What follows belongs to an exercise in optimizing a design on an open flow for small area, a short achievable clock period and few clock cycles; a production flow would make more cautious choices.
At most, simulation tests tie the RTL to the original design; equivalence was not proved.
Some runs may be left out. An edit can pass the tests and still lose a function that they never use.
The RTL of runs 11 and 12 was laid out without a check of its function.

Run 1, finished layout with every layer on:
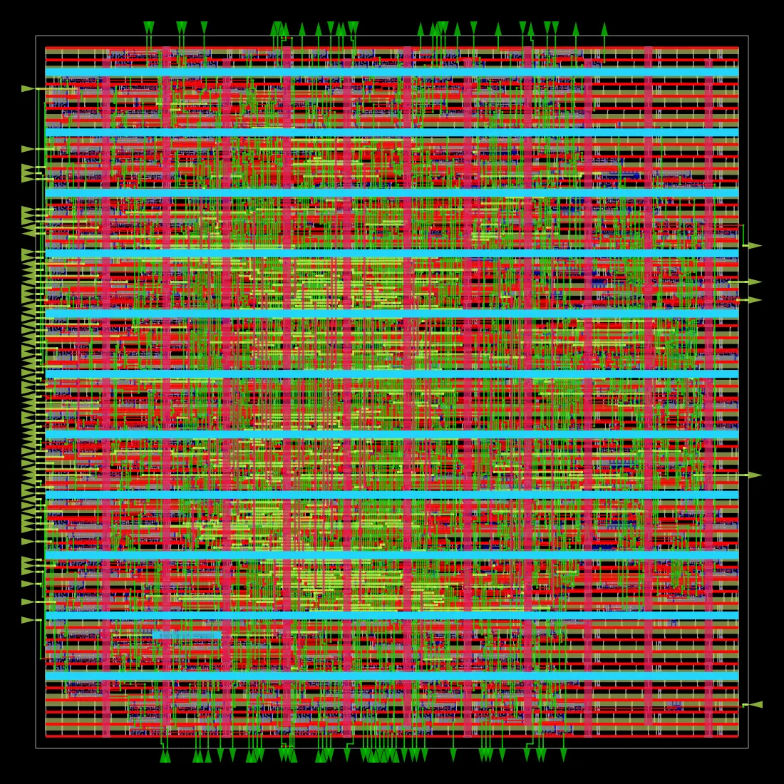
Run 1, metal layers overlaid:
Scale: 4 px per um.
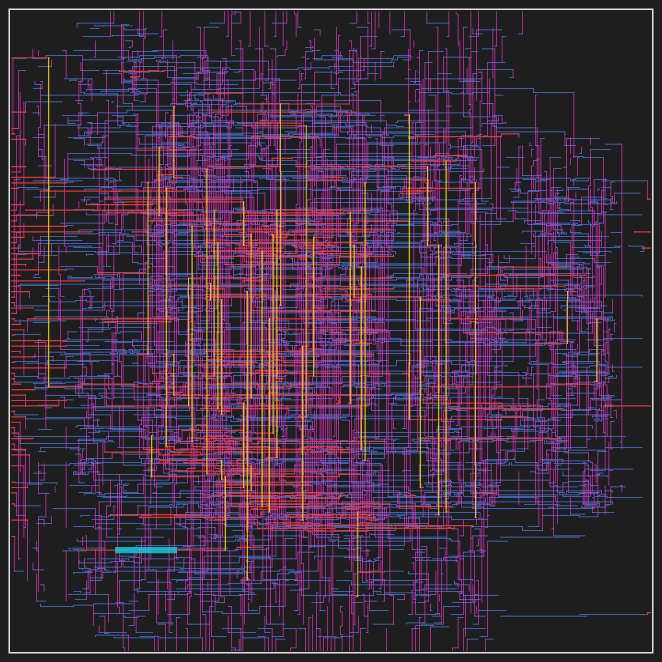
Run 1, signal metal coverage by tile:
Scale: 2 px per um. The die is cut into 32 by 32 equal tiles; white is low, dark blue is high, scaled to the fullest tile. Values are wire area over tile area, all layers added.
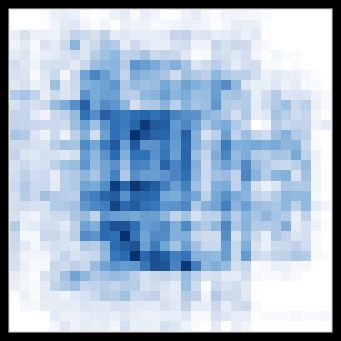
**design/flow/config.mk**
```make
export PLATFORM = sky130hd
export DESIGN_NAME = bubble_sort
export DESIGN_NICKNAME = bubble_sort
export VERILOG_FILES = /design/flow/design.v
export SDC_FILE = /design/flow/constraint.sdc
export NUM_CORES = 4
export LEC_CHECK = 0
export CAP_MARGIN = 20
export CORE_MARGIN = 2
export CORE_UTILIZATION = 40
export SLEW_MARGIN = 20
```
**design/flow/constraint.sdc**
```tcl
create_clock -name core_clock -period 5.0 [get_ports {clk}]
set_input_delay 1.0000 -clock core_clock [delete_from_list [all_inputs] [get_ports {clk}]]
set_output_delay 1.0000 -clock core_clock [all_outputs]
set_load 0.01 [all_outputs]
```
**design/flow/design.v**
```verilog
module bubble_sort(
input clk,
input rst_n,
input [63:0] data,
input en,
output logic [7:0] data_o,
output logic [63:0] data_sort_o,  
output logic wr_en, 
output logic last
);
logic [7:0]L,H; 
logic [7:0]L_nxt,H_nxt;
logic [1:0] state;
logic [1:0] state_nxt;
logic last_nxt;
logic wr_en_nxt;
logic [63:0] data_o_nxt;
logic [7:0] A_nxt;
logic [7:0] A;
logic [7:0] B_nxt;
logic [7:0] B;
logic en_reg;
logic [7:0] _max_nxt;
logic [7:0] _max_;
logic [63:0] data_in;
logic [63:0] data_in_reg;
logic [63:0] data_reg;
logic [63:0] data_reg0,data_reg1;
logic rdy_nxt;
logic rdy;
assign data_sort_o=data_in_reg;
assign state_nxt[0]=(B_nxt>=A_nxt);
assign state_nxt[1]=B_nxt<A_nxt;
assign last_nxt=(_max_==8'd1)&&(H==_max_); 
assign rdy_nxt=en_reg?1'b0:(last)?1'b1:rdy;
always@(*) begin
  data_in=data_in_reg;
  H_nxt=H;
  L_nxt=L;
  wr_en_nxt=1'b0;
  data_o_nxt=data_o;
  _max_nxt=_max_;
  if(H!=_max_) begin
    case(state)
    2'b01:begin
            H_nxt=H+1'b1; L_nxt=L;   
          end
    2'b10:begin
            L_nxt=H;H_nxt=H+1'b1;
          end
    endcase
  end
  else begin 
            H_nxt=1'b1;L_nxt=0;_max_nxt=_max_-1;
            wr_en_nxt=1'b1;
      case(state)
      2'b01:begin  
              data_o_nxt=A;
              case(H)
              'd0:data_in[7:0]=A;
              'd1:data_in[15:8]=A;
              'd2:data_in[23:16]=A; 
              'd3:data_in[31:24]=A;
              'd4:data_in[39:32]=A;
              'd5:data_in[47:40]=A;
              'd6:data_in[55:48]=A;
              'd7:data_in[63:56]=A;
              endcase
              case(L)
               'd0:data_in[7:0]=B;              
               'd1:data_in[15:8]=B;
               'd2:data_in[23:16]=B;
               'd3:data_in[31:24]=B;
               'd4:data_in[39:32]=B;
               'd5:data_in[47:40]=B;
               'd6:data_in[55:48]=B;
               'd7:data_in[63:56]=B;
              endcase
            end
        2'b10: begin
              data_in=data_in_reg;
                data_o_nxt= B;              
              end
       endcase
       end
end
always@(*) begin
  case(L_nxt)
    'd0:A_nxt=data_in[7:0];
    'd1:A_nxt=data_in[15:8];
    'd2:A_nxt=data_in[23:16]; 
    'd3:A_nxt=data_in[31:24];
    'd4:A_nxt=data_in[39:32];
    'd5:A_nxt=data_in[47:40];
    'd6:A_nxt=data_in[55:48];
    'd7:A_nxt=data_in[63:56];
    default:A_nxt=8'h00;
  endcase
  case(H_nxt) 
     'd0:B_nxt=data_in[7:0];    
     'd1:B_nxt=data_in[15:8];
     'd2:B_nxt=data_in[23:16];
     'd3:B_nxt=data_in[31:24];
     'd4:B_nxt=data_in[39:32];
     'd5:B_nxt=data_in[47:40];
     'd6:B_nxt=data_in[55:48];
     'd7:B_nxt=data_in[63:56];
     default:B_nxt=8'h00;
  endcase
end
always@(posedge clk or  negedge rst_n) begin
  if(!rst_n) begin
    last<=1'b1;
    state<=2'd0;
    data_reg0<=64'd0;
    data_reg1<=64'd0;
    data_o<=64'd0;  
    H<=8'd1;
    L<=8'd0;
    _max_<=8'd7;
    A<=8'h0;
    B<=8'h0;
    wr_en<=1'b0;
    en_reg<=1'b0;
    rdy<=1'b1;
  end
  else begin
    en_reg<=en;
    rdy<=rdy_nxt;
    last<=rdy_nxt?last:last_nxt;
    data_reg0<=data;
    data_reg1<=data_reg0;
    data_o<=rdy?data_o:data_o_nxt; 
    wr_en<=(en_reg|rdy)?1'b0:wr_en_nxt;
    state<=en_reg?2'd0:state_nxt;
    H<=(en_reg)?8'd1:(rdy_nxt)?H:H_nxt;
    L<=(en_reg)?8'd0:(rdy_nxt)?L:L_nxt; 
    _max_<=(en_reg)?'d7:(rdy_nxt)?_max_:_max_nxt;
    A<=(rdy_nxt)?A:A_nxt;
    B<=(rdy_nxt)?B:B_nxt;
    data_in_reg<=(en_reg)?data_reg0:data_in;
  end 
end
endmodule
```
**design/flow/run.sh**
```bash
#!/bin/bash
# synth_recipe.tcl (not shown) runs the flow's synth.tcl, then flattens the netlist and writes it again
# the make line also repeats each setting of config.mk as NAME=value (left out here)
make -C /OpenROAD-flow-scripts/flow DESIGN_CONFIG=/design/flow/config.mk WORK_HOME=/design/flow/orfs CLKGATE_MAP_FILE= SYNTH_SCRIPT=/design/flow/synth_recipe.tcl finish
```
==> flow_metrics.tcl, run 1 <==
set metrics [dict create \
    drv_slew 0 \
    status "no timing/DRC/antenna violations" \
    cts_tree "done" \
    grt-ovfl-total 0 \
    tightest_slew_ns 1.15 \
    grt_max_degree 98 \
    setup_tns_ns 0 \
    die_y_um 161 \
    max_freq_mhz 218 \
    portBuffers 140 \
    synth-async-reset-ratio_pct 64.8 \
    grt_pass1_vias 8763 \
    fin_hold_ws_ns 0.516 \
    ys.flop_type "dfrtp_1" \
    synth_cell_type_count 68 \
    synth_warnings 1 \
    drt-initial-drc-count 1241 \
    ant_nets 0 \
    core_mm2 0.0242 \
    drive_above_1_share_pct 10.9 \
    syn_inst 983 \
    path_class "reg -> reg" \
    ys_ff_latch 182 \
]
Testbench counts for the RTL of run 1, summed over its fixed seeds: cycles 49,600.
Back to the opening pictures, 'finished layout with every layer on':
full die area: 0.0258 mm2
num rows: 57

Back to the opening pictures, 'metal layers overlaid':
Key: magenta = M2 [wire length 17000 um]; red = M3 [wire length 3380 um]; yellow = M4 [wire length 1730 um]; cyan = M5 [wire length 13.8 um]; blue = M1 [wire length 15600 um]
DRT Wirelength: 37.8 mm
Overall Global Routing Usage: 29.3%
Avg WL per Cell: 25.9 um
Via Count: 9043

Back to the opening pictures, 'signal metal coverage by tile':
11% of the tiles are nearly empty. 19% of the tiles are over half the peak. The fullest tile reaches 0.86. The densest ninth of the die: centre.

run 1: synthesized netlist by cell type, types with 10 or more instances:
cell type	number	area, um2
xor2_1	12	105
inv_1	13	48.8
nand3_1	20	100
edfxtp_1	64	1920
o21ai_0	74	370
clkbuf_1	45	169
nand2_1	100	375
buf_2	11	55.1
a22oi_1	41	308
a21oi_1	46	230
nor2_1	87	327
ha_1	16	200
o22a_1	34	298
mux2i_1	10	100
o22ai_1	49	307
mux2_2	10	113
dfrtp_1	112	2800
buf_1	19	71.3
a2bb2oi_1	10	87.6
a22o_1	12	105
nor3_1	23	115
xnor2_1	15	131
run 1: metrics by stage:
stage / cell area [um2] / utilization (%)
6_report: 12400 / 51.2
5_1_grt: 12400 / 51.2
4_1_cts: 12300 / 51.0
3_5_place_dp: 11800 / 48.6
3_3_place_gp: 11800 / 48.6
2_1_floorplan: 9800 / -
run 1: area by class of cell:
cell class / instances / area (um2)
tap: 324 / 405
clock inverter: 14 / 150
multi-input combinational: 713 / 4600
fill: 2250 / 11800
sequential: 182 / 4890
inverter: 13 / 48.8
timing repair buffer: 194 / 1850
clock buffer: 18 / 429
run 1: final timing paths:
check                              start              end  cells past startpoint
hold / removal                     rst_n        data_o[1]                      1
min in group core_clock    data_reg0[23]  data_in_reg[23]                      2
setup / recovery                    L[3]         state[1]                     15
hold reg to reg            data_reg0[23]  data_in_reg[23]                      2
max in group asynchronous          rst_n           en_reg                      2
setup reg to reg                    L[3]         state[1]                     15
run 1: worst max-delay path, cell delays in order (launching register included):
cell,delay (ns)
dfrtp_1,0.43
or4b_1,0.69
or2_0,0.51
o22a_1,0.30
o22ai_1,0.37
a2bb2o_1,0.35
nor2_1,0.24
and2_1,0.17
ha_1,0.14
nor2b_1,0.04
o21a_1,0.16
o21a_1,0.17
o21a_1,0.16
o21ai_0,0.27
a21oi_1,0.11
a2111oi_0,0.34
run 1: logic make-up (layout without fill, tap and decap cells):
group | after synthesis | after routing | share of synthesized area (%)
XOR/XNOR | 27 | 27 | 2.41
buffers and inverters | 88 | 239 | 3.51
multiplexers | 20 | 20 | 2.17
adder cells (fa/ha/maj) | 16 | 16 | 2.04
flip-flops | 182 | 182 | 49.8
AND/OR/NAND/NOR | 313 | 313 | 15.8
AO/OA/AOI/OAI | 337 | 337 | 24.2
run 1: placed cells by master, fill, tap and decap left out, types with 15 or more instances in the layout:
cell,instances
nor3_1,22
xnor2_1,15
nand2_1,100
o21ai_0,73
buf_4,51
ha_1,16
o22ai_1,49
a21oi_1,46
dfrtp_1,111
a22oi_1,41
edfxtp_1,64
clkdlybuf4s50_1,139
nor2_1,87
clkbuf_16,17
nand3_1,19
o22a_1,34
run 1: per-layer routing:
metal / vias up / global-route usage, %
li1: 3991 / -
met4: 2 / 13.7
met3: 100 / 6.46
met1: 4437 / 39.6
met5: - / 0
met2: 513 / 45.1
run 1: what timing repair did:
action                                  4_1_cts  5_1_grt
endpoints found under the setup margin        0        2
buffers inserted                              0        2
resized for setup                             0        4
Run 1, register map, names as in the netlist:
Scale: 2 px per um.
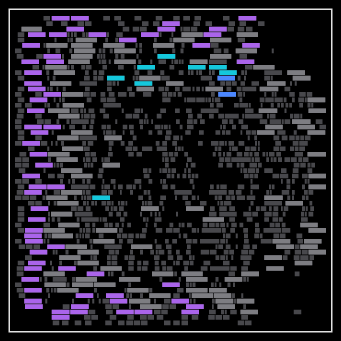

==> inputs of run 2 (changes only) <==
==> design/flow/design.v (replaced) <==
module bubble_sort(
input clk,
input rst_n,
input [63:0] data,
input en,
output logic [7:0] data_o,
output logic [63:0] data_sort_o,
output logic wr_en,
output logic last
);
logic [7:0] lo [4];      
logic [7:0] hi [4];      
logic [3:0] lov, hiv;    
logic [55:0] srt;        
logic [7:0] rem;         
logic [2:0] cnt;         
logic busy;
logic [7:0] pa [4], pb [4];
logic [3:0] ple;
always_comb
  for (int i = 0; i < 4; i++) begin
    pa[i] = data[16*i +: 8];
    pb[i] = data[16*i+8 +: 8];
    ple[i] = pa[i] <= pb[i];
  end
logic [8:0] key [4];
logic lt [4][4];
logic [3:0] win;
logic [7:0] m;
always_comb begin
  for (int i = 0; i < 4; i++) key[i] = {~lov[i], lo[i]};
  for (int i = 0; i < 4; i++)
    for (int j = 0; j < 4; j++)
      lt[i][j] = (i < j) ? (key[i] <= key[j]) : (key[i] < key[j]);
  for (int i = 0; i < 4; i++) begin
    win[i] = busy;
    for (int j = 0; j < 4; j++)
      if (j != i) win[i] = win[i] & lt[i][j];
  end
  m = 8'd0;
  for (int i = 0; i < 4; i++) m = m | (lo[i] & {8{win[i]}});
end
logic [7:0] lo_adv [4];
logic [7:0] rem_nxt;
always_comb begin
  rem_nxt = 8'd0;
  for (int i = 0; i < 4; i++) begin
    lo_adv[i] = win[i] ? hi[i] : lo[i];
    rem_nxt = rem_nxt | lo_adv[i];
  end
end
always_ff @(posedge clk) begin
  for (int i = 0; i < 4; i++) begin
    if (en) begin
      lo[i]  <= ple[i] ? pa[i] : pb[i];
      hi[i]  <= ple[i] ? pb[i] : pa[i];
      lov[i] <= 1'b1;
      hiv[i] <= 1'b1;
    end else if (win[i]) begin
      lo[i]  <= hi[i];
      hi[i]  <= 8'd0;
      lov[i] <= hiv[i];
      hiv[i] <= 1'b0;
    end
  end
  if (busy) srt <= {srt[47:0], m};
  rem <= rem_nxt;
  cnt <= en ? 3'd0 : cnt + 3'd1;
end
always_ff @(posedge clk or negedge rst_n)
  if (!rst_n) begin
    busy  <= 1'b0;
    wr_en <= 1'b0;
    last  <= 1'b1;
  end else begin
    busy  <= en | (busy & (cnt != 3'd6));
    wr_en <= busy;
    last  <= ~(en | (busy & (cnt != 3'd6)));
  end
assign data_o = srt[7:0];
assign data_sort_o = {srt, rem};
endmodule
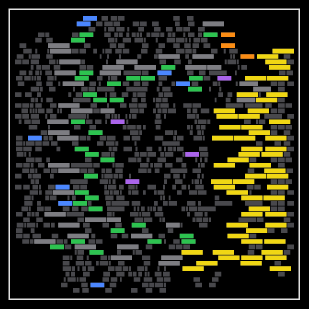
Run 2: register map, names as in the netlist
Scale: 2 px per um.
Key: blue = rem [flops 8]; purple = lov [flops 4, where centre]; orange = cnt [flops 3]; green = lo [flops 32]; yellow = srt [flops 56]
final core utilization: 51.7%
Register Area: 0.00374 mm2
Seq/total area: 37.3%

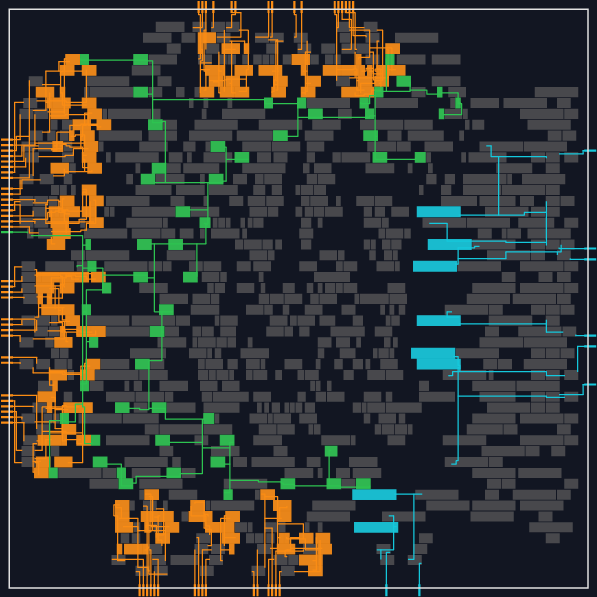
Run 2: wires at chosen ports, followed through buffers
Scale: 4 px per um.
Key: green = en [bits 1, direction input, edge left, end cells 57, buffers 2, wire 627 um]; orange = data [bits 64, direction input, edge 32 left, 16 bottom, 16 top, end cells 128, buffers 64, wire 1820 um]; cyan = data_o [bits 8, direction output, edge 6 right, 2 bottom, end cells 8, buffers 8, wire 360 um]
I/O pin count: 141
Port Buf Inserts: 140

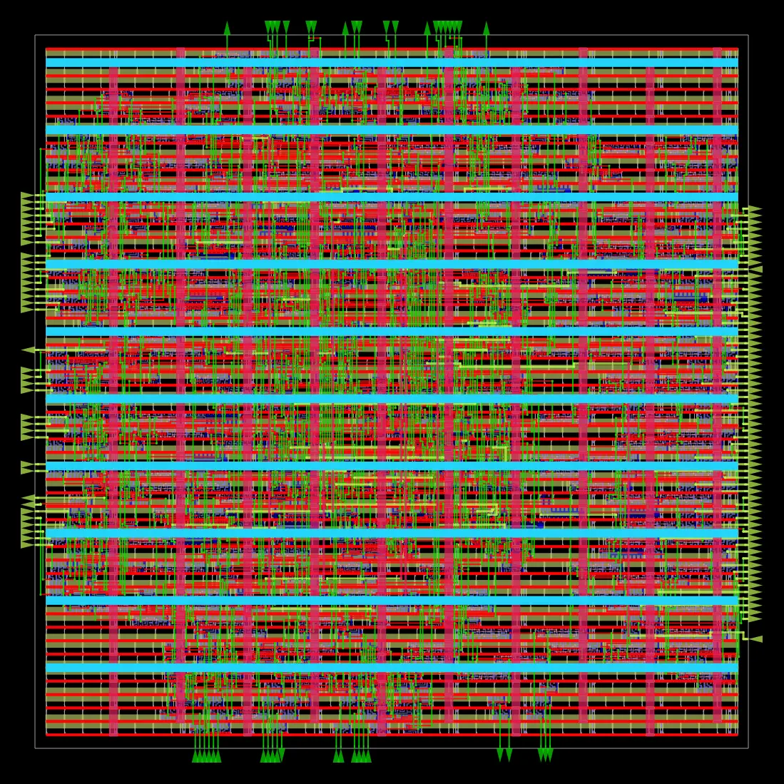
Run 2: finished layout with every layer on
Chip Width: 144 um
Die Y: 144 um

==> run 2 against run 1 <==
Effect of this change:
- via count fell by 38%
- clock skew fell by 0.0078 ns
- setup slack improved by 1.1 ns
- first-iteration DRC count fell by 76%
- still clean on timing, DRC and antenna
- routed wire length fell by 50%
- cell count fell by 26%
- clock-buffer cell count rose by 3
- synthesized cell count fell by 31%
==> flow_metrics.tcl, run 2 <==
set metrics [dict create \
    status "no timing/DRC/antenna violations" \
    synth_area_leader_cell "edfxtp_1" \
    drive_above_1_share_pct 5.37 \
    synth-async-reset-ratio_pct 2.11 \
    hold_path_end "cnt[0]" \
    wire_per_inst_um 17.5 \
    tightest_slew_ns 0.980 \
    hold_path_depth 1 \
    die_area_mm2 0.0208 \
    core_mm2 0.0194 \
    syn_inst 675 \
    grt_pass1_vias 5680 \
    grt-ovfl-total 0 \
    postCtsResizedCells 0 \
    timing.rr.end "rem[2]" \
    synth_cell_type_count 52 \
    path_class "reg -> reg" \
    synth_warnings 8 \
    post_cts_buffers 0 \
    cts_tree "done" \
    drv_slew 0 \
    drt-total-wl_mm 19.0 \
    setup_tns_ns 0 \
    ys_ff_latch 142 \
    layout_commonest_cell "clkdlybuf4s50_1" \
    grt_max_degree 59 \
    fin_hold_ws_ns 0.439 \
    r2r_cells 9 \
    grtUsageTotal_pct 19.0 \
    yosysMostFrequentCell "mux2i_1" \
    ys_top_cells_by_count "128 x mux2i_1, 88 x edfxtp_1, 88 x ha_1" \
    layout_common_cells "139 x clkdlybuf4s50_1, 128 x mux2i_1, 88 x ha_1, 88 x edfxtp_1, 66 x inv_1" \
    min-delay-start "cnt[0]" \
    ant_nets 0 \
]
Testbench counts for the RTL of run 2, summed over its fixed seeds: cycles 12,800.
run 2: changes by cell type after synthesis, sizes merged, moves of 35 or more:
cell	before	now
inv	13	66
a22oi	41	0
nor2	87	31
ha	16	88
dfxtp	0	51
dfrtp	112	2
clkbuf	45	10
nand2	100	20
o22ai	50	5
o21ai	77	16
mux2i	10	128
run 2: critical path, stage by stage, from the launching register on:
cell      delay [ns]
dfxtp_1         0.41
inv_1           0.09
ha_1            0.33
nor2_1          0.12
a211oi_1        0.08
o41ai_1         0.52
and3_1          0.26
and3_1          0.81
mux2i_1         0.53
nand4_1         0.18
run 2: cell type report:
type | count | area [um2]
well taps | 265 | 332
repair buffers | 145 | 1430
clock inverters | 11 | 118
inverters | 66 | 248
fillers | 1778 | 9370
clock buffers | 21 | 440
flip-flops and latches | 142 | 3740
multi-input cells | 435 | 3720
run 2: kinds of logic (layout without fill, tap and decap cells):
| kind of cell | after synthesis | in the layout | synth area share [%] |
|---|---|---|---|
| adders and majority gates | 88 | 88 | 14.0 |
| DFF | 142 | 142 | 47.5 |
| buffers and inverters | 98 | 243 | 5.28 |
| muxes | 128 | 128 | 16.3 |
| xor gates and xnor gates | 1 | 1 | 0.111 |
| and+or+nand+nor | 129 | 129 | 8.93 |
| AOI/OAI and AO/OA | 89 | 89 | 7.91 |
run 2: through the flow:
step	area (um2)	cells	util, %
2_1_floorplan	7870	675	-
3_3_place_gp	9470	1053	48.8
3_5_place_dp	9470	1053	48.8
4_1_cts	10000	1085	51.7
5_1_grt	10000	1085	51.7
6_report	10000	1085	51.7
run 2: worst max path at each step:
stage	start	to
2_1_floorplan	busy	hi[2][0]
3_5_place_dp	data[25]	hi[1][6]
3_3_place_gp	data[13]	hi[0][1]
4_1_cts	lo[0][6]	rem[0]
5_1_grt	lo[1][2]	rem[0]
6_report	lo[1][2]	rem[2]
run 2: per-layer routing:
| layer | GRT usage, % | up-vias |
|---|---|---|
| met1 | 24.1 | 2680 |
| met5 | 0 | - |
| met3 | 4.50 | 23 |
| met2 | 31.8 | 164 |
| li1 | - | 2758 |
| met4 | 6.44 | 0 |
Run 2, signal metal coverage by tile:
Scale: 2 px per um. The die is cut into 29 by 29 equal tiles; white is low, dark blue is high, scaled to the fullest tile. Values are wire area over tile area, all layers added.
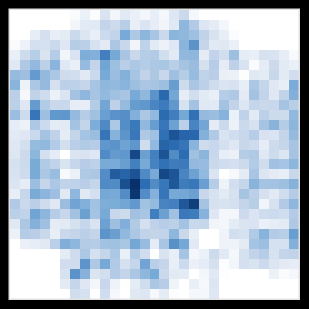

==> inputs of run 3 (changes only) <==
==> design/flow/design.v (replaced) <==
module bubble_sort(
input clk,
input rst_n,
input [63:0] data,
input en,
output logic [7:0] data_o,
output logic [63:0] data_sort_o,
output logic wr_en,
output logic last
);
function automatic logic le8(input logic [7:0] x, input logic [7:0] y);
  logic [7:0] g, l;
  logic [3:0] g2, l2;
  logic [1:0] g4, l4;
  g = x & ~y;
  l = ~x & y;
  for (int k = 0; k < 4; k++) begin
    g2[k] = g[2*k+1] | (~l[2*k+1] & g[2*k]);
    l2[k] = l[2*k+1] | (~g[2*k+1] & l[2*k]);
  end
  for (int k = 0; k < 2; k++) begin
    g4[k] = g2[2*k+1] | (~l2[2*k+1] & g2[2*k]);
    l4[k] = l2[2*k+1] | (~g2[2*k+1] & l2[2*k]);
  end
  le8 = ~(g4[1] | (~l4[1] & g4[0]));
endfunction
logic [7:0] a [4];       
logic [7:0] b [4];
logic [3:0] sela;        
logic [3:0] h1;          
logic [3:0] e;           
logic [55:0] srt;        
logic [7:0] rem;         
logic [2:0] cnt;         
logic busy;
logic [7:0] hd [4];
always_comb
  for (int i = 0; i < 4; i++) hd[i] = sela[i] ? a[i] : b[i];
logic c [4][4];          
logic [3:0] win;
always_comb begin
  for (int i = 0; i < 4; i++)
    for (int j = 0; j < 4; j++)
      c[i][j] = e[j] | (~e[i] & le8(hd[i], hd[j]));
  for (int i = 0; i < 4; i++) begin
    win[i] = busy;
    for (int j = 0; j < 4; j++)
      if (j > i) win[i] = win[i] & c[i][j];
      else if (j < i) win[i] = win[i] & ~c[j][i];
  end
end
logic [7:0] m, rem_nxt;
always_comb begin
  m = 8'd0;
  rem_nxt = 8'd0;
  for (int i = 0; i < 4; i++) begin
    m = m | ({8{win[i] & sela[i]}} & a[i]) | ({8{win[i] & ~sela[i]}} & b[i]);
    rem_nxt = rem_nxt
      | ({8{(win[i] & ~h1[i] & ~sela[i]) | (~win[i] & ~e[i] & sela[i])}} & a[i])
      | ({8{(win[i] & ~h1[i] & sela[i]) | (~win[i] & ~e[i] & ~sela[i])}} & b[i]);
  end
end
always_ff @(posedge clk) begin
  for (int i = 0; i < 4; i++) begin
    if (!busy) begin
      a[i]    <= data[16*i +: 8];
      b[i]    <= data[16*i+8 +: 8];
      sela[i] <= le8(data[16*i +: 8], data[16*i+8 +: 8]);
      h1[i]   <= 1'b0;
      e[i]    <= 1'b0;
    end else if (win[i]) begin
      sela[i] <= ~sela[i];
      h1[i]   <= 1'b1;
      e[i]    <= h1[i];
    end
  end
  if (busy) srt <= {srt[47:0], m};
  if (busy && cnt == 3'd6) rem <= rem_nxt;
  cnt <= en ? 3'd0 : cnt + 3'd1;
end
always_ff @(posedge clk or negedge rst_n)
  if (!rst_n) begin
    busy  <= 1'b0;
    wr_en <= 1'b0;
    last  <= 1'b1;
  end else begin
    busy  <= en | (busy & (cnt != 3'd6));
    wr_en <= busy;
    last  <= ~(en | (busy & (cnt != 3'd6)));
  end
assign data_o = srt[7:0];
assign data_sort_o = {srt, rem};
endmodule
==> design/flow/flow/run.sh (new file) <==
#!/bin/bash
set -euo pipefail
export BUFFER_PORTS_ARGS="-buffer_cell sky130_fd_sc_hd__buf_1"
bash standard.sh > flow_standard.log 2>&1
==> design/flow/standard.sh (new file) <==
#!/bin/bash
# synth_recipe.tcl (not shown) runs the flow's synth.tcl, then flattens the netlist and writes it again
# the make line also repeats each setting of config.mk as NAME=value (left out here)
make -C /OpenROAD-flow-scripts/flow DESIGN_CONFIG=/design/flow/config.mk WORK_HOME=/design/flow/orfs CLKGATE_MAP_FILE= SYNTH_SCRIPT=/design/flow/synth_recipe.tcl "${@:-finish}"
removed: design/flow/run.sh
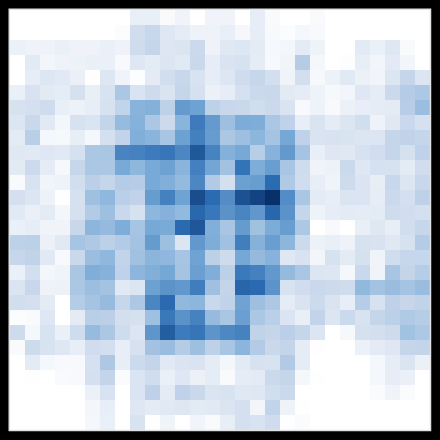
Run 3: signal metal coverage by tile
Scale: 3 px per um. The die is cut into 28 by 28 equal tiles; white is low, dark blue is high, scaled to the fullest tile. Values are wire area over tile area, all layers added.
The densest ninth of the die: centre. The fullest tile reaches 0.81. 10% of the tiles are over half the peak. 14% of the tiles are nearly empty.
Avg WL per Cell: 21.6 um
Via Count: 5759
Overall Global Routing Usage: 21.6%

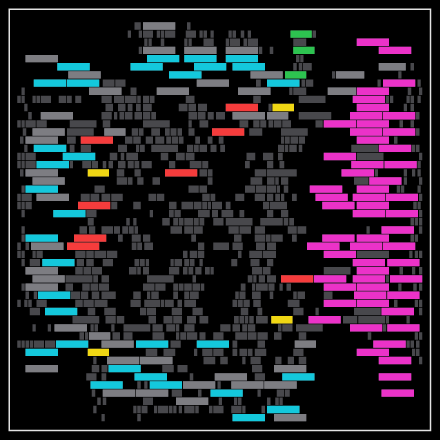
Run 3: register map, names as in the netlist
Scale: 3 px per um.
Key: yellow = e [flops 4]; cyan = b [flops 32]; red = rem [flops 8]; magenta = srt [flops 56]; green = cnt [flops 3]
final core utilization: 48.8%
Seq/total area: 48.4%

==> run 3 against run 2 <==
Effect of this change:
- core utilization is 2.9 points lower
- cell count fell by 9.9%
- final area fell by 12%
- worst hold slack got worse by 0.054 ns
==> flow_metrics.tcl, run 3 <==
set metrics [dict create \
    status "no timing/DRC/antenna violations" \
    die_w_um 140 \
    path_class "reg -> reg" \
    synth_cell_type_count 66 \
    yosysTopAreaCellShare_pct 53.6 \
    post_cts_buffers 0 \
    cts_tree "done" \
    layout_common_cells "140 x buf_1, 132 x edfxtp_1, 38 x mux2i_1" \
    core_mm2 0.0180 \
    ys_top_cells_by_count "132 x edfxtp_1, 38 x mux2i_1, 37 x o21ai_0" \
    timing.critical_path.slowest_cell_delay_ns 0.97 \
    grt-ovfl-total 0 \
    synth-async-reset-ratio_pct 2.05 \
    crit_chain "mux2_2 > a221oi_1 > a311oi_1 > maj3_2 > a211oi_2 > o22ai_1 > nor3_2 > buf_4 > nor4bb_1 > a221oi_1 > nand4_1" \
    synth_warnings 5 \
    grt_max_degree 80 \
    drt-total-wl_mm 21.1 \
    yosysMostFrequentCell "edfxtp_1" \
    ys_ff_latch 146 \
    postCtsResizedCells 0 \
    portBuffers 140 \
    syn_inst 585 \
    worst_path_most_repeated_cell "a221oi_1" \
    drive_above_1_share_pct 13.1 \
    crit_family "compound AO/OA/AOI/OAI gates" \
    slowest_stage "edfxtp_1" \
    drv_slew 0 \
    tightest_slew_ns 1.03 \
    setup_tns_ns 0 \
    layout_commonest_cell "buf_1" \
]
Testbench counts for the RTL of run 3, summed over its fixed seeds: cycles 12,800.
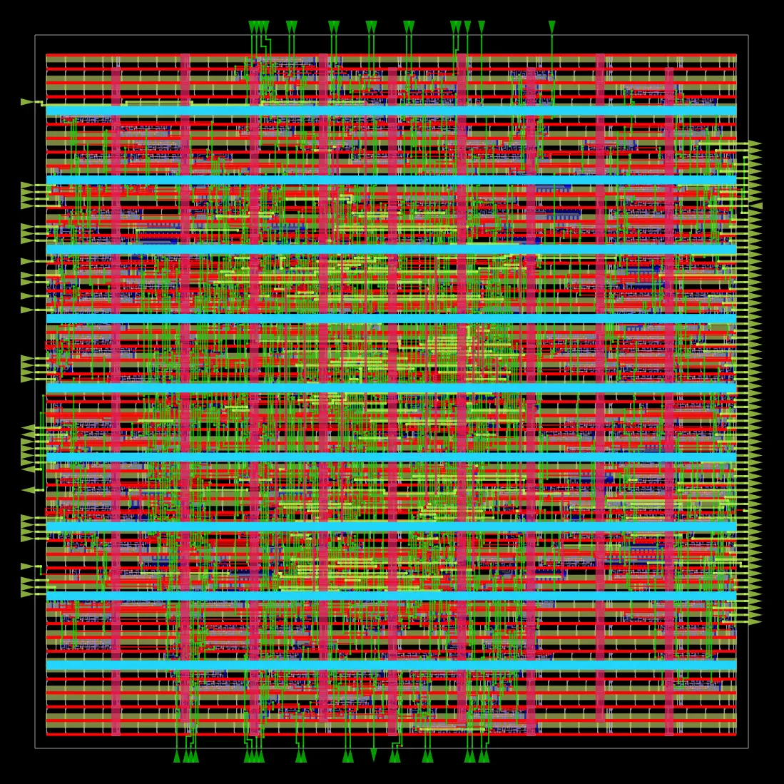
Run 3: finished layout with every layer on
Finished Layout Cells: 978
cell area after layout: 0.00880 mm2
num rows: 49
full die area: 0.0196 mm2
Die Y: 140 um

run 3: per-layer routing:
metal | up-vias | part of all wire (%) | GRT usage (%)
met3 | 38 | 9.1 | 5.03
met1 | 2767 | 40 | 28.0
li1 | 2628 | - | -
met2 | 326 | 48 | 36.2
met5 | - | 0 | 0
met4 | 0 | 2.5 | 6.74
run 3: path summary, 6_finish.rpt:
| path | start | endpoint | slack (ns) | cells past startpoint |
|---|---|---|---|---|
| setup / recovery | sela[0] | rem[4] | 0.62 | 11 |
| hold / removal | rst_n | busy | 0.39 | 1 |
| setup reg to reg | sela[0] | rem[4] | 0.62 | 11 |
| hold reg to reg | cnt[0] | cnt[0] | 0.45 | 1 |
| max in group asynchronous | rst_n | last | 4.37 | 1 |
| min in group core_clock | cnt[0] | cnt[0] | 0.45 | 1 |
run 3: cell type report:
type,count,area (um2)
timing repair buffer,163,698
inverter,33,124
sequential,146,4260
tap,229,287
multi-input combinational,375,2830
clock inverter,13,150
clock buffer,19,453
fill,1656,9230
run 3: stage by stage:
stage,setup WS [ns],instance area (um2),cells,hold slack (ns)
final,0.617,8800,978,0.385
after global routing,0.365,8800,978,0.380
after CTS,0.696,8800,978,0.368
after detailed placement,0.709,8200,946,0.433
after global placement,0.794,8200,946,0.428
after floorplan,0.512,7390,585,0.415
run 3: worst reg2reg max path, cell delays in order (launching register included):
cell	delay [ns]
edfxtp_1	0.97
mux2_2	0.53
a221oi_1	0.33
a311oi_1	0.10
maj3_2	0.34
a211oi_2	0.33
o22ai_1	0.19
nor3_2	0.35
buf_4	0.31
nor4bb_1	0.46
a221oi_1	0.19
nand4_1	0.13
run 3: logic make-up after synthesis:
family	Yosys count	synth area share [%]
compound gates	164	15.6
flops	146	57.6
simple gates	114	8.88
mux	66	9.49
buf+inv	64	4.15
fa+ha+maj	30	4.15
xor+xnor	1	0.118
Run 3, wires at chosen ports, followed through buffers:
Scale: 4 px per um.
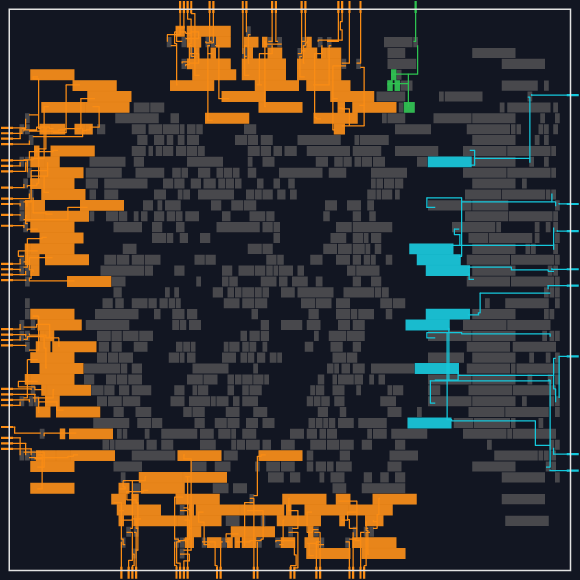

==> inputs of run 4 (changes only) <==
==> design/flow/run.sh (new file) <==
#!/bin/bash
# synth_recipe.tcl (not shown) runs the flow's synth.tcl, then flattens the netlist and writes it again
# the make line also repeats each setting of config.mk as NAME=value (left out here)
make -C /OpenROAD-flow-scripts/flow DESIGN_CONFIG=/design/flow/config.mk WORK_HOME=/design/flow/orfs CLKGATE_MAP_FILE= SYNTH_SCRIPT=/design/flow/synth_recipe.tcl finish
removed: design/flow/flow/run.sh
removed: design/flow/standard.sh
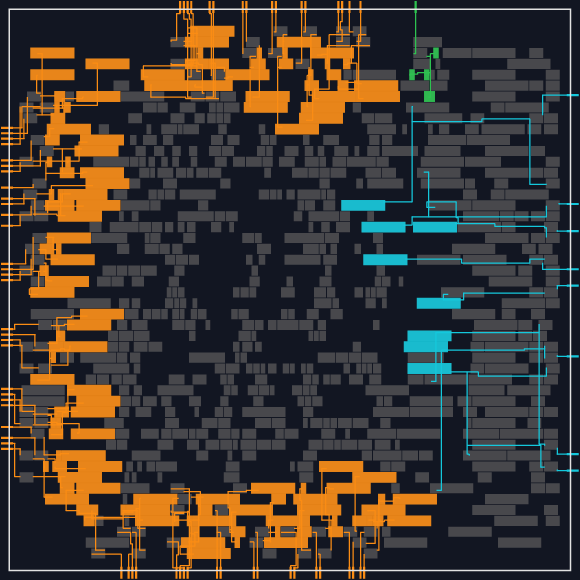
Run 4: wires at chosen ports, followed through buffers
Scale: 4 px per um.
Key: cyan = data_o [bits 8, direction output, edge right, end cells 8, buffers 8, wire 490 um]; green = en [bits 1, direction input, edge top, end cells 4, buffers 1, wire 30.8 um]; orange = data [bits 64, direction input, edge 28 left, 20 bottom, 16 top, end cells 124, buffers 64, wire 1610 um]

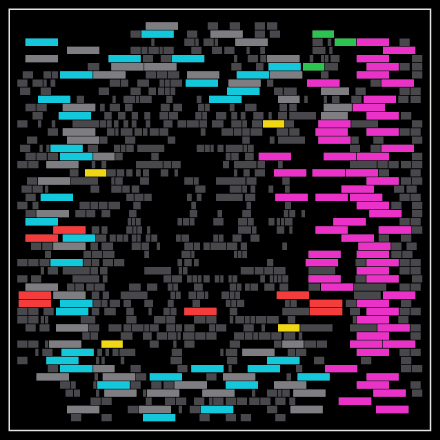
Run 4: register map, names as in the netlist
Scale: 3 px per um.
Key: magenta = srt [flops 56, where a column on the right]; cyan = b [flops 32]; yellow = e [flops 4]; red = rem [flops 8]; green = cnt [flops 3]
Register Area: 0.00426 mm2
final core utilization: 53.6%
Seq/total area: 44.1%

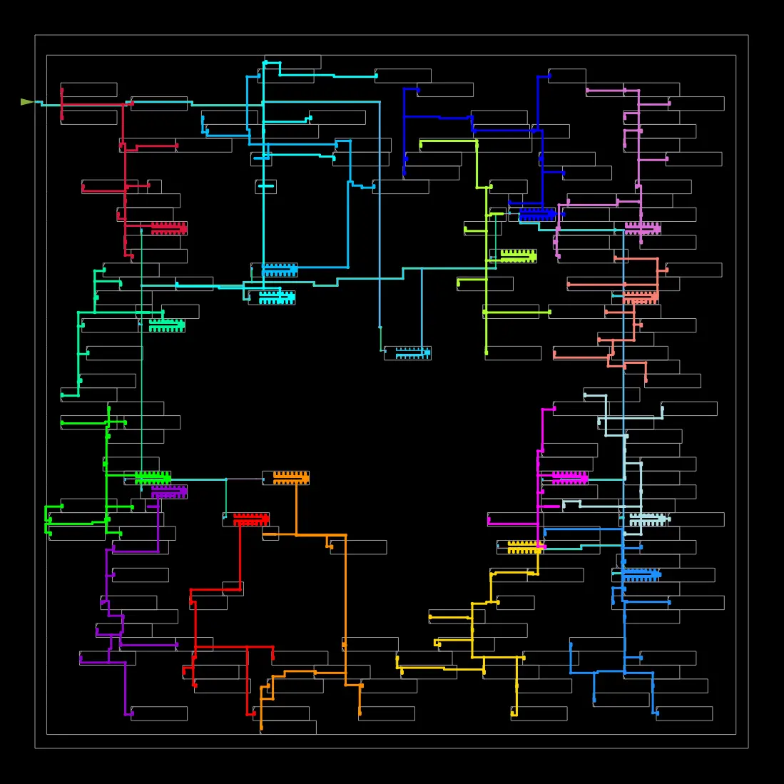
Run 4: clock tree after CTS
Num CTS Buffers: 17
sequential cells: 146
CTS Sinks: 146

==> run 4 against run 3 <==
Effect of this change:
- first-iteration DRC count shrank 24%
- critical path type unchanged
- critical path depth is the same
- highest routed layer unchanged
- routed wire length shrank 1.4%
==> flow_metrics.tcl, run 4 <==
set metrics [dict create \
    status "no timing/DRC/antenna violations" \
    synth.area.mux_share_pct 9.49 \
    synth-compound-area-share_pct 15.6 \
    synth-async-reset-ratio_pct 2.05 \
    gr-usage-met2_pct 35.2 \
    hold_path_depth 0 \
    syn_inst 585 \
    synth_warnings 5 \
    ys_ff_latch 146 \
    setup_tns_ns 0 \
    yosysMostFrequentCell "edfxtp_1" \
    met1_usage_pct 28.0 \
    r2r-start "sela[3]" \
    top_usage_layer "met2" \
    reg2reg_setup_slack_ns 0.70 \
    cts_tree "done" \
    die_w_um 140 \
    drive_above_1_share_pct 12.7 \
    final_cells 976 \
    grt_max_degree 68 \
    synth_cell_type_count 66 \
    worst_slack_ns 0.702 \
    post-place-ws_ns 0.672 \
    yosysTopAreaCellShare_pct 53.6 \
    core_mm2 0.0180 \
    grtUsageTotal_pct 21.4 \
    portBuffers 140 \
    path_class "reg -> reg" \
    grt-ovfl-total 0 \
    placedCellCount 944 \
    timing.rr.end "rem[4]" \
    post_cts_buffers 0 \
    die_area_mm2 0.0196 \
    layout_commonest_cell "clkdlybuf4s50_1" \
    die_y_um 140 \
    r2r_cells 11 \
    rows 49 \
    wire_per_inst_um 21.3 \
    min-delay-start "srt[32]" \
    drv_slew 0 \
    tightest_slew_ns 0.967 \
]
## run 4: cell types whose count changed in the layout (fill, tap and decap cells not counted), sizes merged
| cell | before | now |
|---|---|---|
| clkinvlp | 2 | 4 |
| clkdlybuf4s50 | 0 | 140 |
| inv | 36 | 40 |
| clkinv | 6 | 1 |
| clkbuf | 19 | 18 |
| buf | 163 | 21 |
## run 4: kinds of logic after synthesis
kind of cell	after synthesis
muxes	66
xor gates and xnor gates	1
DFF	146
buffers and inverters	64
and+or+nand+nor	114
adders and majority gates	30
AOI/OAI and AO/OA	164
## run 4: worst max path at each step
stage,endpoint,slack [ns],cells past startpoint
global placement,sela[1],0.73,10
CTS,rem[6],0.78,11
finish,rem[4],0.70,11
detailed placement,sela[0],0.67,10
floorplan,rem[0],0.51,3
global route,rem[5],0.51,11
## run 4: metrics by stage
stage | hold WS, ns | area (um2)
finish | 0.454 | 9660
global placement | 0.426 | 9060
global route | 0.465 | 9660
floorplan | 0.415 | 7390
detailed placement | 0.437 | 9060
CTS | 0.453 | 9660
## run 4: final cells by class
cell class                      instances  area [um2]
Timing Repair Buffer                  161        1560
Sequential cell                       146        4260
Inverter                               33         124
Multi-Input combinational cell        375        2830
Clock buffer                           18         429
Tap cell                              229         287
Clock inverter                         14         170
Fill cell                            1566        8370
## run 4: per-layer routing
layer / vias to the layer above / part of all wire, %
li1: 2618 / -
met1: 2760 / 44
met2: 262 / 48
met3: 32 / 6.3
met4: 0 / 2.3
met5: - / 0
## run 4: worst max-delay path, stage by stage, from the launching register on
cell and delay [ns]:
edfxtp_1 0.84, mux2i_1 0.37, a221oi_1 0.38, a311oi_1 0.09, maj3_2 0.35, a211oi_2 0.38
nor4_4 0.09, buf_4 0.24, and3b_1 0.28, a22o_1 0.26, a221oi_1 0.47, nand4_1 0.24
Run 4, metal layers overlaid:
Scale: 4 px per um.
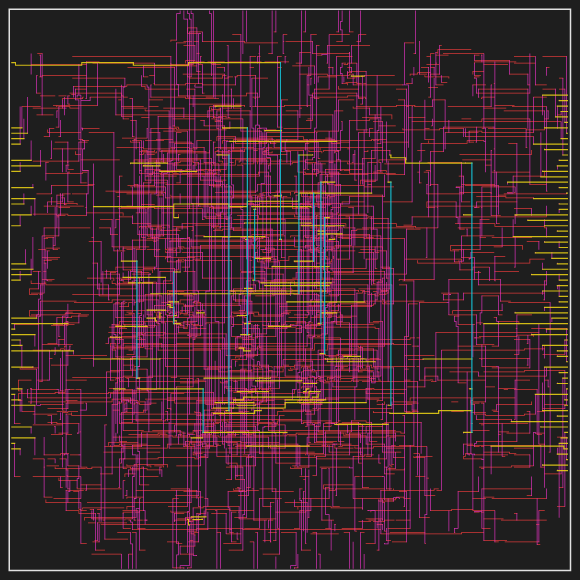

==> inputs of run 5 (changes only) <==
--- a/design/flow/config.mk
+++ b/design/flow/config.mk
@@ -5,7 +5,9 @@
 export SDC_FILE = /design/flow/constraint.sdc
 export NUM_CORES = 4
 export LEC_CHECK = 0
+export ABC_CLOCK_PERIOD_IN_PS = 2200
 export CAP_MARGIN = 20
 export CORE_MARGIN = 2
 export CORE_UTILIZATION = 40
+export SETUP_SLACK_MARGIN = 2.8
 export SLEW_MARGIN = 20
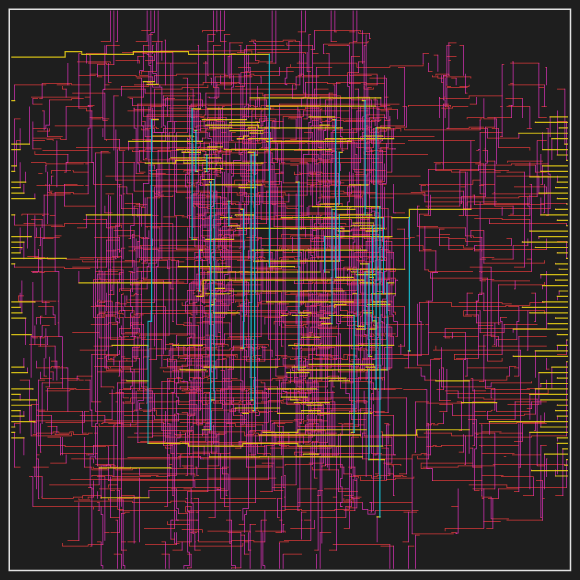
Run 5: metal layers overlaid
Scale: 4 px per um.
Key: cyan = M4 [wire length 996 um]; yellow = M3 [wire length 1850 um]; red = M1 [wire length 9530 um]; magenta = M2 [wire length 11200 um]
DRT Wirelength: 23.5 mm
Avg WL per Cell: 22.2 um
Via Count: 6277
Overall Global Routing Usage: 23.5%

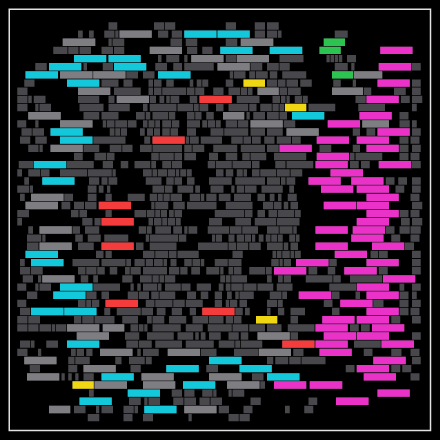
Run 5: register map, names as in the netlist
Scale: 3 px per um.
Key: green = cnt [flops 3]; magenta = srt [flops 56]; cyan = b [flops 32]; red = rem [flops 8]; yellow = e [flops 4]
Register Area: 0.00426 mm2
final core utilization: 62.6%
Seq/total area: 37.8%

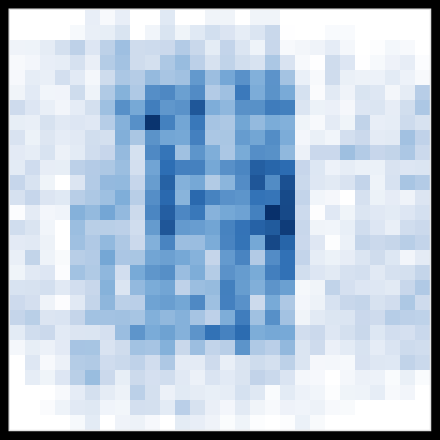
Run 5: signal metal coverage by tile
Scale: 3 px per um. The die is cut into 28 by 28 equal tiles; white is low, dark blue is high, scaled to the fullest tile. Values are wire area over tile area, all layers added.
The emptiest ninth of the die: upper right. The fullest tile reaches 0.78. 10% of the tiles are nearly empty. The mean over all tiles is 0.20. The densest ninth of the die: centre. 16% of the tiles are over half the peak.

==> run 5 against run 4 <==
Effect of this change:
- still clean on timing, DRC and antenna
- sequential cell count is the same
- critical path depth grew 1
- clock skew grew 0.012 ns
- first-iteration DRC count grew 33%
- final area grew 17%
- core utilization grew 9.0 points
- critical endpoint is now rem[7]
==> flow_metrics.tcl, run 5 <==
set metrics [dict create \
    status "no timing/DRC/antenna violations" \
    tightest_slew_ns 0.919 \
    crit_path_start_kind "flip-flop" \
    synth_warnings 5 \
    ys_ff_latch 146 \
    routed_via_density 5.93 \
    reg2reg_setup_slack_ns 1.55 \
    drv_slew 0 \
    cts_tree "done" \
    cts_inserted_buffers 17 \
    rows 49 \
    r2r_cells 12 \
    path_class "reg -> reg" \
    grt_pass1_vias 6001 \
    grt_max_degree 68 \
    slowest_stage "nor3b_2" \
    synth-async-reset-ratio_pct 2.05 \
    die_area_mm2 0.0196 \
    crit_chain "buf_6 > mux2_4 > a22oi_2 > a221oi_2 > a2bb2oi_2 > or3_4 > a2111oi_4 > o21ai_4 > buf_4 > nor3b_2 > o21ai_1 > nand4_1" \
    drive_above_1_share_pct 39.8 \
    layout_commonest_cell "edfxtp_1" \
    core_mm2 0.0180 \
    yosysTopAreaCellShare_pct 53.6 \
    die_w_um 140 \
    ioPinCount 141 \
    timing.critical_path.slowest_cell_delay_ns 0.44 \
    grt-ovfl-total 0 \
    portBuffers 140 \
    cts_sinks 146 \
    die_y_um 140 \
    synth_cell_type_count 66 \
    yosysMostFrequentCell "edfxtp_1" \
    setup_tns_ns 0 \
]
==> run 5: logic make-up after synthesis <==
kind of cell             after synthesis  share of synthesized area, %
flip-flops                           146                          57.6
adder cells (fa/ha/maj)               30                          4.15
XOR/XNOR                               1                         0.118
AND/OR/NAND/NOR                      114                          8.88
multiplexers                          66                          9.49
AO/OA/AOI/OAI                        164                          15.6
buffers and inverters                 64                          4.15
==> run 5: timing repair <==
item | 4_1_cts | 5_1_grt
endpoints found under the hold margin | 0 | 0
cloned | 1 | 1
resized for setup | 221 | 75
hold buffers | 0 | 0
pin swaps | 48 | 35
buffers inserted | 58 | 29
endpoints found under the setup margin | 114 | 48
==> run 5: through the flow <==
stage / utilization [%] / std cells / instance area (um2) / setup slack, ns / hold WS [ns]
after floorplan: - / 585 / 7840 / 1.61 / 0.415
after global placement: 52.1 / 937 / 9390 / 0.684 / 0.428
after detailed placement: 52.1 / 937 / 9390 / 0.677 / 0.436
after CTS: 59.5 / 1028 / 10700 / 1.60 / 0.453
after global routing: 62.6 / 1058 / 11300 / 1.49 / 0.463
final: 62.6 / 1058 / 11300 / 1.55 / 0.447
==> run 5: worst max-delay path: cells and delay by family (launching register included) <==
family | cells | cell delay, ns
AOI/OAI and AO/OA | 6 | 1.15
buffers and inverters | 2 | 0.37
DFF | 1 | 0.43
muxes | 1 | 0.35
and+or+nand+nor | 3 | 0.99
==> run 5: routing by layer <==
metal | wire, um | up-vias | track usage (%)
met4 | 995 | 0 | 10.6
met5 | 0 | - | 0
met2 | 11200 | 360 | 38.3
met3 | 1850 | 68 | 4.96
met1 | 9530 | 3049 | 30.3
li1 | - | 2800 | -
==> run 5: worst paths after layout <==
path                            startpoint       to
worst max-delay path               sela[1]   rem[7]
worst min-delay path               srt[27]  srt[35]
worst max register to register     sela[1]   rem[7]
worst min register to register     srt[27]  srt[35]
max in group asynchronous            rst_n     last
min in group asynchronous            rst_n    wr_en
==> run 5: cell type report <==
| class | count | area [um2] |
|---|---|---|
| sequential | 146 | 4260 |
| tap | 229 | 287 |
| fill | 1378 | 6750 |
| timing repair buffer | 243 | 2280 |
| multi-input combinational | 375 | 3700 |
| inverter | 33 | 128 |
| clock inverter | 14 | 174 |
| clock buffer | 18 | 439 |
Run 5, wires at chosen ports, followed through buffers:
Scale: 4 px per um.
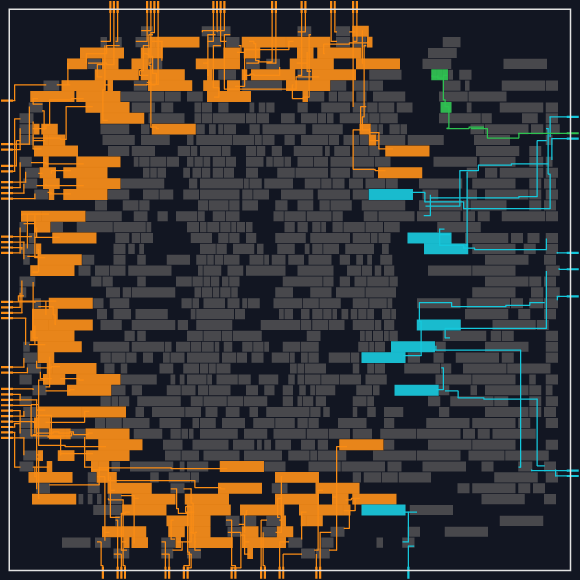

==> inputs of run 6 (changes only) <==
==> design/flow/design.v (replaced) <==
module bubble_sort(
input clk,
input rst_n,
input [63:0] data,
input en,
output logic [7:0] data_o,
output logic [63:0] data_sort_o,
output logic wr_en,
output logic last
);
function automatic logic le8(input logic [7:0] x, input logic [7:0] y);
  logic [7:0] g, l;
  logic [3:0] g2, l2;
  logic [1:0] g4, l4;
  g = x & ~y;
  l = ~x & y;
  for (int k = 0; k < 4; k++) begin
    g2[k] = g[2*k+1] | (~l[2*k+1] & g[2*k]);
    l2[k] = l[2*k+1] | (~g[2*k+1] & l[2*k]);
  end
  for (int k = 0; k < 2; k++) begin
    g4[k] = g2[2*k+1] | (~l2[2*k+1] & g2[2*k]);
    l4[k] = l2[2*k+1] | (~g2[2*k+1] & l2[2*k]);
  end
  le8 = ~(g4[1] | (~l4[1] & g4[0]));
endfunction
logic [7:0] lo [4];      
logic [7:0] hi [4];      
logic [55:0] srt;        
logic [7:0] rem;         
logic [2:0] cnt;         
logic busy;
logic [7:0] pa [4], pb [4];
logic [3:0] ple;
always_comb
  for (int i = 0; i < 4; i++) begin
    pa[i] = data[16*i +: 8];
    pb[i] = data[16*i+8 +: 8];
    ple[i] = le8(pa[i], pb[i]);
  end
logic c [4][4];          
logic [3:0] win;
always_comb begin
  for (int i = 0; i < 4; i++)
    for (int j = 0; j < 4; j++)
      c[i][j] = le8(lo[i], lo[j]);
  for (int i = 0; i < 4; i++) begin
    win[i] = busy;
    for (int j = 0; j < 4; j++)
      if (j > i) win[i] = win[i] & c[i][j];
      else if (j < i) win[i] = win[i] & ~c[j][i];
  end
end
logic [7:0] m, rem_nxt;
always_comb begin
  m = 8'd0;
  rem_nxt = 8'hff;
  for (int i = 0; i < 4; i++) begin
    m = m | (lo[i] & {8{win[i]}});
    rem_nxt = rem_nxt & hi[i] & (lo[i] | {8{win[i]}});
  end
end
always_ff @(posedge clk) begin
  for (int i = 0; i < 4; i++)
    if (en) begin
      lo[i] <= ple[i] ? pa[i] : pb[i];
      hi[i] <= ple[i] ? pb[i] : pa[i];
    end else if (win[i]) begin
      lo[i] <= hi[i];
      hi[i] <= 8'hff;
    end
  if (busy) srt <= {srt[47:0], m};
  rem <= rem_nxt;
  cnt <= en ? 3'd0 : cnt + 3'd1;
end
always_ff @(posedge clk or negedge rst_n)
  if (!rst_n) begin
    busy  <= 1'b0;
    wr_en <= 1'b0;
    last  <= 1'b1;
  end else begin
    busy  <= en | (busy & (cnt != 3'd6));
    wr_en <= busy;
    last  <= ~(en | (busy & (cnt != 3'd6)));
  end
assign data_o = srt[7:0];
assign data_sort_o = {srt, rem};
endmodule
==> design/flow/flow/run.sh (new file) <==
#!/bin/bash
set -euo pipefail
export BUFFER_PORTS_ARGS="-buffer_cell sky130_fd_sc_hd__buf_1"
bash standard.sh > flow_standard.log 2>&1
==> design/flow/standard.sh (new file) <==
#!/bin/bash
# synth_recipe.tcl (not shown) runs the flow's synth.tcl, then flattens the netlist and writes it again
# the make line also repeats each setting of config.mk as NAME=value (left out here)
make -C /OpenROAD-flow-scripts/flow DESIGN_CONFIG=/design/flow/config.mk WORK_HOME=/design/flow/orfs CLKGATE_MAP_FILE= SYNTH_SCRIPT=/design/flow/synth_recipe.tcl "${@:-finish}"
==> design/flow/config.mk (replaced) <==
export PLATFORM = sky130hd
export DESIGN_NAME = bubble_sort
export DESIGN_NICKNAME = bubble_sort
export VERILOG_FILES = /design/flow/design.v
export SDC_FILE = /design/flow/constraint.sdc
export NUM_CORES = 4
export LEC_CHECK = 0
export CAP_MARGIN = 20
export CORE_MARGIN = 2
export CORE_UTILIZATION = 40
export SETUP_SLACK_MARGIN = 2.5
export SLEW_MARGIN = 20
removed: design/flow/run.sh
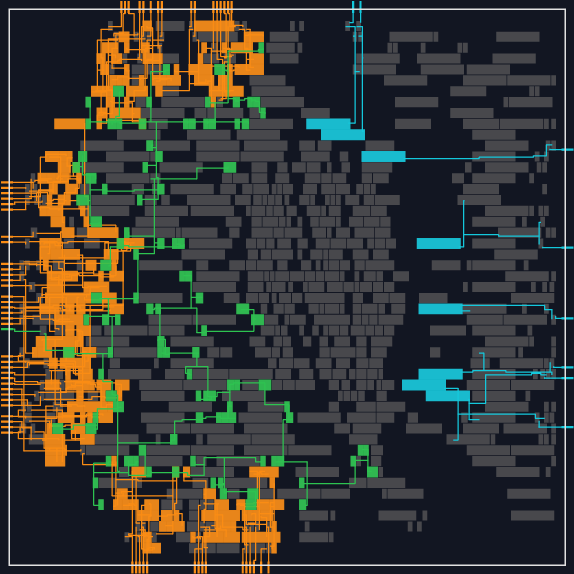
Run 6: wires at chosen ports, followed through buffers
Scale: 4 px per um.
Key: cyan = data_o [bits 8, direction output, edge 6 right, 2 top, end cells 8, buffers 8, wire 306 um]; orange = data [bits 64, direction input, edge 33 left, 16 top, 15 bottom, end cells 175, buffers 68, wire 2300 um]; green = en [bits 1, direction input, edge left, end cells 104, buffers 3, wire 755 um]

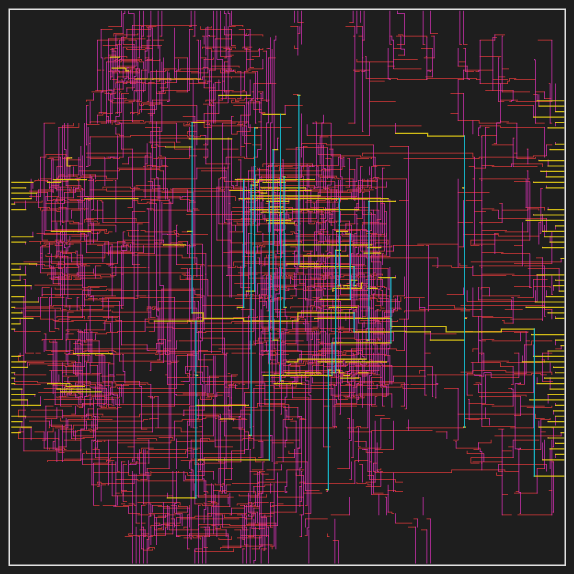
Run 6: metal layers overlaid
Scale: 4 px per um.
Key: yellow = M3 [wire length 1100 um]; red = M1 [wire length 8170 um]; magenta = M2 [wire length 8980 um]; cyan = M4 [wire length 758 um]
Overall Global Routing Usage: 19.2%
Avg WL per Cell: 17.4 um

==> run 6 against run 5 <==
Effect of this change:
- critical path type is now in -> reg
- setup slack gained 0.57 ns
- via count shrank 4.3%
- routed wire length shrank 19%
==> flow_metrics.tcl, run 6 <==
set metrics [dict create \
    status "no timing/DRC/antenna violations" \
    portBuffers 140 \
    synth-async-reset-ratio_pct 2.24 \
    synth_warnings 6 \
    grt_pass1_vias 5697 \
    layout_commonest_cell "buf_1" \
    multiInputGateArea_mm2 0.00336 \
    rows 49 \
    timing.critical_path.slowest_cell_delay_ns 0.35 \
    drt-total-wl_mm 19.0 \
    vias 6009 \
    nFillCells 1561 \
    drv_slew 0 \
    crit_path_start_kind "input port" \
    cts_sinks 134 \
    ioPinCount 141 \
    core_mm2 0.0179 \
    synth_cell_type_count 73 \
    crit_family "adder cells" \
    routed_via_density 5.49 \
    crit_chain "buf_6 > nand2b_4 > maj3_2 > maj3_2 > maj3_2 > o211ai_4 > o311ai_2 > mux2i_1 > a21oi_1" \
    drive_above_1_share_pct 25.2 \
    grt_max_degree 59 \
    seq_area_mm2 0.00390 \
    cts_inserted_buffers 17 \
    cp-startpoint "data[56]" \
    cts_tree "done" \
]
Testbench counts for the RTL of run 6, summed over its fixed seeds: cycles 12,800.
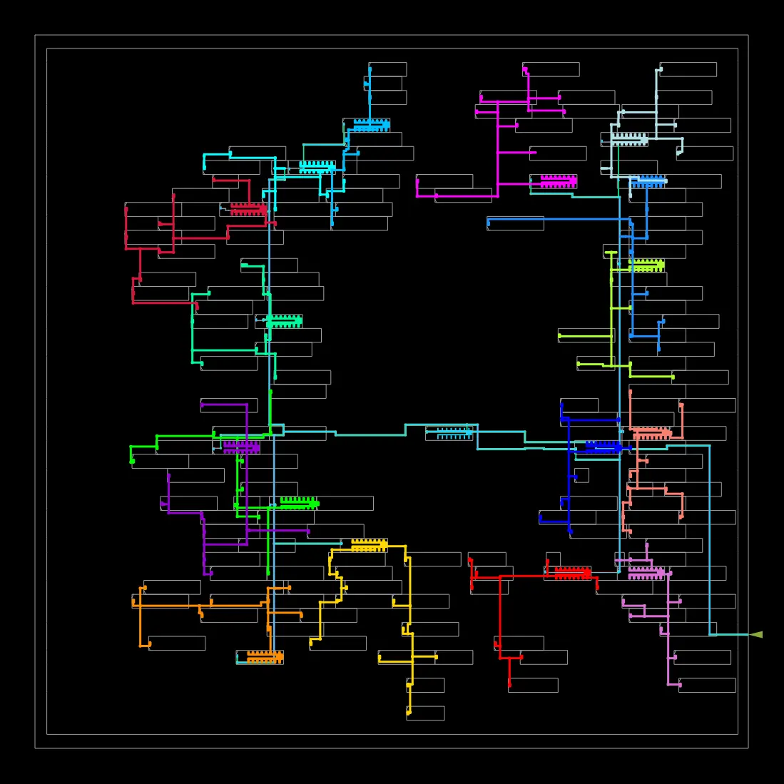
Run 6: clock tree after CTS
root buffer cell: clkbuf_16
CTS H-tree lvls: 4
sequential cells: 134

## run 6: cell count changes in the layout (fill, tap and decap cells not counted), moves of 23 or more
cell and delta:
buf_1 +124, dlygate4sd2_1 -64, clkdlybuf4s50_1 -46, nand2_1 +38
nor2_1 +23
## run 6: cell type report
cell class | count | area share [%]
inverters | 49 | 1.90
clock buffers | 20 | 4.81
multi-input cells | 429 | 34.7
well taps | 229 | 2.95
clock inverters | 12 | 1.81
flip-flops and latches | 134 | 40.2
repair buffers | 222 | 13.7
## run 6: cell families after synthesis
kind of cell	synth area share [%]
compound gates	17.7
xor+xnor	0.121
fa+ha+maj	4.31
buf+inv	6.01
flops	53.8
mux	4.97
simple gates	13.0
## run 6: path summary, 6_finish.rpt
path,to,slack (ns),cells past startpoint
min,wr_en,0.38,1
max,lo[3][3],2.12,9
min in group core_clock,cnt[0],0.44,1
max reg2reg,lo[3][1],2.25,8
min reg2reg,cnt[0],0.44,1
max in group asynchronous,last,4.40,1
## run 6: layer usage
layer  up-vias  wire length [um]  GRT usage (%)
met4         0               757           9.84
met3        50              1100           3.97
li1       2855                 -              -
met2       242              8980           31.5
met1      2862              8170           24.2
met5         -                 0              0
## run 6: repair_timing
action,in CTS,in global routing
buffers inserted,47,31
cloned,5,1
gates resized for setup,51,44
setup endpoints to repair,131,132
pin swaps,25,23
hold buffers,0,0
## run 6: stage by stage
stage	std cells	hold WS, ns	setup slack (ns)	area [um2]	utilization [%]
2_1_floorplan	648	0.402	1.91	7410	-
3_3_place_gp	979	0.411	1.57	7970	44.5
3_5_place_dp	979	0.433	1.46	7970	44.5
4_1_cts	1063	0.356	2.12	9250	51.7
5_1_grt	1095	0.373	2.03	9700	54.2
6_report	1095	0.377	2.12	9700	54.2
==> inputs of run 7 (changes only) <==
--- a/design/flow/config.mk
+++ b/design/flow/config.mk
@@ -5,6 +5,7 @@
 export SDC_FILE = /design/flow/constraint.sdc
 export NUM_CORES = 4
 export LEC_CHECK = 0
+export ABC_CLOCK_PERIOD_IN_PS = 1500
 export CAP_MARGIN = 20
 export CORE_MARGIN = 2
 export CORE_UTILIZATION = 40
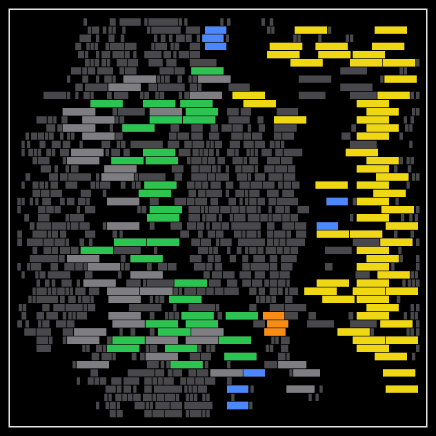
Run 7: register map, names as in the netlist
Scale: 3 px per um.
Key: green = lo [flops 32]; yellow = srt [flops 56, where a column on the right]; orange = cnt [flops 3]; blue = rem [flops 8]
Another 35 sequential cells are not coloured.
final core utilization: 54.2%
Seq/total area: 40.2%

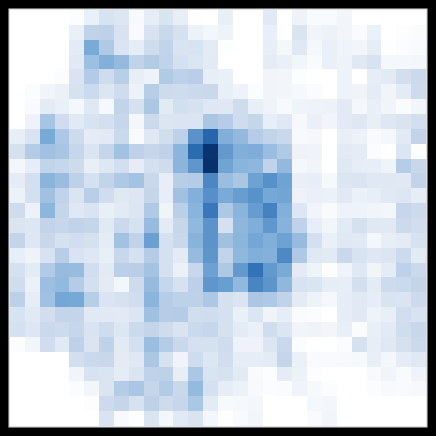
Run 7: signal metal coverage by tile
Scale: 3 px per um. The die is cut into 28 by 28 equal tiles; white is low, dark blue is high, scaled to the fullest tile. Values are wire area over tile area, all layers added.
The densest ninth of the die: centre. 16% of the tiles are nearly empty. The fullest tile reaches 0.91. The mean over all tiles is 0.16.
Via Count: 6009
DRT Wirelength: 19.0 mm

==> run 7 against run 6 <==
Effect of this change:
- worst hold slack stayed put
- synthesized cell count stayed put
- highest routed layer unchanged
- clock-buffer cell count stayed put
- global-route usage stayed put
- non-clock buffer count stayed put
- critical path type unchanged
==> flow_metrics.tcl, run 7 <==
set metrics [dict create \
    grt_max_degree 59 \
    cts-root-buf "clkbuf_16" \
    cts_inserted_buffers 17 \
    end_kind "flip-flop" \
    layout_commonest_cell "buf_1" \
    cts_tree "done" \
    status "no timing/DRC/antenna violations" \
    cts_sinks 134 \
    grt_pass1_vias 5697 \
    synth_area_per_cell_um2 11.2 \
    drv_slew 0 \
    grtUsageTotal_pct 19.2 \
    core_mm2 0.0179 \
    wire_per_inst_um 17.4 \
    rows 49 \
    ioPinCount 141 \
    crit_path_start_kind "input port" \
    tightest_slew_ns 1.00 \
    synth_warnings 6 \
    synth_cell_type_count 73 \
    holdBufCountCts 0 \
    cp.required_ns 5.14 \
    routed_via_density 5.49 \
    synth-async-reset-ratio_pct 2.24 \
    htree_levels 4 \
    portBuffers 140 \
    drive_above_1_share_pct 25.2 \
    max_cap_violations 0 \
    yosys-top-cells-area "edfxtp_1 50%, mux2i_1 5.0%, dfxtp_1 3.0%" \
]
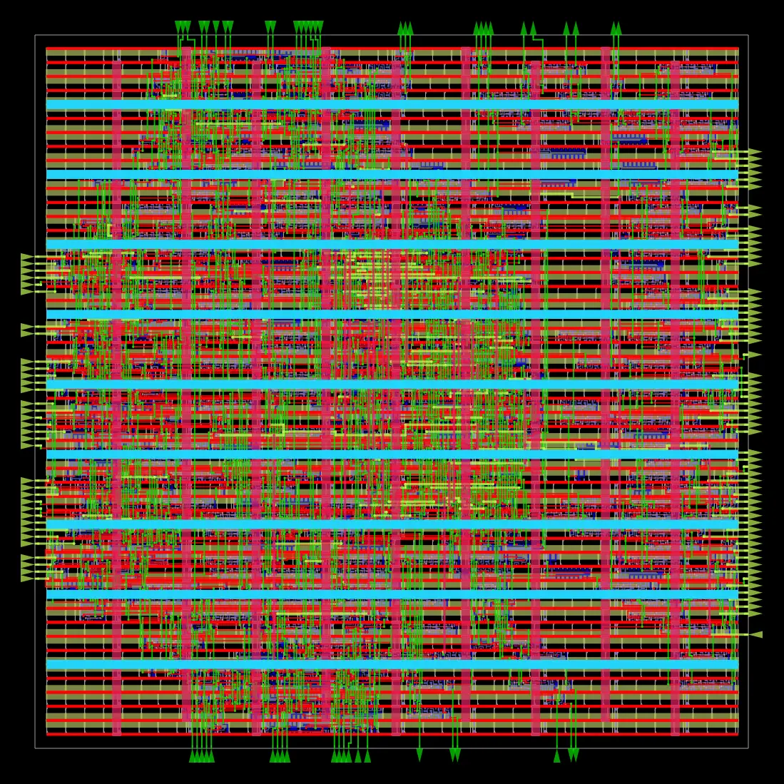
Run 7: finished layout with every layer on
Die Y: 139 um
Chip Width: 139 um
Finished Layout Cells: 1095
cell area after layout: 0.00970 mm2
full die area: 0.0192 mm2

-- run 7: cell counts after synthesis --
No cell type changed its count.
-- run 7: cells by family after synthesis --
kind of cell | Yosys count | share of synthesized area, %
AND/OR/NAND/NOR | 189 | 13.0
AO/OA/AOI/OAI | 168 | 17.7
adder cells (fa/ha/maj) | 30 | 4.31
XOR/XNOR | 1 | 0.121
buffers and inverters | 90 | 6.01
multiplexers | 36 | 4.97
flip-flops | 134 | 53.8
-- run 7: cell type report --
cell class,instances,area (um2)
Clock buffer,20,467
Clock inverter,12,175
Fill cell,1561,8200
Inverter,49,184
Multi-Input combinational cell,429,3360
Sequential cell,134,3900
Tap cell,229,287
Timing Repair Buffer,222,1330
-- run 7: metrics by stage --
| stage | area [um2] | hold slack [ns] | setup WS [ns] | std cells |
|---|---|---|---|---|
| after CTS | 9250 | 0.356 | 2.12 | 1063 |
| after detailed placement | 7970 | 0.433 | 1.46 | 979 |
| after floorplan | 7410 | 0.402 | 1.91 | 648 |
| after global routing | 9700 | 0.373 | 2.03 | 1095 |
| final | 9700 | 0.377 | 2.12 | 1095 |
| after global placement | 7970 | 0.411 | 1.57 | 979 |
-- run 7: worst paths after layout --
path	start	slack [ns]	to
worst min register to register	cnt[0]	0.44	cnt[0]
worst max-delay path	data[56]	2.12	lo[3][3]
worst max register to register	lo[3][0]	2.25	lo[3][1]
max in group asynchronous	rst_n	4.40	last
worst min-delay path	rst_n	0.38	wr_en
min in group core_clock	cnt[0]	0.44	cnt[0]
-- run 7: worst max-delay path, cell delays in order --
cell      delay, ns
buf_6          0.09
nand2b_4       0.12
maj3_2         0.29
maj3_2         0.29
maj3_2         0.35
o211ai_4       0.22
o311ai_2       0.25
mux2i_1        0.30
a21oi_1        0.09
-- run 7: routing by layer --
metal	GRT usage (%)	vias to the layer above	wire, um
li1	-	2855	-
met1	24.2	2862	8170
met2	31.5	242	8980
met3	3.97	50	1100
met4	9.84	0	757
met5	0	-	0
-- run 7: what timing repair did --
item / CTS / global route
pin swaps: 25 / 23
cloned: 5 / 1
hold endpoints to repair: 0 / 0
setup buffers: 47 / 31
resized for setup: 51 / 44
setup endpoints to repair: 131 / 132
==> inputs of run 8 (changes only) <==
==> design/flow/config.mk (replaced) <==
export PLATFORM = sky130hd
export DESIGN_NAME = bubble_sort
export DESIGN_NICKNAME = bubble_sort
export VERILOG_FILES = /design/flow/design.v
export SDC_FILE = /design/flow/constraint.sdc
export NUM_CORES = 4
export LEC_CHECK = 0
export CAP_MARGIN = 20
export CORE_MARGIN = 2
export CORE_UTILIZATION = 40
export SETUP_SLACK_MARGIN = 1.5
export SLEW_MARGIN = 20
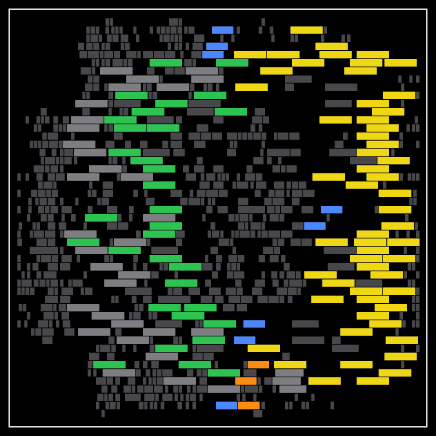
Run 8: register map, names as in the netlist
Scale: 3 px per um.
Key: yellow = srt [flops 56, where a column on the right]; orange = cnt [flops 3]; green = lo [flops 32]; blue = rem [flops 8]
Register Area: 0.00390 mm2
Seq/total area: 45.9%

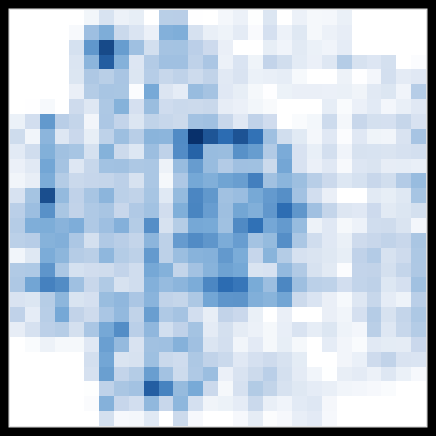
Run 8: signal metal coverage by tile
Scale: 3 px per um. The die is cut into 28 by 28 equal tiles; white is low, dark blue is high, scaled to the fullest tile. Values are wire area over tile area, all layers added.
The densest ninth of the die: centre. The mean over all tiles is 0.14. 9.4% of the tiles are over half the peak. The fullest tile reaches 0.62. 15% of the tiles are nearly empty. The emptiest ninth of the die: upper right.
Via Count: 5569
DRT Wirelength: 17.2 mm
Overall Global Routing Usage: 18.0%
Avg WL per Cell: 17.0 um

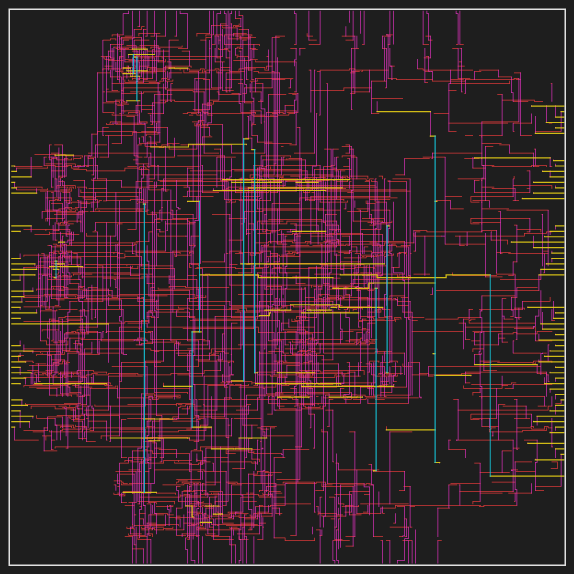
Run 8: metal layers overlaid
Scale: 4 px per um.
Key: red = M1 [wire length 7690 um]; cyan = M4 [wire length 479 um]; magenta = M2 [wire length 8050 um]; yellow = M3 [wire length 1010 um]

==> run 8 against run 7 <==
Effect of this change:
- via count fell by 7.3%
- sequential share of layout area rose by 5.7 points
==> flow_metrics.tcl, run 8 <==
set metrics [dict create \
    tightest_slew_ns 0.839 \
    cts_tree "done" \
    status "no timing/DRC/antenna violations" \
    holdBufCountCts 0 \
    synth_warnings 6 \
    synth-async-reset-ratio_pct 2.24 \
    final_util_pct 47.4 \
    routed_via_density 5.50 \
    ioPinCount 141 \
    drive_above_1_share_pct 8.17 \
    layout_commonest_cell "buf_1" \
    synth.area.mux_share_pct 4.97 \
    die_y_um 139 \
    core_mm2 0.0179 \
    yosys.area_share.xor_xnor_pct 0.121 \
    portBuffers 140 \
    synth_top_family_by_area "compound AO/OA/AOI/OAI gates" \
    synth-compound-area-share_pct 17.7 \
    synth_cell_type_count 73 \
    htree_levels 4 \
    max_cap_violations 0 \
    synth_area_per_cell_um2 11.2 \
    die_area_mm2 0.0192 \
    grt_pass1_vias 5335 \
    crit_path_start_kind "input port" \
]
-- run 8: cell counts after synthesis --
Identical to the previous run, type by type.
-- run 8: kinds of logic (layout without fill, tap and decap cells) --
kind of cell,after synthesis,in the layout
simple gates,189,189
buf+inv,90,225
compound gates,168,168
xor+xnor,1,1
fa+ha+maj,30,30
flops,134,134
mux,36,36
-- run 8: critical path, stage by stage --
cell and delay, ns:
buf_1 0.10, nand2b_1 0.15, maj3_1 0.35, o221ai_1 0.16, o311ai_0 0.22, a221oi_2 0.41
and2_1 0.63, mux2i_1 0.26, a21oi_1 0.10
-- run 8: area by class of cell --
| type | count | area [um2] |
|---|---|---|
| fill | 1663 | 9410 |
| tap | 229 | 287 |
| multi-input combinational | 424 | 2910 |
| timing repair buffer | 146 | 572 |
| clock inverter | 13 | 208 |
| clock buffer | 17 | 425 |
| inverter | 49 | 184 |
| sequential | 134 | 3900 |
-- run 8: worst paths after layout --
kind / start / to / slack, ns / cells after the start
max in group asynchronous: rst_n / last / 4.40 / 1
setup / recovery: data[8] / lo[0][4] / 1.76 / 9
min in group core_clock: cnt[0] / cnt[0] / 0.43 / 1
hold reg to reg: cnt[0] / cnt[0] / 0.43 / 1
hold / removal: rst_n / wr_en / 0.38 / 1
setup reg to reg: lo[2][5] / hi[2][4] / 1.79 / 7
-- run 8: metal layers --
layer  GRT usage [%]  part of all wire, %  up-vias
li1                -                    -     2675
met1            23.7                   45     2648
met2            28.9                   47      215
met3            4.04                  5.8       31
met4            7.39                  2.8        0
met5               0                    0        -
-- run 8: through the flow --
stage          cell area (um2)  hold WS [ns]  cells  setup slack [ns]
6_report                  8490         0.376   1012              1.76
5_1_grt                   8490         0.366   1012              1.57
4_1_cts                   8490         0.356   1012              1.82
3_5_place_dp              7860         0.419    982              1.39
3_3_place_gp              7860         0.411    982              1.48
2_1_floorplan             7250         0.402    648              1.88
Run 8, wires at chosen ports, followed through buffers:
Scale: 4 px per um.
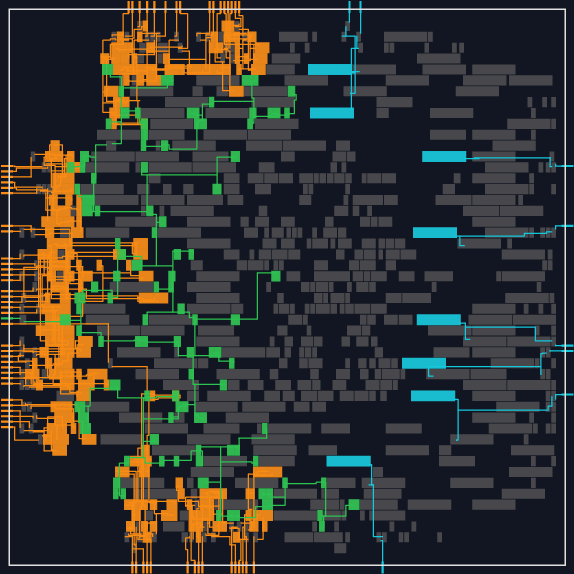

==> inputs of run 9 (changes only) <==
--- a/design/flow/config.mk
+++ b/design/flow/config.mk
@@ -8,5 +8,5 @@
 export CAP_MARGIN = 20
 export CORE_MARGIN = 2
 export CORE_UTILIZATION = 40
-export SETUP_SLACK_MARGIN = 1.5
+export SETUP_SLACK_MARGIN = 3.2
 export SLEW_MARGIN = 20
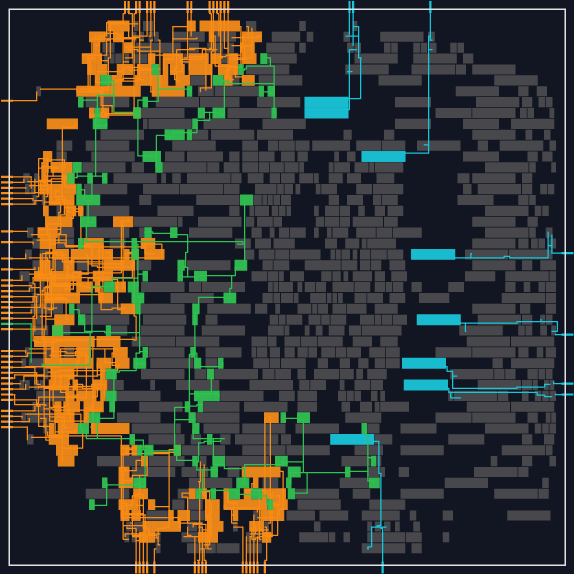
Run 9: wires at chosen ports, followed through buffers
Scale: 4 px per um.
Key: orange = data [bits 64, direction input, edge 34 left, 15 bottom, 15 top, end cells 176, buffers 70, wire 2680 um]; cyan = data_o [bits 8, direction output, edge 4 right, 3 top, 1 bottom, end cells 8, buffers 8, wire 296 um]; green = en [bits 1, direction input, edge left, end cells 105, buffers 3, wire 797 um]

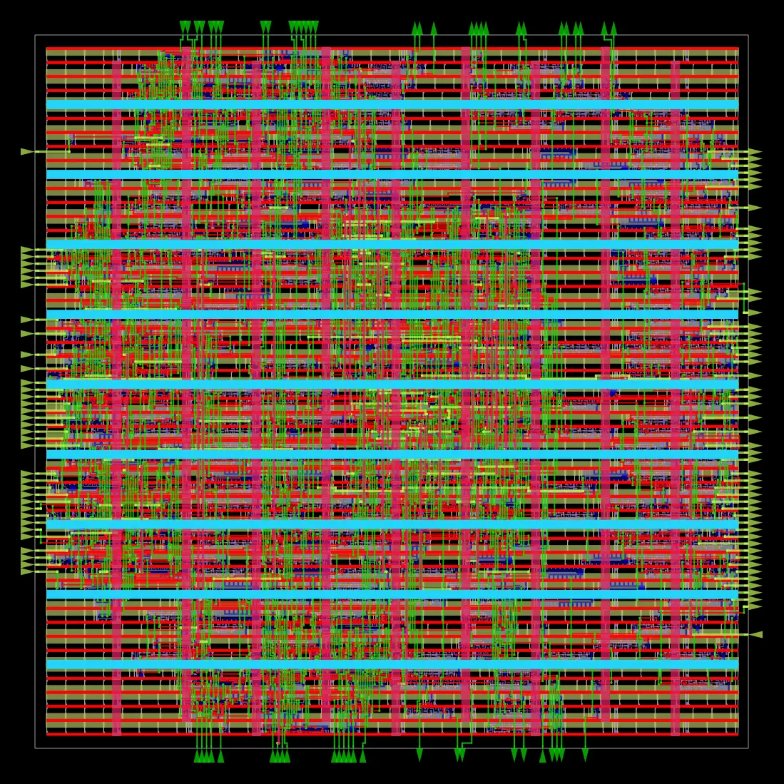
Run 9: finished layout with every layer on
final core utilization: 58.3%
Finished Layout Cells: 1130

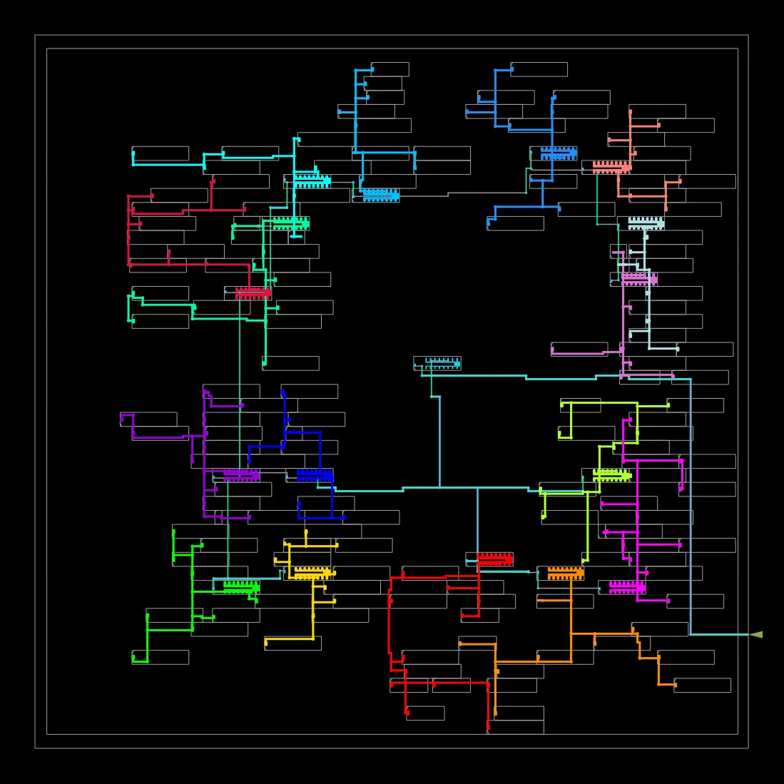
Run 9: clock tree after CTS
CTS Sinks: 134

==> run 9 against run 8 <==
Effect of this change:
- final area is 23% higher
- clock skew is 0.0072 ns higher
- non-clock buffer count is 107 higher
==> flow_metrics.tcl, run 9 <==
set metrics [dict create \
    status "no timing/DRC/antenna violations" \
    slowest_stage "maj3_2" \
    core_mm2 0.0179 \
    portBuffers 140 \
    drc 0 \
    layout_commonest_cell "edfxtp_1" \
    cts_tree "done" \
    nets 957 \
    nFillCells 1471 \
    ioPinCount 141 \
    first_pass_iters 5 \
    gr-usage-met2_pct 33.8 \
    timing.critical_path.slowest_cell_delay_ns 0.37 \
    setup_tns_ns 0 \
    placedCellCount 979 \
    grt_pass1_vias 5998 \
    drive_above_1_share_pct 40.5 \
    rows 49 \
    layout_common_cells "120 x edfxtp_1, 87 x buf_4, 52 x buf_1" \
    routabilityCongestion 0.875 \
    die_y_um 139 \
    max_cap_violations 0 \
    htree_levels 4 \
    dpl_cell_area_mm2 0.00802 \
    finClkSkew_ns 0.0168 \
    ys_seq_area_share_pct 53.8 \
    ys_top_cells_by_count "120 x edfxtp_1, 51 x nor2_1, 50 x nand2_1" \
    met1_usage_pct 25.6 \
    drt-total-wl_mm 20.3 \
    max_freq_mhz 350 \
    routed_via_density 5.48 \
    synth_area_per_cell_um2 11.2 \
    synth_warnings 6 \
    grtUsageMet3_pct 4.21 \
    tightest_slew_ns 0.600 \
    crit_chain "buf_6 > nand2b_4 > maj3_2 > maj3_2 > maj3_2 > o211ai_4 > o311ai_2 > mux2i_1 > nand2_1" \
    finish.instance_area_mm2 0.0104 \
    cp-startpoint "data[56]" \
    synth-async-reset-ratio_pct 2.24 \
    grt-ovfl-total 0 \
    vias 6197 \
    die_w_um 139 \
    synth_cell_type_count 73 \
    crit_path_start_kind "input port" \
    holdBufCountCts 0 \
    finalHoldViolCount 0 \
    end_kind "flip-flop" \
    die_area_mm2 0.0192 \
    r2r-start "lo[1][7]" \
    worst_path_most_repeated_cell "maj3_2" \
    wire_per_inst_um 18.0 \
    grtUsageTotal_pct 20.5 \
    worstSkewPairLatency_ns 0.42 \
    diodes 0 \
    top_usage_layer "met2" \
    clk_path_buf_depth 2 \
]
run 9: logic make-up after synthesis:
kind of cell,share of synthesized area (%)
AO/OA/AOI/OAI,17.7
XOR/XNOR,0.121
adder cells (fa/ha/maj),4.31
buffers and inverters,6.01
flip-flops,53.8
multiplexers,4.97
AND/OR/NAND/NOR,13.0
run 9: final timing paths:
kind                            slack (ns)  depth (start not counted)  endpoint
worst max-delay path                  2.14                          9  hi[3][6]
worst max register to register        2.29                         10    rem[1]
worst min-delay path                  0.38                          1      busy
worst min register to register        0.44                          1    cnt[0]
max in group asynchronous             4.40                          1      last
min in group core_clock               0.44                          1    cnt[0]
run 9: per-stage QoR:
stage	hold slack (ns)	worst slack (ns)
2_1_floorplan	0.402	1.91
3_3_place_gp	0.411	1.61
3_5_place_dp	0.429	1.50
4_1_cts	0.350	2.17
5_1_grt	0.365	2.10
6_report	0.378	2.14
run 9: timing repair:
item / 4_1_cts / 5_1_grt
resized for setup: 133 / 102
cloned: 9 / 0
pin swaps: 40 / 38
hold endpoints to repair: 0 / 0
buffers inserted: 86 / 24
setup endpoints to repair: 216 / 215
run 9: per-layer routing:
metal	part of all wire, %	vias to the layer above
li1	-	2939
met1	43	2971
met2	48	235
met3	4.8	52
met4	4.8	0
met5	0	-
run 9: area by class of cell:
| cell class | instances | area (um2) | area share [%] |
|---|---|---|---|
| inverters | 49 | 189 | 1.81 |
| multi-input cells | 433 | 3670 | 35.1 |
| clock buffers | 26 | 597 | 5.71 |
| clock inverters | 6 | 92.6 | 0.887 |
| well taps | 229 | 287 | 2.74 |
| flip-flops and latches | 134 | 3900 | 37.4 |
| repair buffers | 253 | 1710 | 16.4 |
run 9: critical path: cells and delay by family:
family,cells,cell delay [ns]
compound gates,2,0.50
mux,1,0.27
fa+ha+maj,3,0.95
simple gates,2,0.20
buf+inv,1,0.09
==> inputs of run 10 (changes only) <==
--- a/design/flow/config.mk
+++ b/design/flow/config.mk
@@ -8,5 +8,4 @@
 export CAP_MARGIN = 20
 export CORE_MARGIN = 2
 export CORE_UTILIZATION = 40
-export SETUP_SLACK_MARGIN = 3.2
 export SLEW_MARGIN = 20
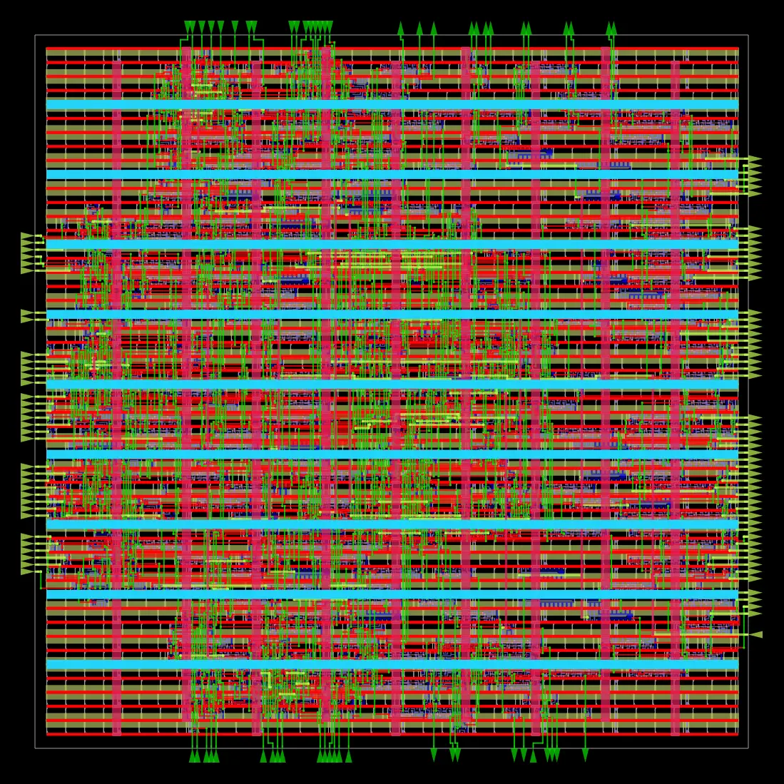
Run 10: finished layout with every layer on
Finished Layout Cells: 1012
final core utilization: 47.4%
cell area after layout: 0.00849 mm2

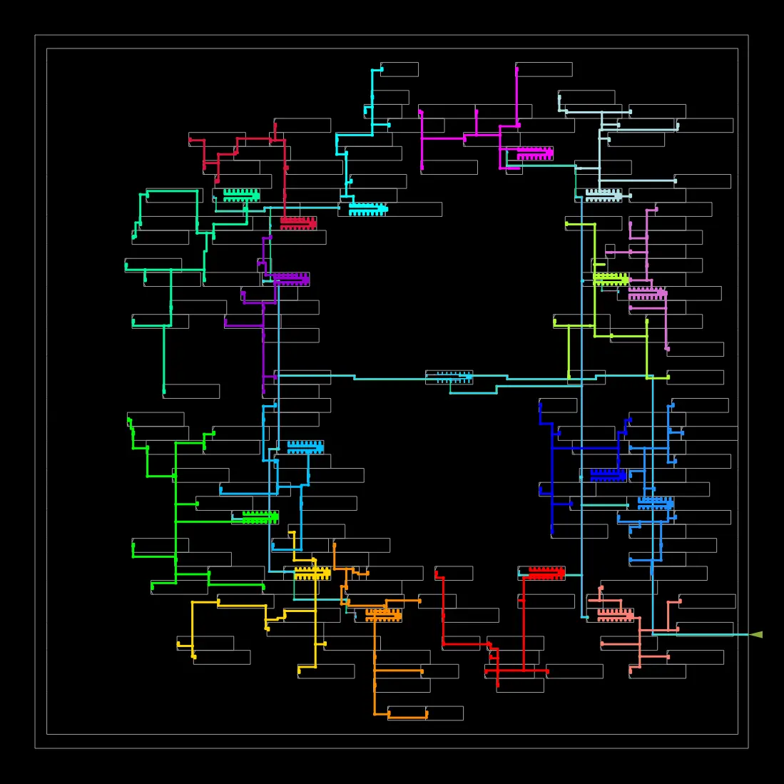
Run 10: clock tree after CTS

==> run 10 against run 9 <==
Effect of this change:
- cell count shrank 10%
- critical path type unchanged
- global-route usage decreased by 2.5 points
- die area stayed put
- first-iteration DRC count is 6.3% higher
- still clean on timing, DRC and antenna
- clock skew down 0.0072 ns
- critical path depth unchanged
- register-to-register slack got worse by 0.50 ns
- clock-buffer cell count shrank 9
- maximum frequency is 12% lower
- critical endpoint is now lo[0][4]
- sequential share of layout area is 8.6 points higher
==> flow_metrics.tcl, run 10 <==
set metrics [dict create \
    die_area_mm2 0.0192 \
    finalHoldViolCount 0 \
    synth_warnings 6 \
    routabilityCongestion 0.909 \
    drive_above_1_share_pct 8.17 \
    setup_tns_ns 0 \
    clk_path_buf_depth 2 \
    layout_commonest_cell "buf_1" \
    layout_common_cells "139 x buf_1, 120 x edfxtp_1, 51 x nor2_1" \
    max_cap_violations 0 \
    finClkSkew_ns 0.00954 \
    die_y_um 139 \
    portBuffers 140 \
    grt_pass1_vias 5335 \
    status "no timing/DRC/antenna violations" \
    placedCellCount 982 \
    crit_path_start_kind "input port" \
    htree_levels 4 \
    wire_per_inst_um 17.0 \
    core_mm2 0.0179 \
    end_kind "flip-flop" \
    postCtsResizedCells 0 \
    diodes 0 \
    dpl_cell_area_mm2 0.00786 \
    fin_hold_ws_ns 0.376 \
    ioPinCount 141 \
    worstSkewPairLatency_ns 0.42 \
    synth-async-reset-ratio_pct 2.24 \
    ys_seq_area_share_pct 53.8 \
    first_pass_iters 5 \
    holdBufCountCts 0 \
]
## run 10: through the flow
stage,worst slack [ns],utilization (%)
2_1_floorplan,1.88,-
3_3_place_gp,1.48,43.9
3_5_place_dp,1.39,43.9
4_1_cts,1.82,47.4
5_1_grt,1.57,47.4
6_report,1.76,47.4
## run 10: area by class of cell
cell class	instances	area, um2
clock inverters	13	208
inverters	49	184
multi-input cells	424	2910
clock buffers	17	425
fillers	1663	9410
well taps	229	287
repair buffers	146	572
flip-flops and latches	134	3900
## run 10: critical path, stage by stage
cell,delay (ns)
buf_1,0.10
nand2b_1,0.15
maj3_1,0.35
o221ai_1,0.16
o311ai_0,0.22
a221oi_2,0.41
and2_1,0.63
mux2i_1,0.26
a21oi_1,0.10
## run 10: cell families (layout without fill, tap and decap cells)
| logic type | after synthesis | count (layout) | synth area share [%] |
|---|---|---|---|
| buffers and inverters | 90 | 225 | 6.01 |
| AND/OR/NAND/NOR | 189 | 189 | 13.0 |
| multiplexers | 36 | 36 | 4.97 |
| flip-flops | 134 | 134 | 53.8 |
| XOR/XNOR | 1 | 1 | 0.121 |
| AO/OA/AOI/OAI | 168 | 168 | 17.7 |
| adder cells (fa/ha/maj) | 30 | 30 | 4.31 |
## run 10: worst paths after layout
| kind | cells after the start | from | slack, ns | to |
|---|---|---|---|---|
| max reg2reg | 7 | lo[2][5] | 1.79 | hi[2][4] |
| min in group core_clock | 1 | cnt[0] | 0.43 | cnt[0] |
| max | 9 | data[8] | 1.76 | lo[0][4] |
| max in group asynchronous | 1 | rst_n | 4.40 | last |
| min reg2reg | 1 | cnt[0] | 0.43 | cnt[0] |
| min | 1 | rst_n | 0.38 | wr_en |
## run 10: per-layer routing
metal,track usage (%),wire [um]
met5,0,0
met4,7.39,478
met3,4.04,1010
met2,28.9,8050
met1,23.7,7690
==> inputs of run 11 (changes only) <==
--- a/design/flow/design.v
+++ b/design/flow/design.v
@@ -9,20 +9,18 @@
 output logic last
 );
 function automatic logic le8(input logic [7:0] x, input logic [7:0] y);
-  logic [7:0] g, l;
-  logic [3:0] g2, l2;
-  logic [1:0] g4, l4;
+  logic [7:0] g, e;
+  logic gt;
   g = x & ~y;
-  l = ~x & y;
-  for (int k = 0; k < 4; k++) begin
-    g2[k] = g[2*k+1] | (~l[2*k+1] & g[2*k]);
-    l2[k] = l[2*k+1] | (~g[2*k+1] & l[2*k]);
+  e = ~(x ^ y);
+  gt = 1'b0;
+  for (int i = 0; i < 8; i++) begin
+    logic t;
+    t = g[i];
+    for (int j = i + 1; j < 8; j++) t = t & e[j];
+    gt = gt | t;
   end
-  for (int k = 0; k < 2; k++) begin
-    g4[k] = g2[2*k+1] | (~l2[2*k+1] & g2[2*k]);
-    l4[k] = l2[2*k+1] | (~g2[2*k+1] & l2[2*k]);
-  end
-  le8 = ~(g4[1] | (~l4[1] & g4[0]));
+  le8 = ~gt;
 endfunction
 logic [7:0] lo [4];      
 logic [7:0] hi [4];      
--- a/design/flow/config.mk
+++ b/design/flow/config.mk
@@ -8,4 +8,5 @@
 export CAP_MARGIN = 20
 export CORE_MARGIN = 2
 export CORE_UTILIZATION = 40
+export SETUP_SLACK_MARGIN = 2.8
 export SLEW_MARGIN = 20
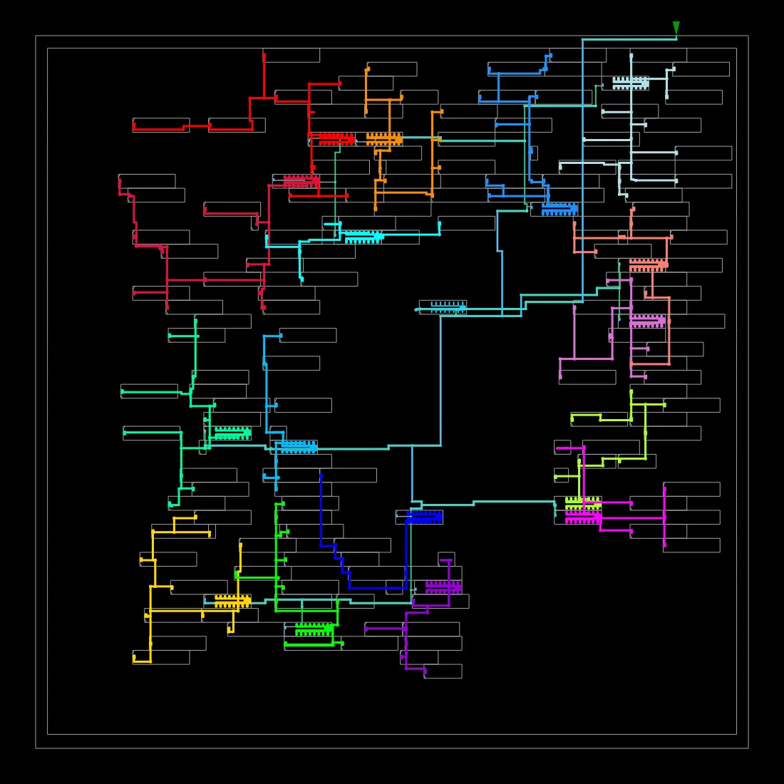
Run 11: clock tree after CTS

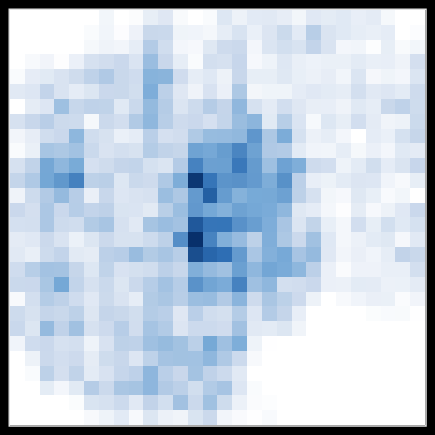
Run 11: signal metal coverage by tile
Scale: 3 px per um. The die is cut into 28 by 28 equal tiles; white is low, dark blue is high, scaled to the fullest tile. Values are wire area over tile area, all layers added.
The densest ninth of the die: centre. The mean over all tiles is 0.19. 16% of the tiles are nearly empty. The emptiest ninth of the die: lower right. 6.6% of the tiles are over half the peak.
Overall Global Routing Usage: 21.8%
Via Count: 6237
Avg WL per Cell: 20.0 um
DRT Wirelength: 22.1 mm

==> run 11 against run 10 <==
Effect of this change:
- global-route usage grew 3.8 points
- setup slack gained 0.62 ns
- via count grew 12%
- sequential share of layout area shrank 10 points
- clock skew grew 0.0036 ns
- first-iteration DRC count grew 26%
- worst hold slack lost 0.0054 ns
- still clean on timing, DRC and antenna
- maximum frequency grew 24%
- register-to-register slack gained 0.59 ns
- final area grew 28%
- synthesized cell count shrank 4.8%
==> flow_metrics.tcl, run 11 <==
set metrics [dict create \
    r2r-start "lo[3][5]" \
    max_cap_violations 0 \
    worstSkewPairLatency_ns 0.43 \
    nFillCells 1364 \
    cp_num_buf_inv 2 \
    ys.flop_type "edfxtp_1" \
    first_pass_iters 5 \
    synth_area_per_cell_um2 11.7 \
    diodes 0 \
    r2r_cells 9 \
    cts_inserted_buffers 17 \
    holdBufCountCts 0 \
    drive_above_1_share_pct 37.7 \
    end_kind "flip-flop" \
    seq_area_mm2 0.00390 \
    crit_path_start_kind "flip-flop" \
    die_w_um 138 \
    drv_slew 0 \
    tightest_slew_ns 0.643 \
    slowest_stage "edfxtp_1" \
    core_mm2 0.0178 \
    cp.required_ns 5.30 \
    routabilityCongestion 0.882 \
    clk_path_buf_depth 2 \
    ys_seq_area_share_pct 53.9 \
    crit_family "simple AND/OR/NAND/NOR gates" \
    status "no timing/DRC/antenna violations" \
    finClkSkew_ns 0.0132 \
    synth_warnings 6 \
    die_y_um 138 \
    die_area_mm2 0.0192 \
    grt_pass1_vias 6113 \
    crit_chain "inv_2 > ha_4 > a2111oi_4 > nand2_1 > o22ai_4 > buf_6 > and4_4 > o22ai_2 > nor4_4" \
    finalSetupViolations 0 \
    ant_nets 0 \
    initial_utilization_pct 40.5 \
    finalHoldViolCount 0 \
    multiInputGateArea_mm2 0.00407 \
    reg2reg_setup_slack_ns 2.38 \
    grt-ovfl-total 0 \
    dp_hpwl_mm 13.3 \
    cts_tree "done" \
    yosys-top-cells-area "edfxtp_1 50%, ha_1 12%, mux2i_1 5.0%" \
    layout_common_cells "120 x edfxtp_1, 112 x buf_1, 75 x buf_4" \
    layout_commonest_cell "edfxtp_1" \
    hold_path_class "in -> async" \
    timing.rr.end "rem[5]" \
    fin_hold_ws_ns 0.371 \
    worstSetupPathDepth 9 \
    synth-async-reset-ratio_pct 2.24 \
    htree_levels 4 \
    timing.critical_path.slowest_cell_delay_ns 0.48 \
    setup_tns_ns 0 \
    ioPinCount 141 \
    portBuffers 140 \
    final_util_pct 61.0 \
]
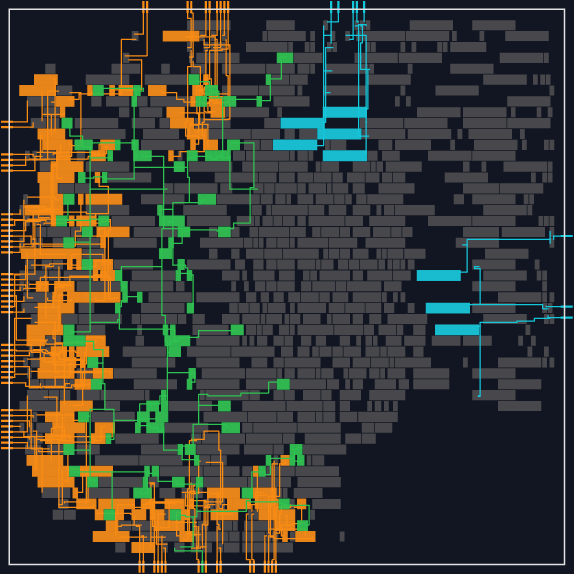
Run 11: wires at chosen ports, followed through buffers
Scale: 4 px per um.
Key: green = en [bits 1, direction input, edge bottom, end cells 108, buffers 3, wire 879 um]; cyan = data_o [bits 8, direction output, edge 5 top, 3 right, end cells 8, buffers 8, wire 297 um]; orange = data [bits 64, direction input, edge 38 left, 16 bottom, 10 top, end cells 124, buffers 76, wire 2360 um]

run 11: changes by cell type in the layout (fill, tap and decap cells not counted), moves of 22 or more:
cell	delta
ha_4	+23
maj3_1	-22
nand2b_1	-22
buf_6	+34
nor2b_1	-27
buf_4	+69
o21ai_0	-25
buf_1	-27
ha_1	+43
run 11: cell type report:
class	instances	area share, %
Multi-Input combinational cell	407	37.4
Sequential cell	134	35.9
Timing Repair Buffer	249	16.4
Clock buffer	19	3.98
Inverter	54	2.74
Tap cell	229	2.63
Clock inverter	13	1.00
run 11: what timing repair did:
action / CTS / global route
setup endpoints to repair: 144 / 144
setup buffers: 77 / 26
cloned: 13 / 3
resized for setup: 159 / 96
pin swaps: 61 / 53
run 11: worst max path at each step:
stage                        start        to  slack (ns)
final                     lo[3][5]    rem[5]        2.38
after global routing      lo[3][2]    rem[7]        2.34
after CTS                 lo[0][5]    rem[1]        2.54
after detailed placement  data[26]  lo[1][6]        1.40
after global placement    data[26]  lo[1][2]        1.48
after floorplan            data[9]  lo[0][2]        2.43
run 11: cell families (layout without fill, tap and decap cells):
family | after synthesis | in the layout | synth area share (%)
flip-flops | 134 | 134 | 53.9
buffers and inverters | 88 | 335 | 5.40
XOR/XNOR | 1 | 1 | 0.121
AND/OR/NAND/NOR | 144 | 149 | 9.74
multiplexers | 36 | 36 | 4.98
adder cells (fa/ha/maj) | 72 | 72 | 12.5
AO/OA/AOI/OAI | 142 | 149 | 13.3
run 11: metrics by stage:
stage | instance area (um2) | setup slack [ns] | std cells
floorplan | 7650 | 2.43 | 617
finish | 10900 | 2.38 | 1105
global placement | 8240 | 1.48 | 954
CTS | 10300 | 2.54 | 1076
detailed placement | 8240 | 1.40 | 954
global route | 10900 | 2.34 | 1105
run 11: layer usage:
metal | vias to the layer above | GRT usage, % | part of all wire (%)
met4 | 0 | 8.70 | 3.7
met2 | 292 | 36.4 | 49
met1 | 3032 | 27.4 | 41
met3 | 75 | 5.16 | 6.2
li1 | 2838 | - | -
met5 | - | 0 | 0
Run 11, finished layout with every layer on:
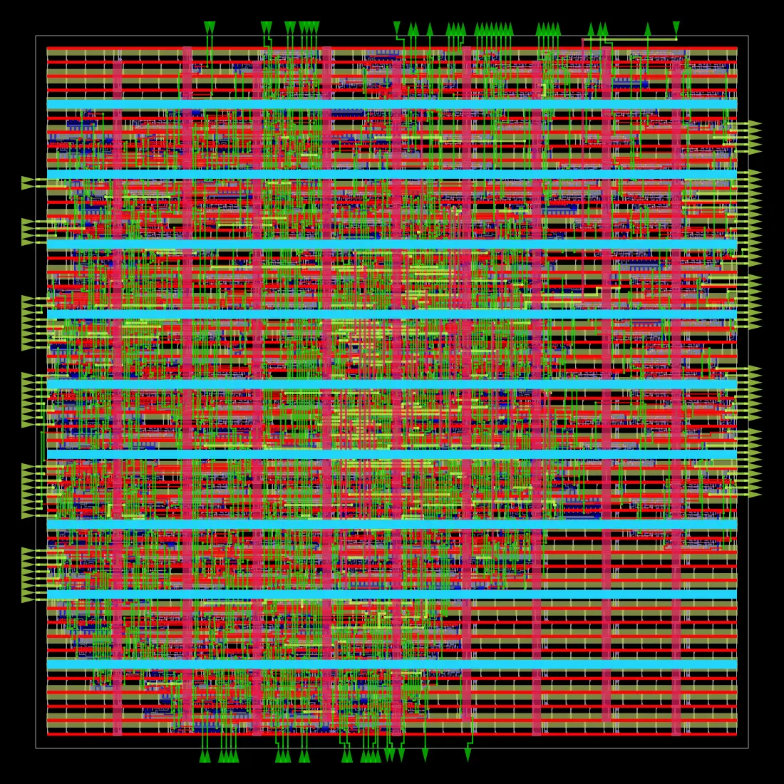

==> inputs of run 12 (changes only) <==
--- a/design/flow/config.mk
+++ b/design/flow/config.mk
@@ -8,5 +8,4 @@
 export CAP_MARGIN = 20
 export CORE_MARGIN = 2
 export CORE_UTILIZATION = 40
-export SETUP_SLACK_MARGIN = 2.8
 export SLEW_MARGIN = 20
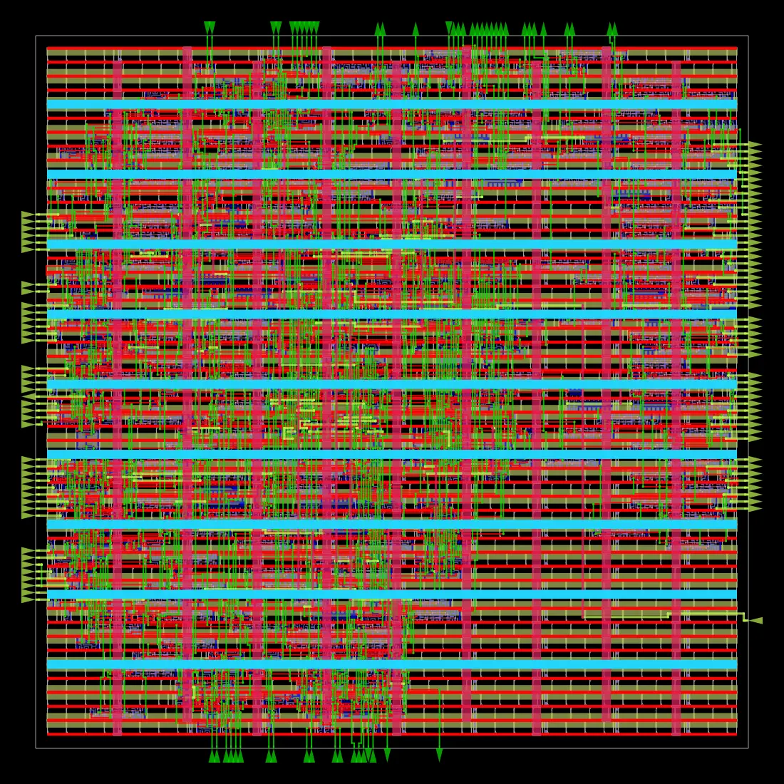
Run 12: finished layout with every layer on
Finished Layout Cells: 987
DRT Wirelength: 17.0 mm
final core utilization: 47.4%

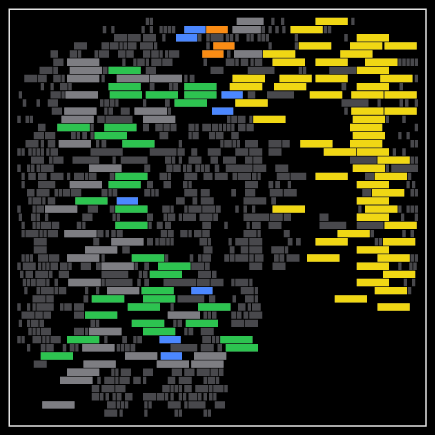
Run 12: register map, names as in the netlist
Scale: 3 px per um.
Key: blue = rem [flops 8]; orange = cnt [flops 3]; green = lo [flops 32]; yellow = srt [flops 56]
Another 35 sequential cells are not coloured.
Seq/total area: 46.1%

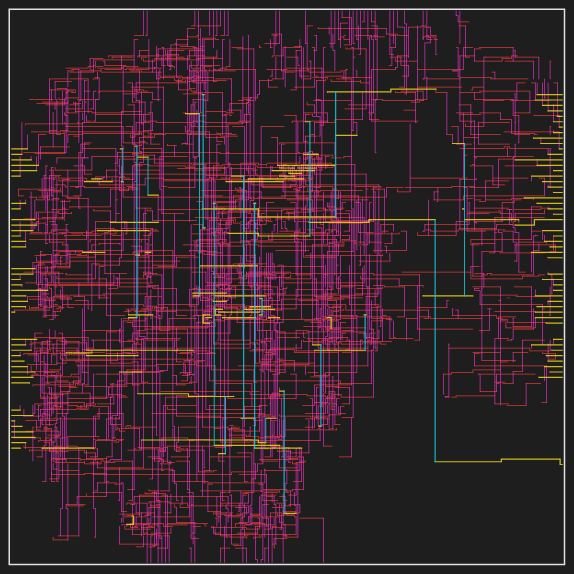
Run 12: metal layers overlaid
Scale: 4 px per um.
Key: red = M1 [wire length 7500 um]; cyan = M4 [wire length 564 um]; yellow = M3 [wire length 971 um]; magenta = M2 [wire length 7960 um]
Via Count: 5278
Overall Global Routing Usage: 18.1%
Avg WL per Cell: 17.2 um

==> run 12 against run 11 <==
Effect of this change:
- largest cell class is now sequential cells
- setup slack worse by 0.62 ns
- clock-buffer cell count down 1
- clock skew down 0.0025 ns
- core utilization down 14 points
- non-clock buffer count down 106
- still clean on timing, DRC and antenna
- sequential share of layout area up 10 points
==> flow_metrics.tcl, run 12 <==
set metrics [dict create \
    synth_warnings 6 \
    finalSetupViolations 0 \
    dp_hpwl_mm 12.8 \
    grt-ovfl-total 0 \
    first_pass_iters 5 \
    diodes 0 \
    nFillCells 1633 \
    post_cts_buffers 0 \
    die_y_um 138 \
    fin_hold_ws_ns 0.377 \
    synth_area_per_cell_um2 11.7 \
    ys_seq_area_share_pct 53.9 \
    grt_max_degree 57 \
    ys.flop_type "edfxtp_1" \
    setup_tns_ns 0 \
    crit_path_start_kind "flip-flop" \
    cts_inserted_buffers 17 \
    initial_utilization_pct 40.5 \
    synth-async-reset-ratio_pct 2.24 \
    layout_commonest_cell "buf_1" \
    yosys-top-cells-area "edfxtp_1 50%, ha_1 12%, mux2i_1 5.0%" \
    cp.required_ns 5.08 \
    crit_chain "ha_1 > a2111oi_0 > nand2_1 > o22ai_2 > and4b_1 > or2_2" \
    postCtsResizedCells 0 \
    portBuffers 140 \
    drive_above_1_share_pct 5.94 \
    ioPinCount 141 \
    drv_slew 0 \
    finalHoldViolCount 0 \
    hold_path_class "in -> async" \
    clk_path_buf_depth 2 \
    finish.instance_area_mm2 0.00846 \
    max_cap_violations 0 \
    grt_pass1_vias 5225 \
    r2r_cells 6 \
    finClkSkew_ns 0.0107 \
    die_area_mm2 0.0192 \
    tightest_slew_ns 1.07 \
    fin_crit_sh_pct 64.7 \
    core_mm2 0.0178 \
    holdBufCountCts 0 \
    ant_nets 0 \
    routabilityCongestion 0.909 \
    status "no timing/DRC/antenna violations" \
    htree_levels 4 \
    layout_common_cells "139 x buf_1, 120 x edfxtp_1, 72 x ha_1" \
    cts_tree "done" \
    worstSkewPairLatency_ns 0.42 \
    timing.critical_path.slowest_cell_delay_ns 0.69 \
    reg2reg_setup_slack_ns 1.76 \
    slowest_stage "and4b_1" \
]
-- run 12: path summary, 6_finish.rpt --
path,from,endpoint
max,lo[0][5],lo[0][5]
min,rst_n,wr_en
max reg2reg,lo[0][5],lo[0][5]
min reg2reg,cnt[0],cnt[0]
max in group asynchronous,rst_n,last
min in group core_clock,cnt[0],cnt[0]
-- run 12: layer usage --
layer  up-vias  wire length [um]  GRT usage [%]
met4         0               564           8.97
li1       2571                 -              -
met3        40               970           4.23
met5         -                 0              0
met2       207              7960           29.4
met1      2460              7490           22.7
-- run 12: final cells by class --
class	count	area (um2)	area share, %
clock buffer	18	429	5.07
clock inverter	14	134	1.58
inverter	54	203	2.39
multi-input combinational	395	2960	35.0
sequential	134	3900	46.1
tap	229	287	3.39
timing repair buffer	143	549	6.49
-- run 12: logic make-up (layout without fill, tap and decap cells) --
logic type | after synthesis | count (layout) | synth area share [%]
AO/OA/AOI/OAI | 142 | 142 | 13.3
flip-flops | 134 | 134 | 53.9
adder cells (fa/ha/maj) | 72 | 72 | 12.5
buffers and inverters | 88 | 229 | 5.40
XOR/XNOR | 1 | 1 | 0.121
multiplexers | 36 | 36 | 4.98
AND/OR/NAND/NOR | 144 | 144 | 9.74
-- run 12: through the flow --
stage	std cells	setup WS, ns
after floorplan	617	1.80
after global placement	955	1.55
after detailed placement	955	1.52
after CTS	987	1.80
after global routing	987	1.49
final	987	1.76
-- run 12: worst max-delay path: cells and delay by family, from the launching register on --
family / cells / cell delay (ns)
AO/OA/AOI/OAI: 2 / 0.71
adder cells (fa/ha/maj): 1 / 0.38
flip-flops: 1 / 0.51
AND/OR/NAND/NOR: 3 / 1.29

==> layout pictures side by side <==
Clock tree after CTS.
panel A
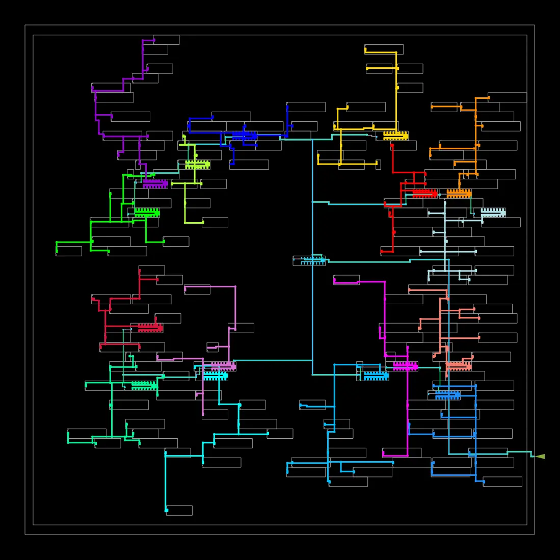
panel B
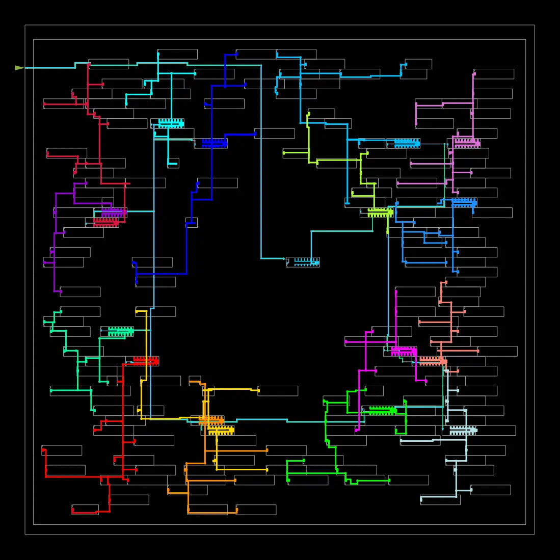
panel C
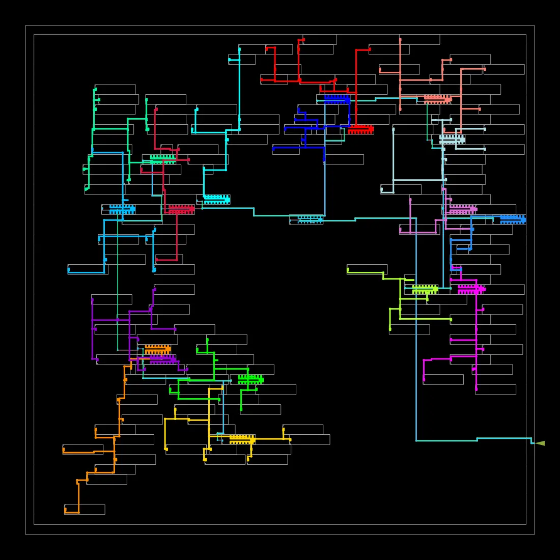
panel D
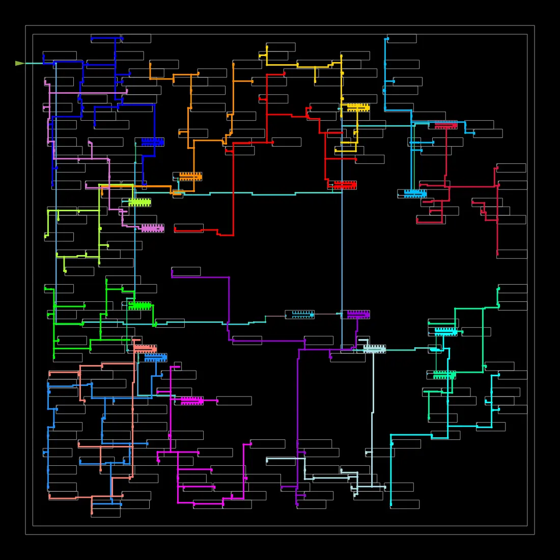
panel E
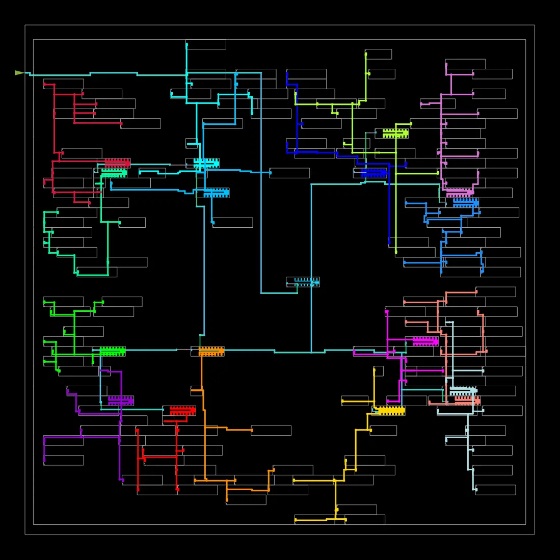
panel C -> run 12
panel E -> run 3
panel A -> run 2
panel B -> run 5
panel D -> run 1
Of these, most sequential cells: panel D


==> screenshots <==
Signal metal coverage by tile.
Scale: 3 px per um. The die is cut into 28 by 28 equal tiles; white is low, dark blue is high, scaled to the fullest tile. Values are wire area over tile area, all layers added.
Plate I
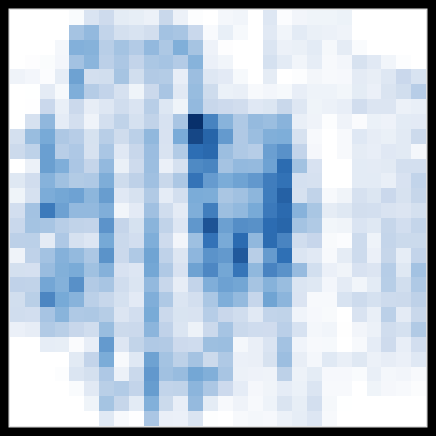
Plate II
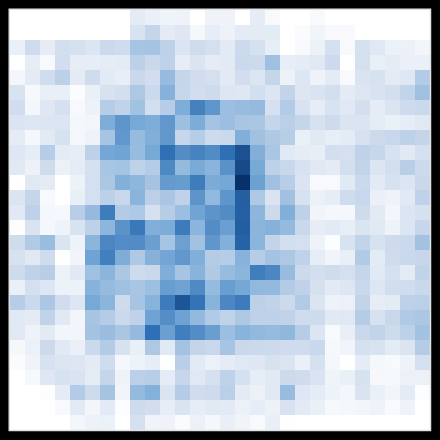
Plate III
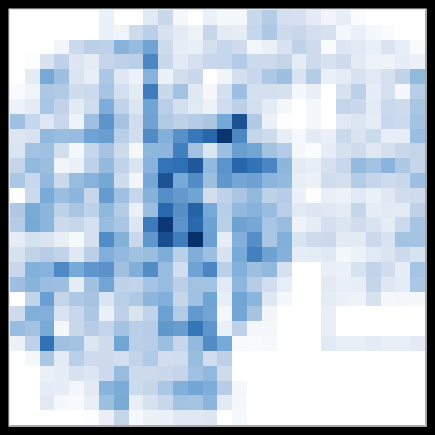
- Plate I = run 9
- Plate III = run 12
- Plate II = run 4

Key to Plate I:
The emptiest ninth of the die: upper right. The fullest tile reaches 0.76. 9.1% of the tiles are over half the peak.

what the ideal ports hide:
No port has a modelled driver above. Below, the same layouts with a new extraction and two added sets of constraints.
Step 1 (the two cells are an assumption about what drives the block):
set clk [get_ports {clk}]
set_driving_cell -lib_cell sky130_fd_sc_hd__clkbuf_16 $clk
set_driving_cell -lib_cell sky130_fd_sc_hd__buf_2 [delete_from_list [all_inputs] $clk]
Step 2 adds t to the input delays and takes it off the output delays; t is the mean of the earliest and latest rising clock arrival at the registers after step 1. Input paths then give back, and output paths get back, about the clock's delay inside the block.
a / b / c = ideal ports / drivers / drivers and shift; a / b = the first two.
| run | shift t [ns] | setup WS [ns] | hold WS [ns] | clock arrival spread, ns |
|---|---|---|---|---|
| run 1 | 0.493 | 0.417 / 0.417 / 0.417 | 0.516 / 0.508 / 0.519 | 0.016 / 0.015 |
| run 2 | 0.458 | 1.537 / 1.537 / 1.249 | 0.439 / 0.439 / 0.439 | 0.008 / 0.008 |
| run 3 | 0.469 | 0.617 / 0.617 / 0.617 | 0.385 / 0.365 / 0.450 | 0.008 / 0.007 |
| run 4 | 0.462 | 0.702 / 0.702 / 0.667 | 0.454 / 0.454 / 0.454 | 0.010 / 0.010 |
| run 5 | 0.477 | 1.553 / 1.553 / 1.400 | 0.447 / 0.447 / 0.447 | 0.023 / 0.023 |
| run 6 | 0.458 | 2.121 / 2.128 / 1.670 | 0.377 / 0.362 / 0.438 | 0.008 / 0.008 |
| run 7 | 0.458 | 2.121 / 2.128 / 1.670 | 0.377 / 0.362 / 0.438 | 0.008 / 0.008 |
| run 8 | 0.453 | 1.763 / 1.783 / 1.330 | 0.376 / 0.366 / 0.429 | 0.011 / 0.010 |
| run 9 | 0.456 | 2.141 / 2.152 / 1.697 | 0.378 / 0.361 / 0.444 | 0.017 / 0.017 |
| run 10 | 0.453 | 1.763 / 1.783 / 1.330 | 0.376 / 0.366 / 0.429 | 0.011 / 0.010 |
| run 11 | 0.462 | 2.382 / 2.382 / 2.089 | 0.371 / 0.359 / 0.446 | 0.013 / 0.014 |
| run 12 | 0.453 | 1.763 / 1.763 / 1.498 | 0.377 / 0.362 / 0.436 | 0.012 / 0.011 |
After both steps setup and hold are still met in every run listed.
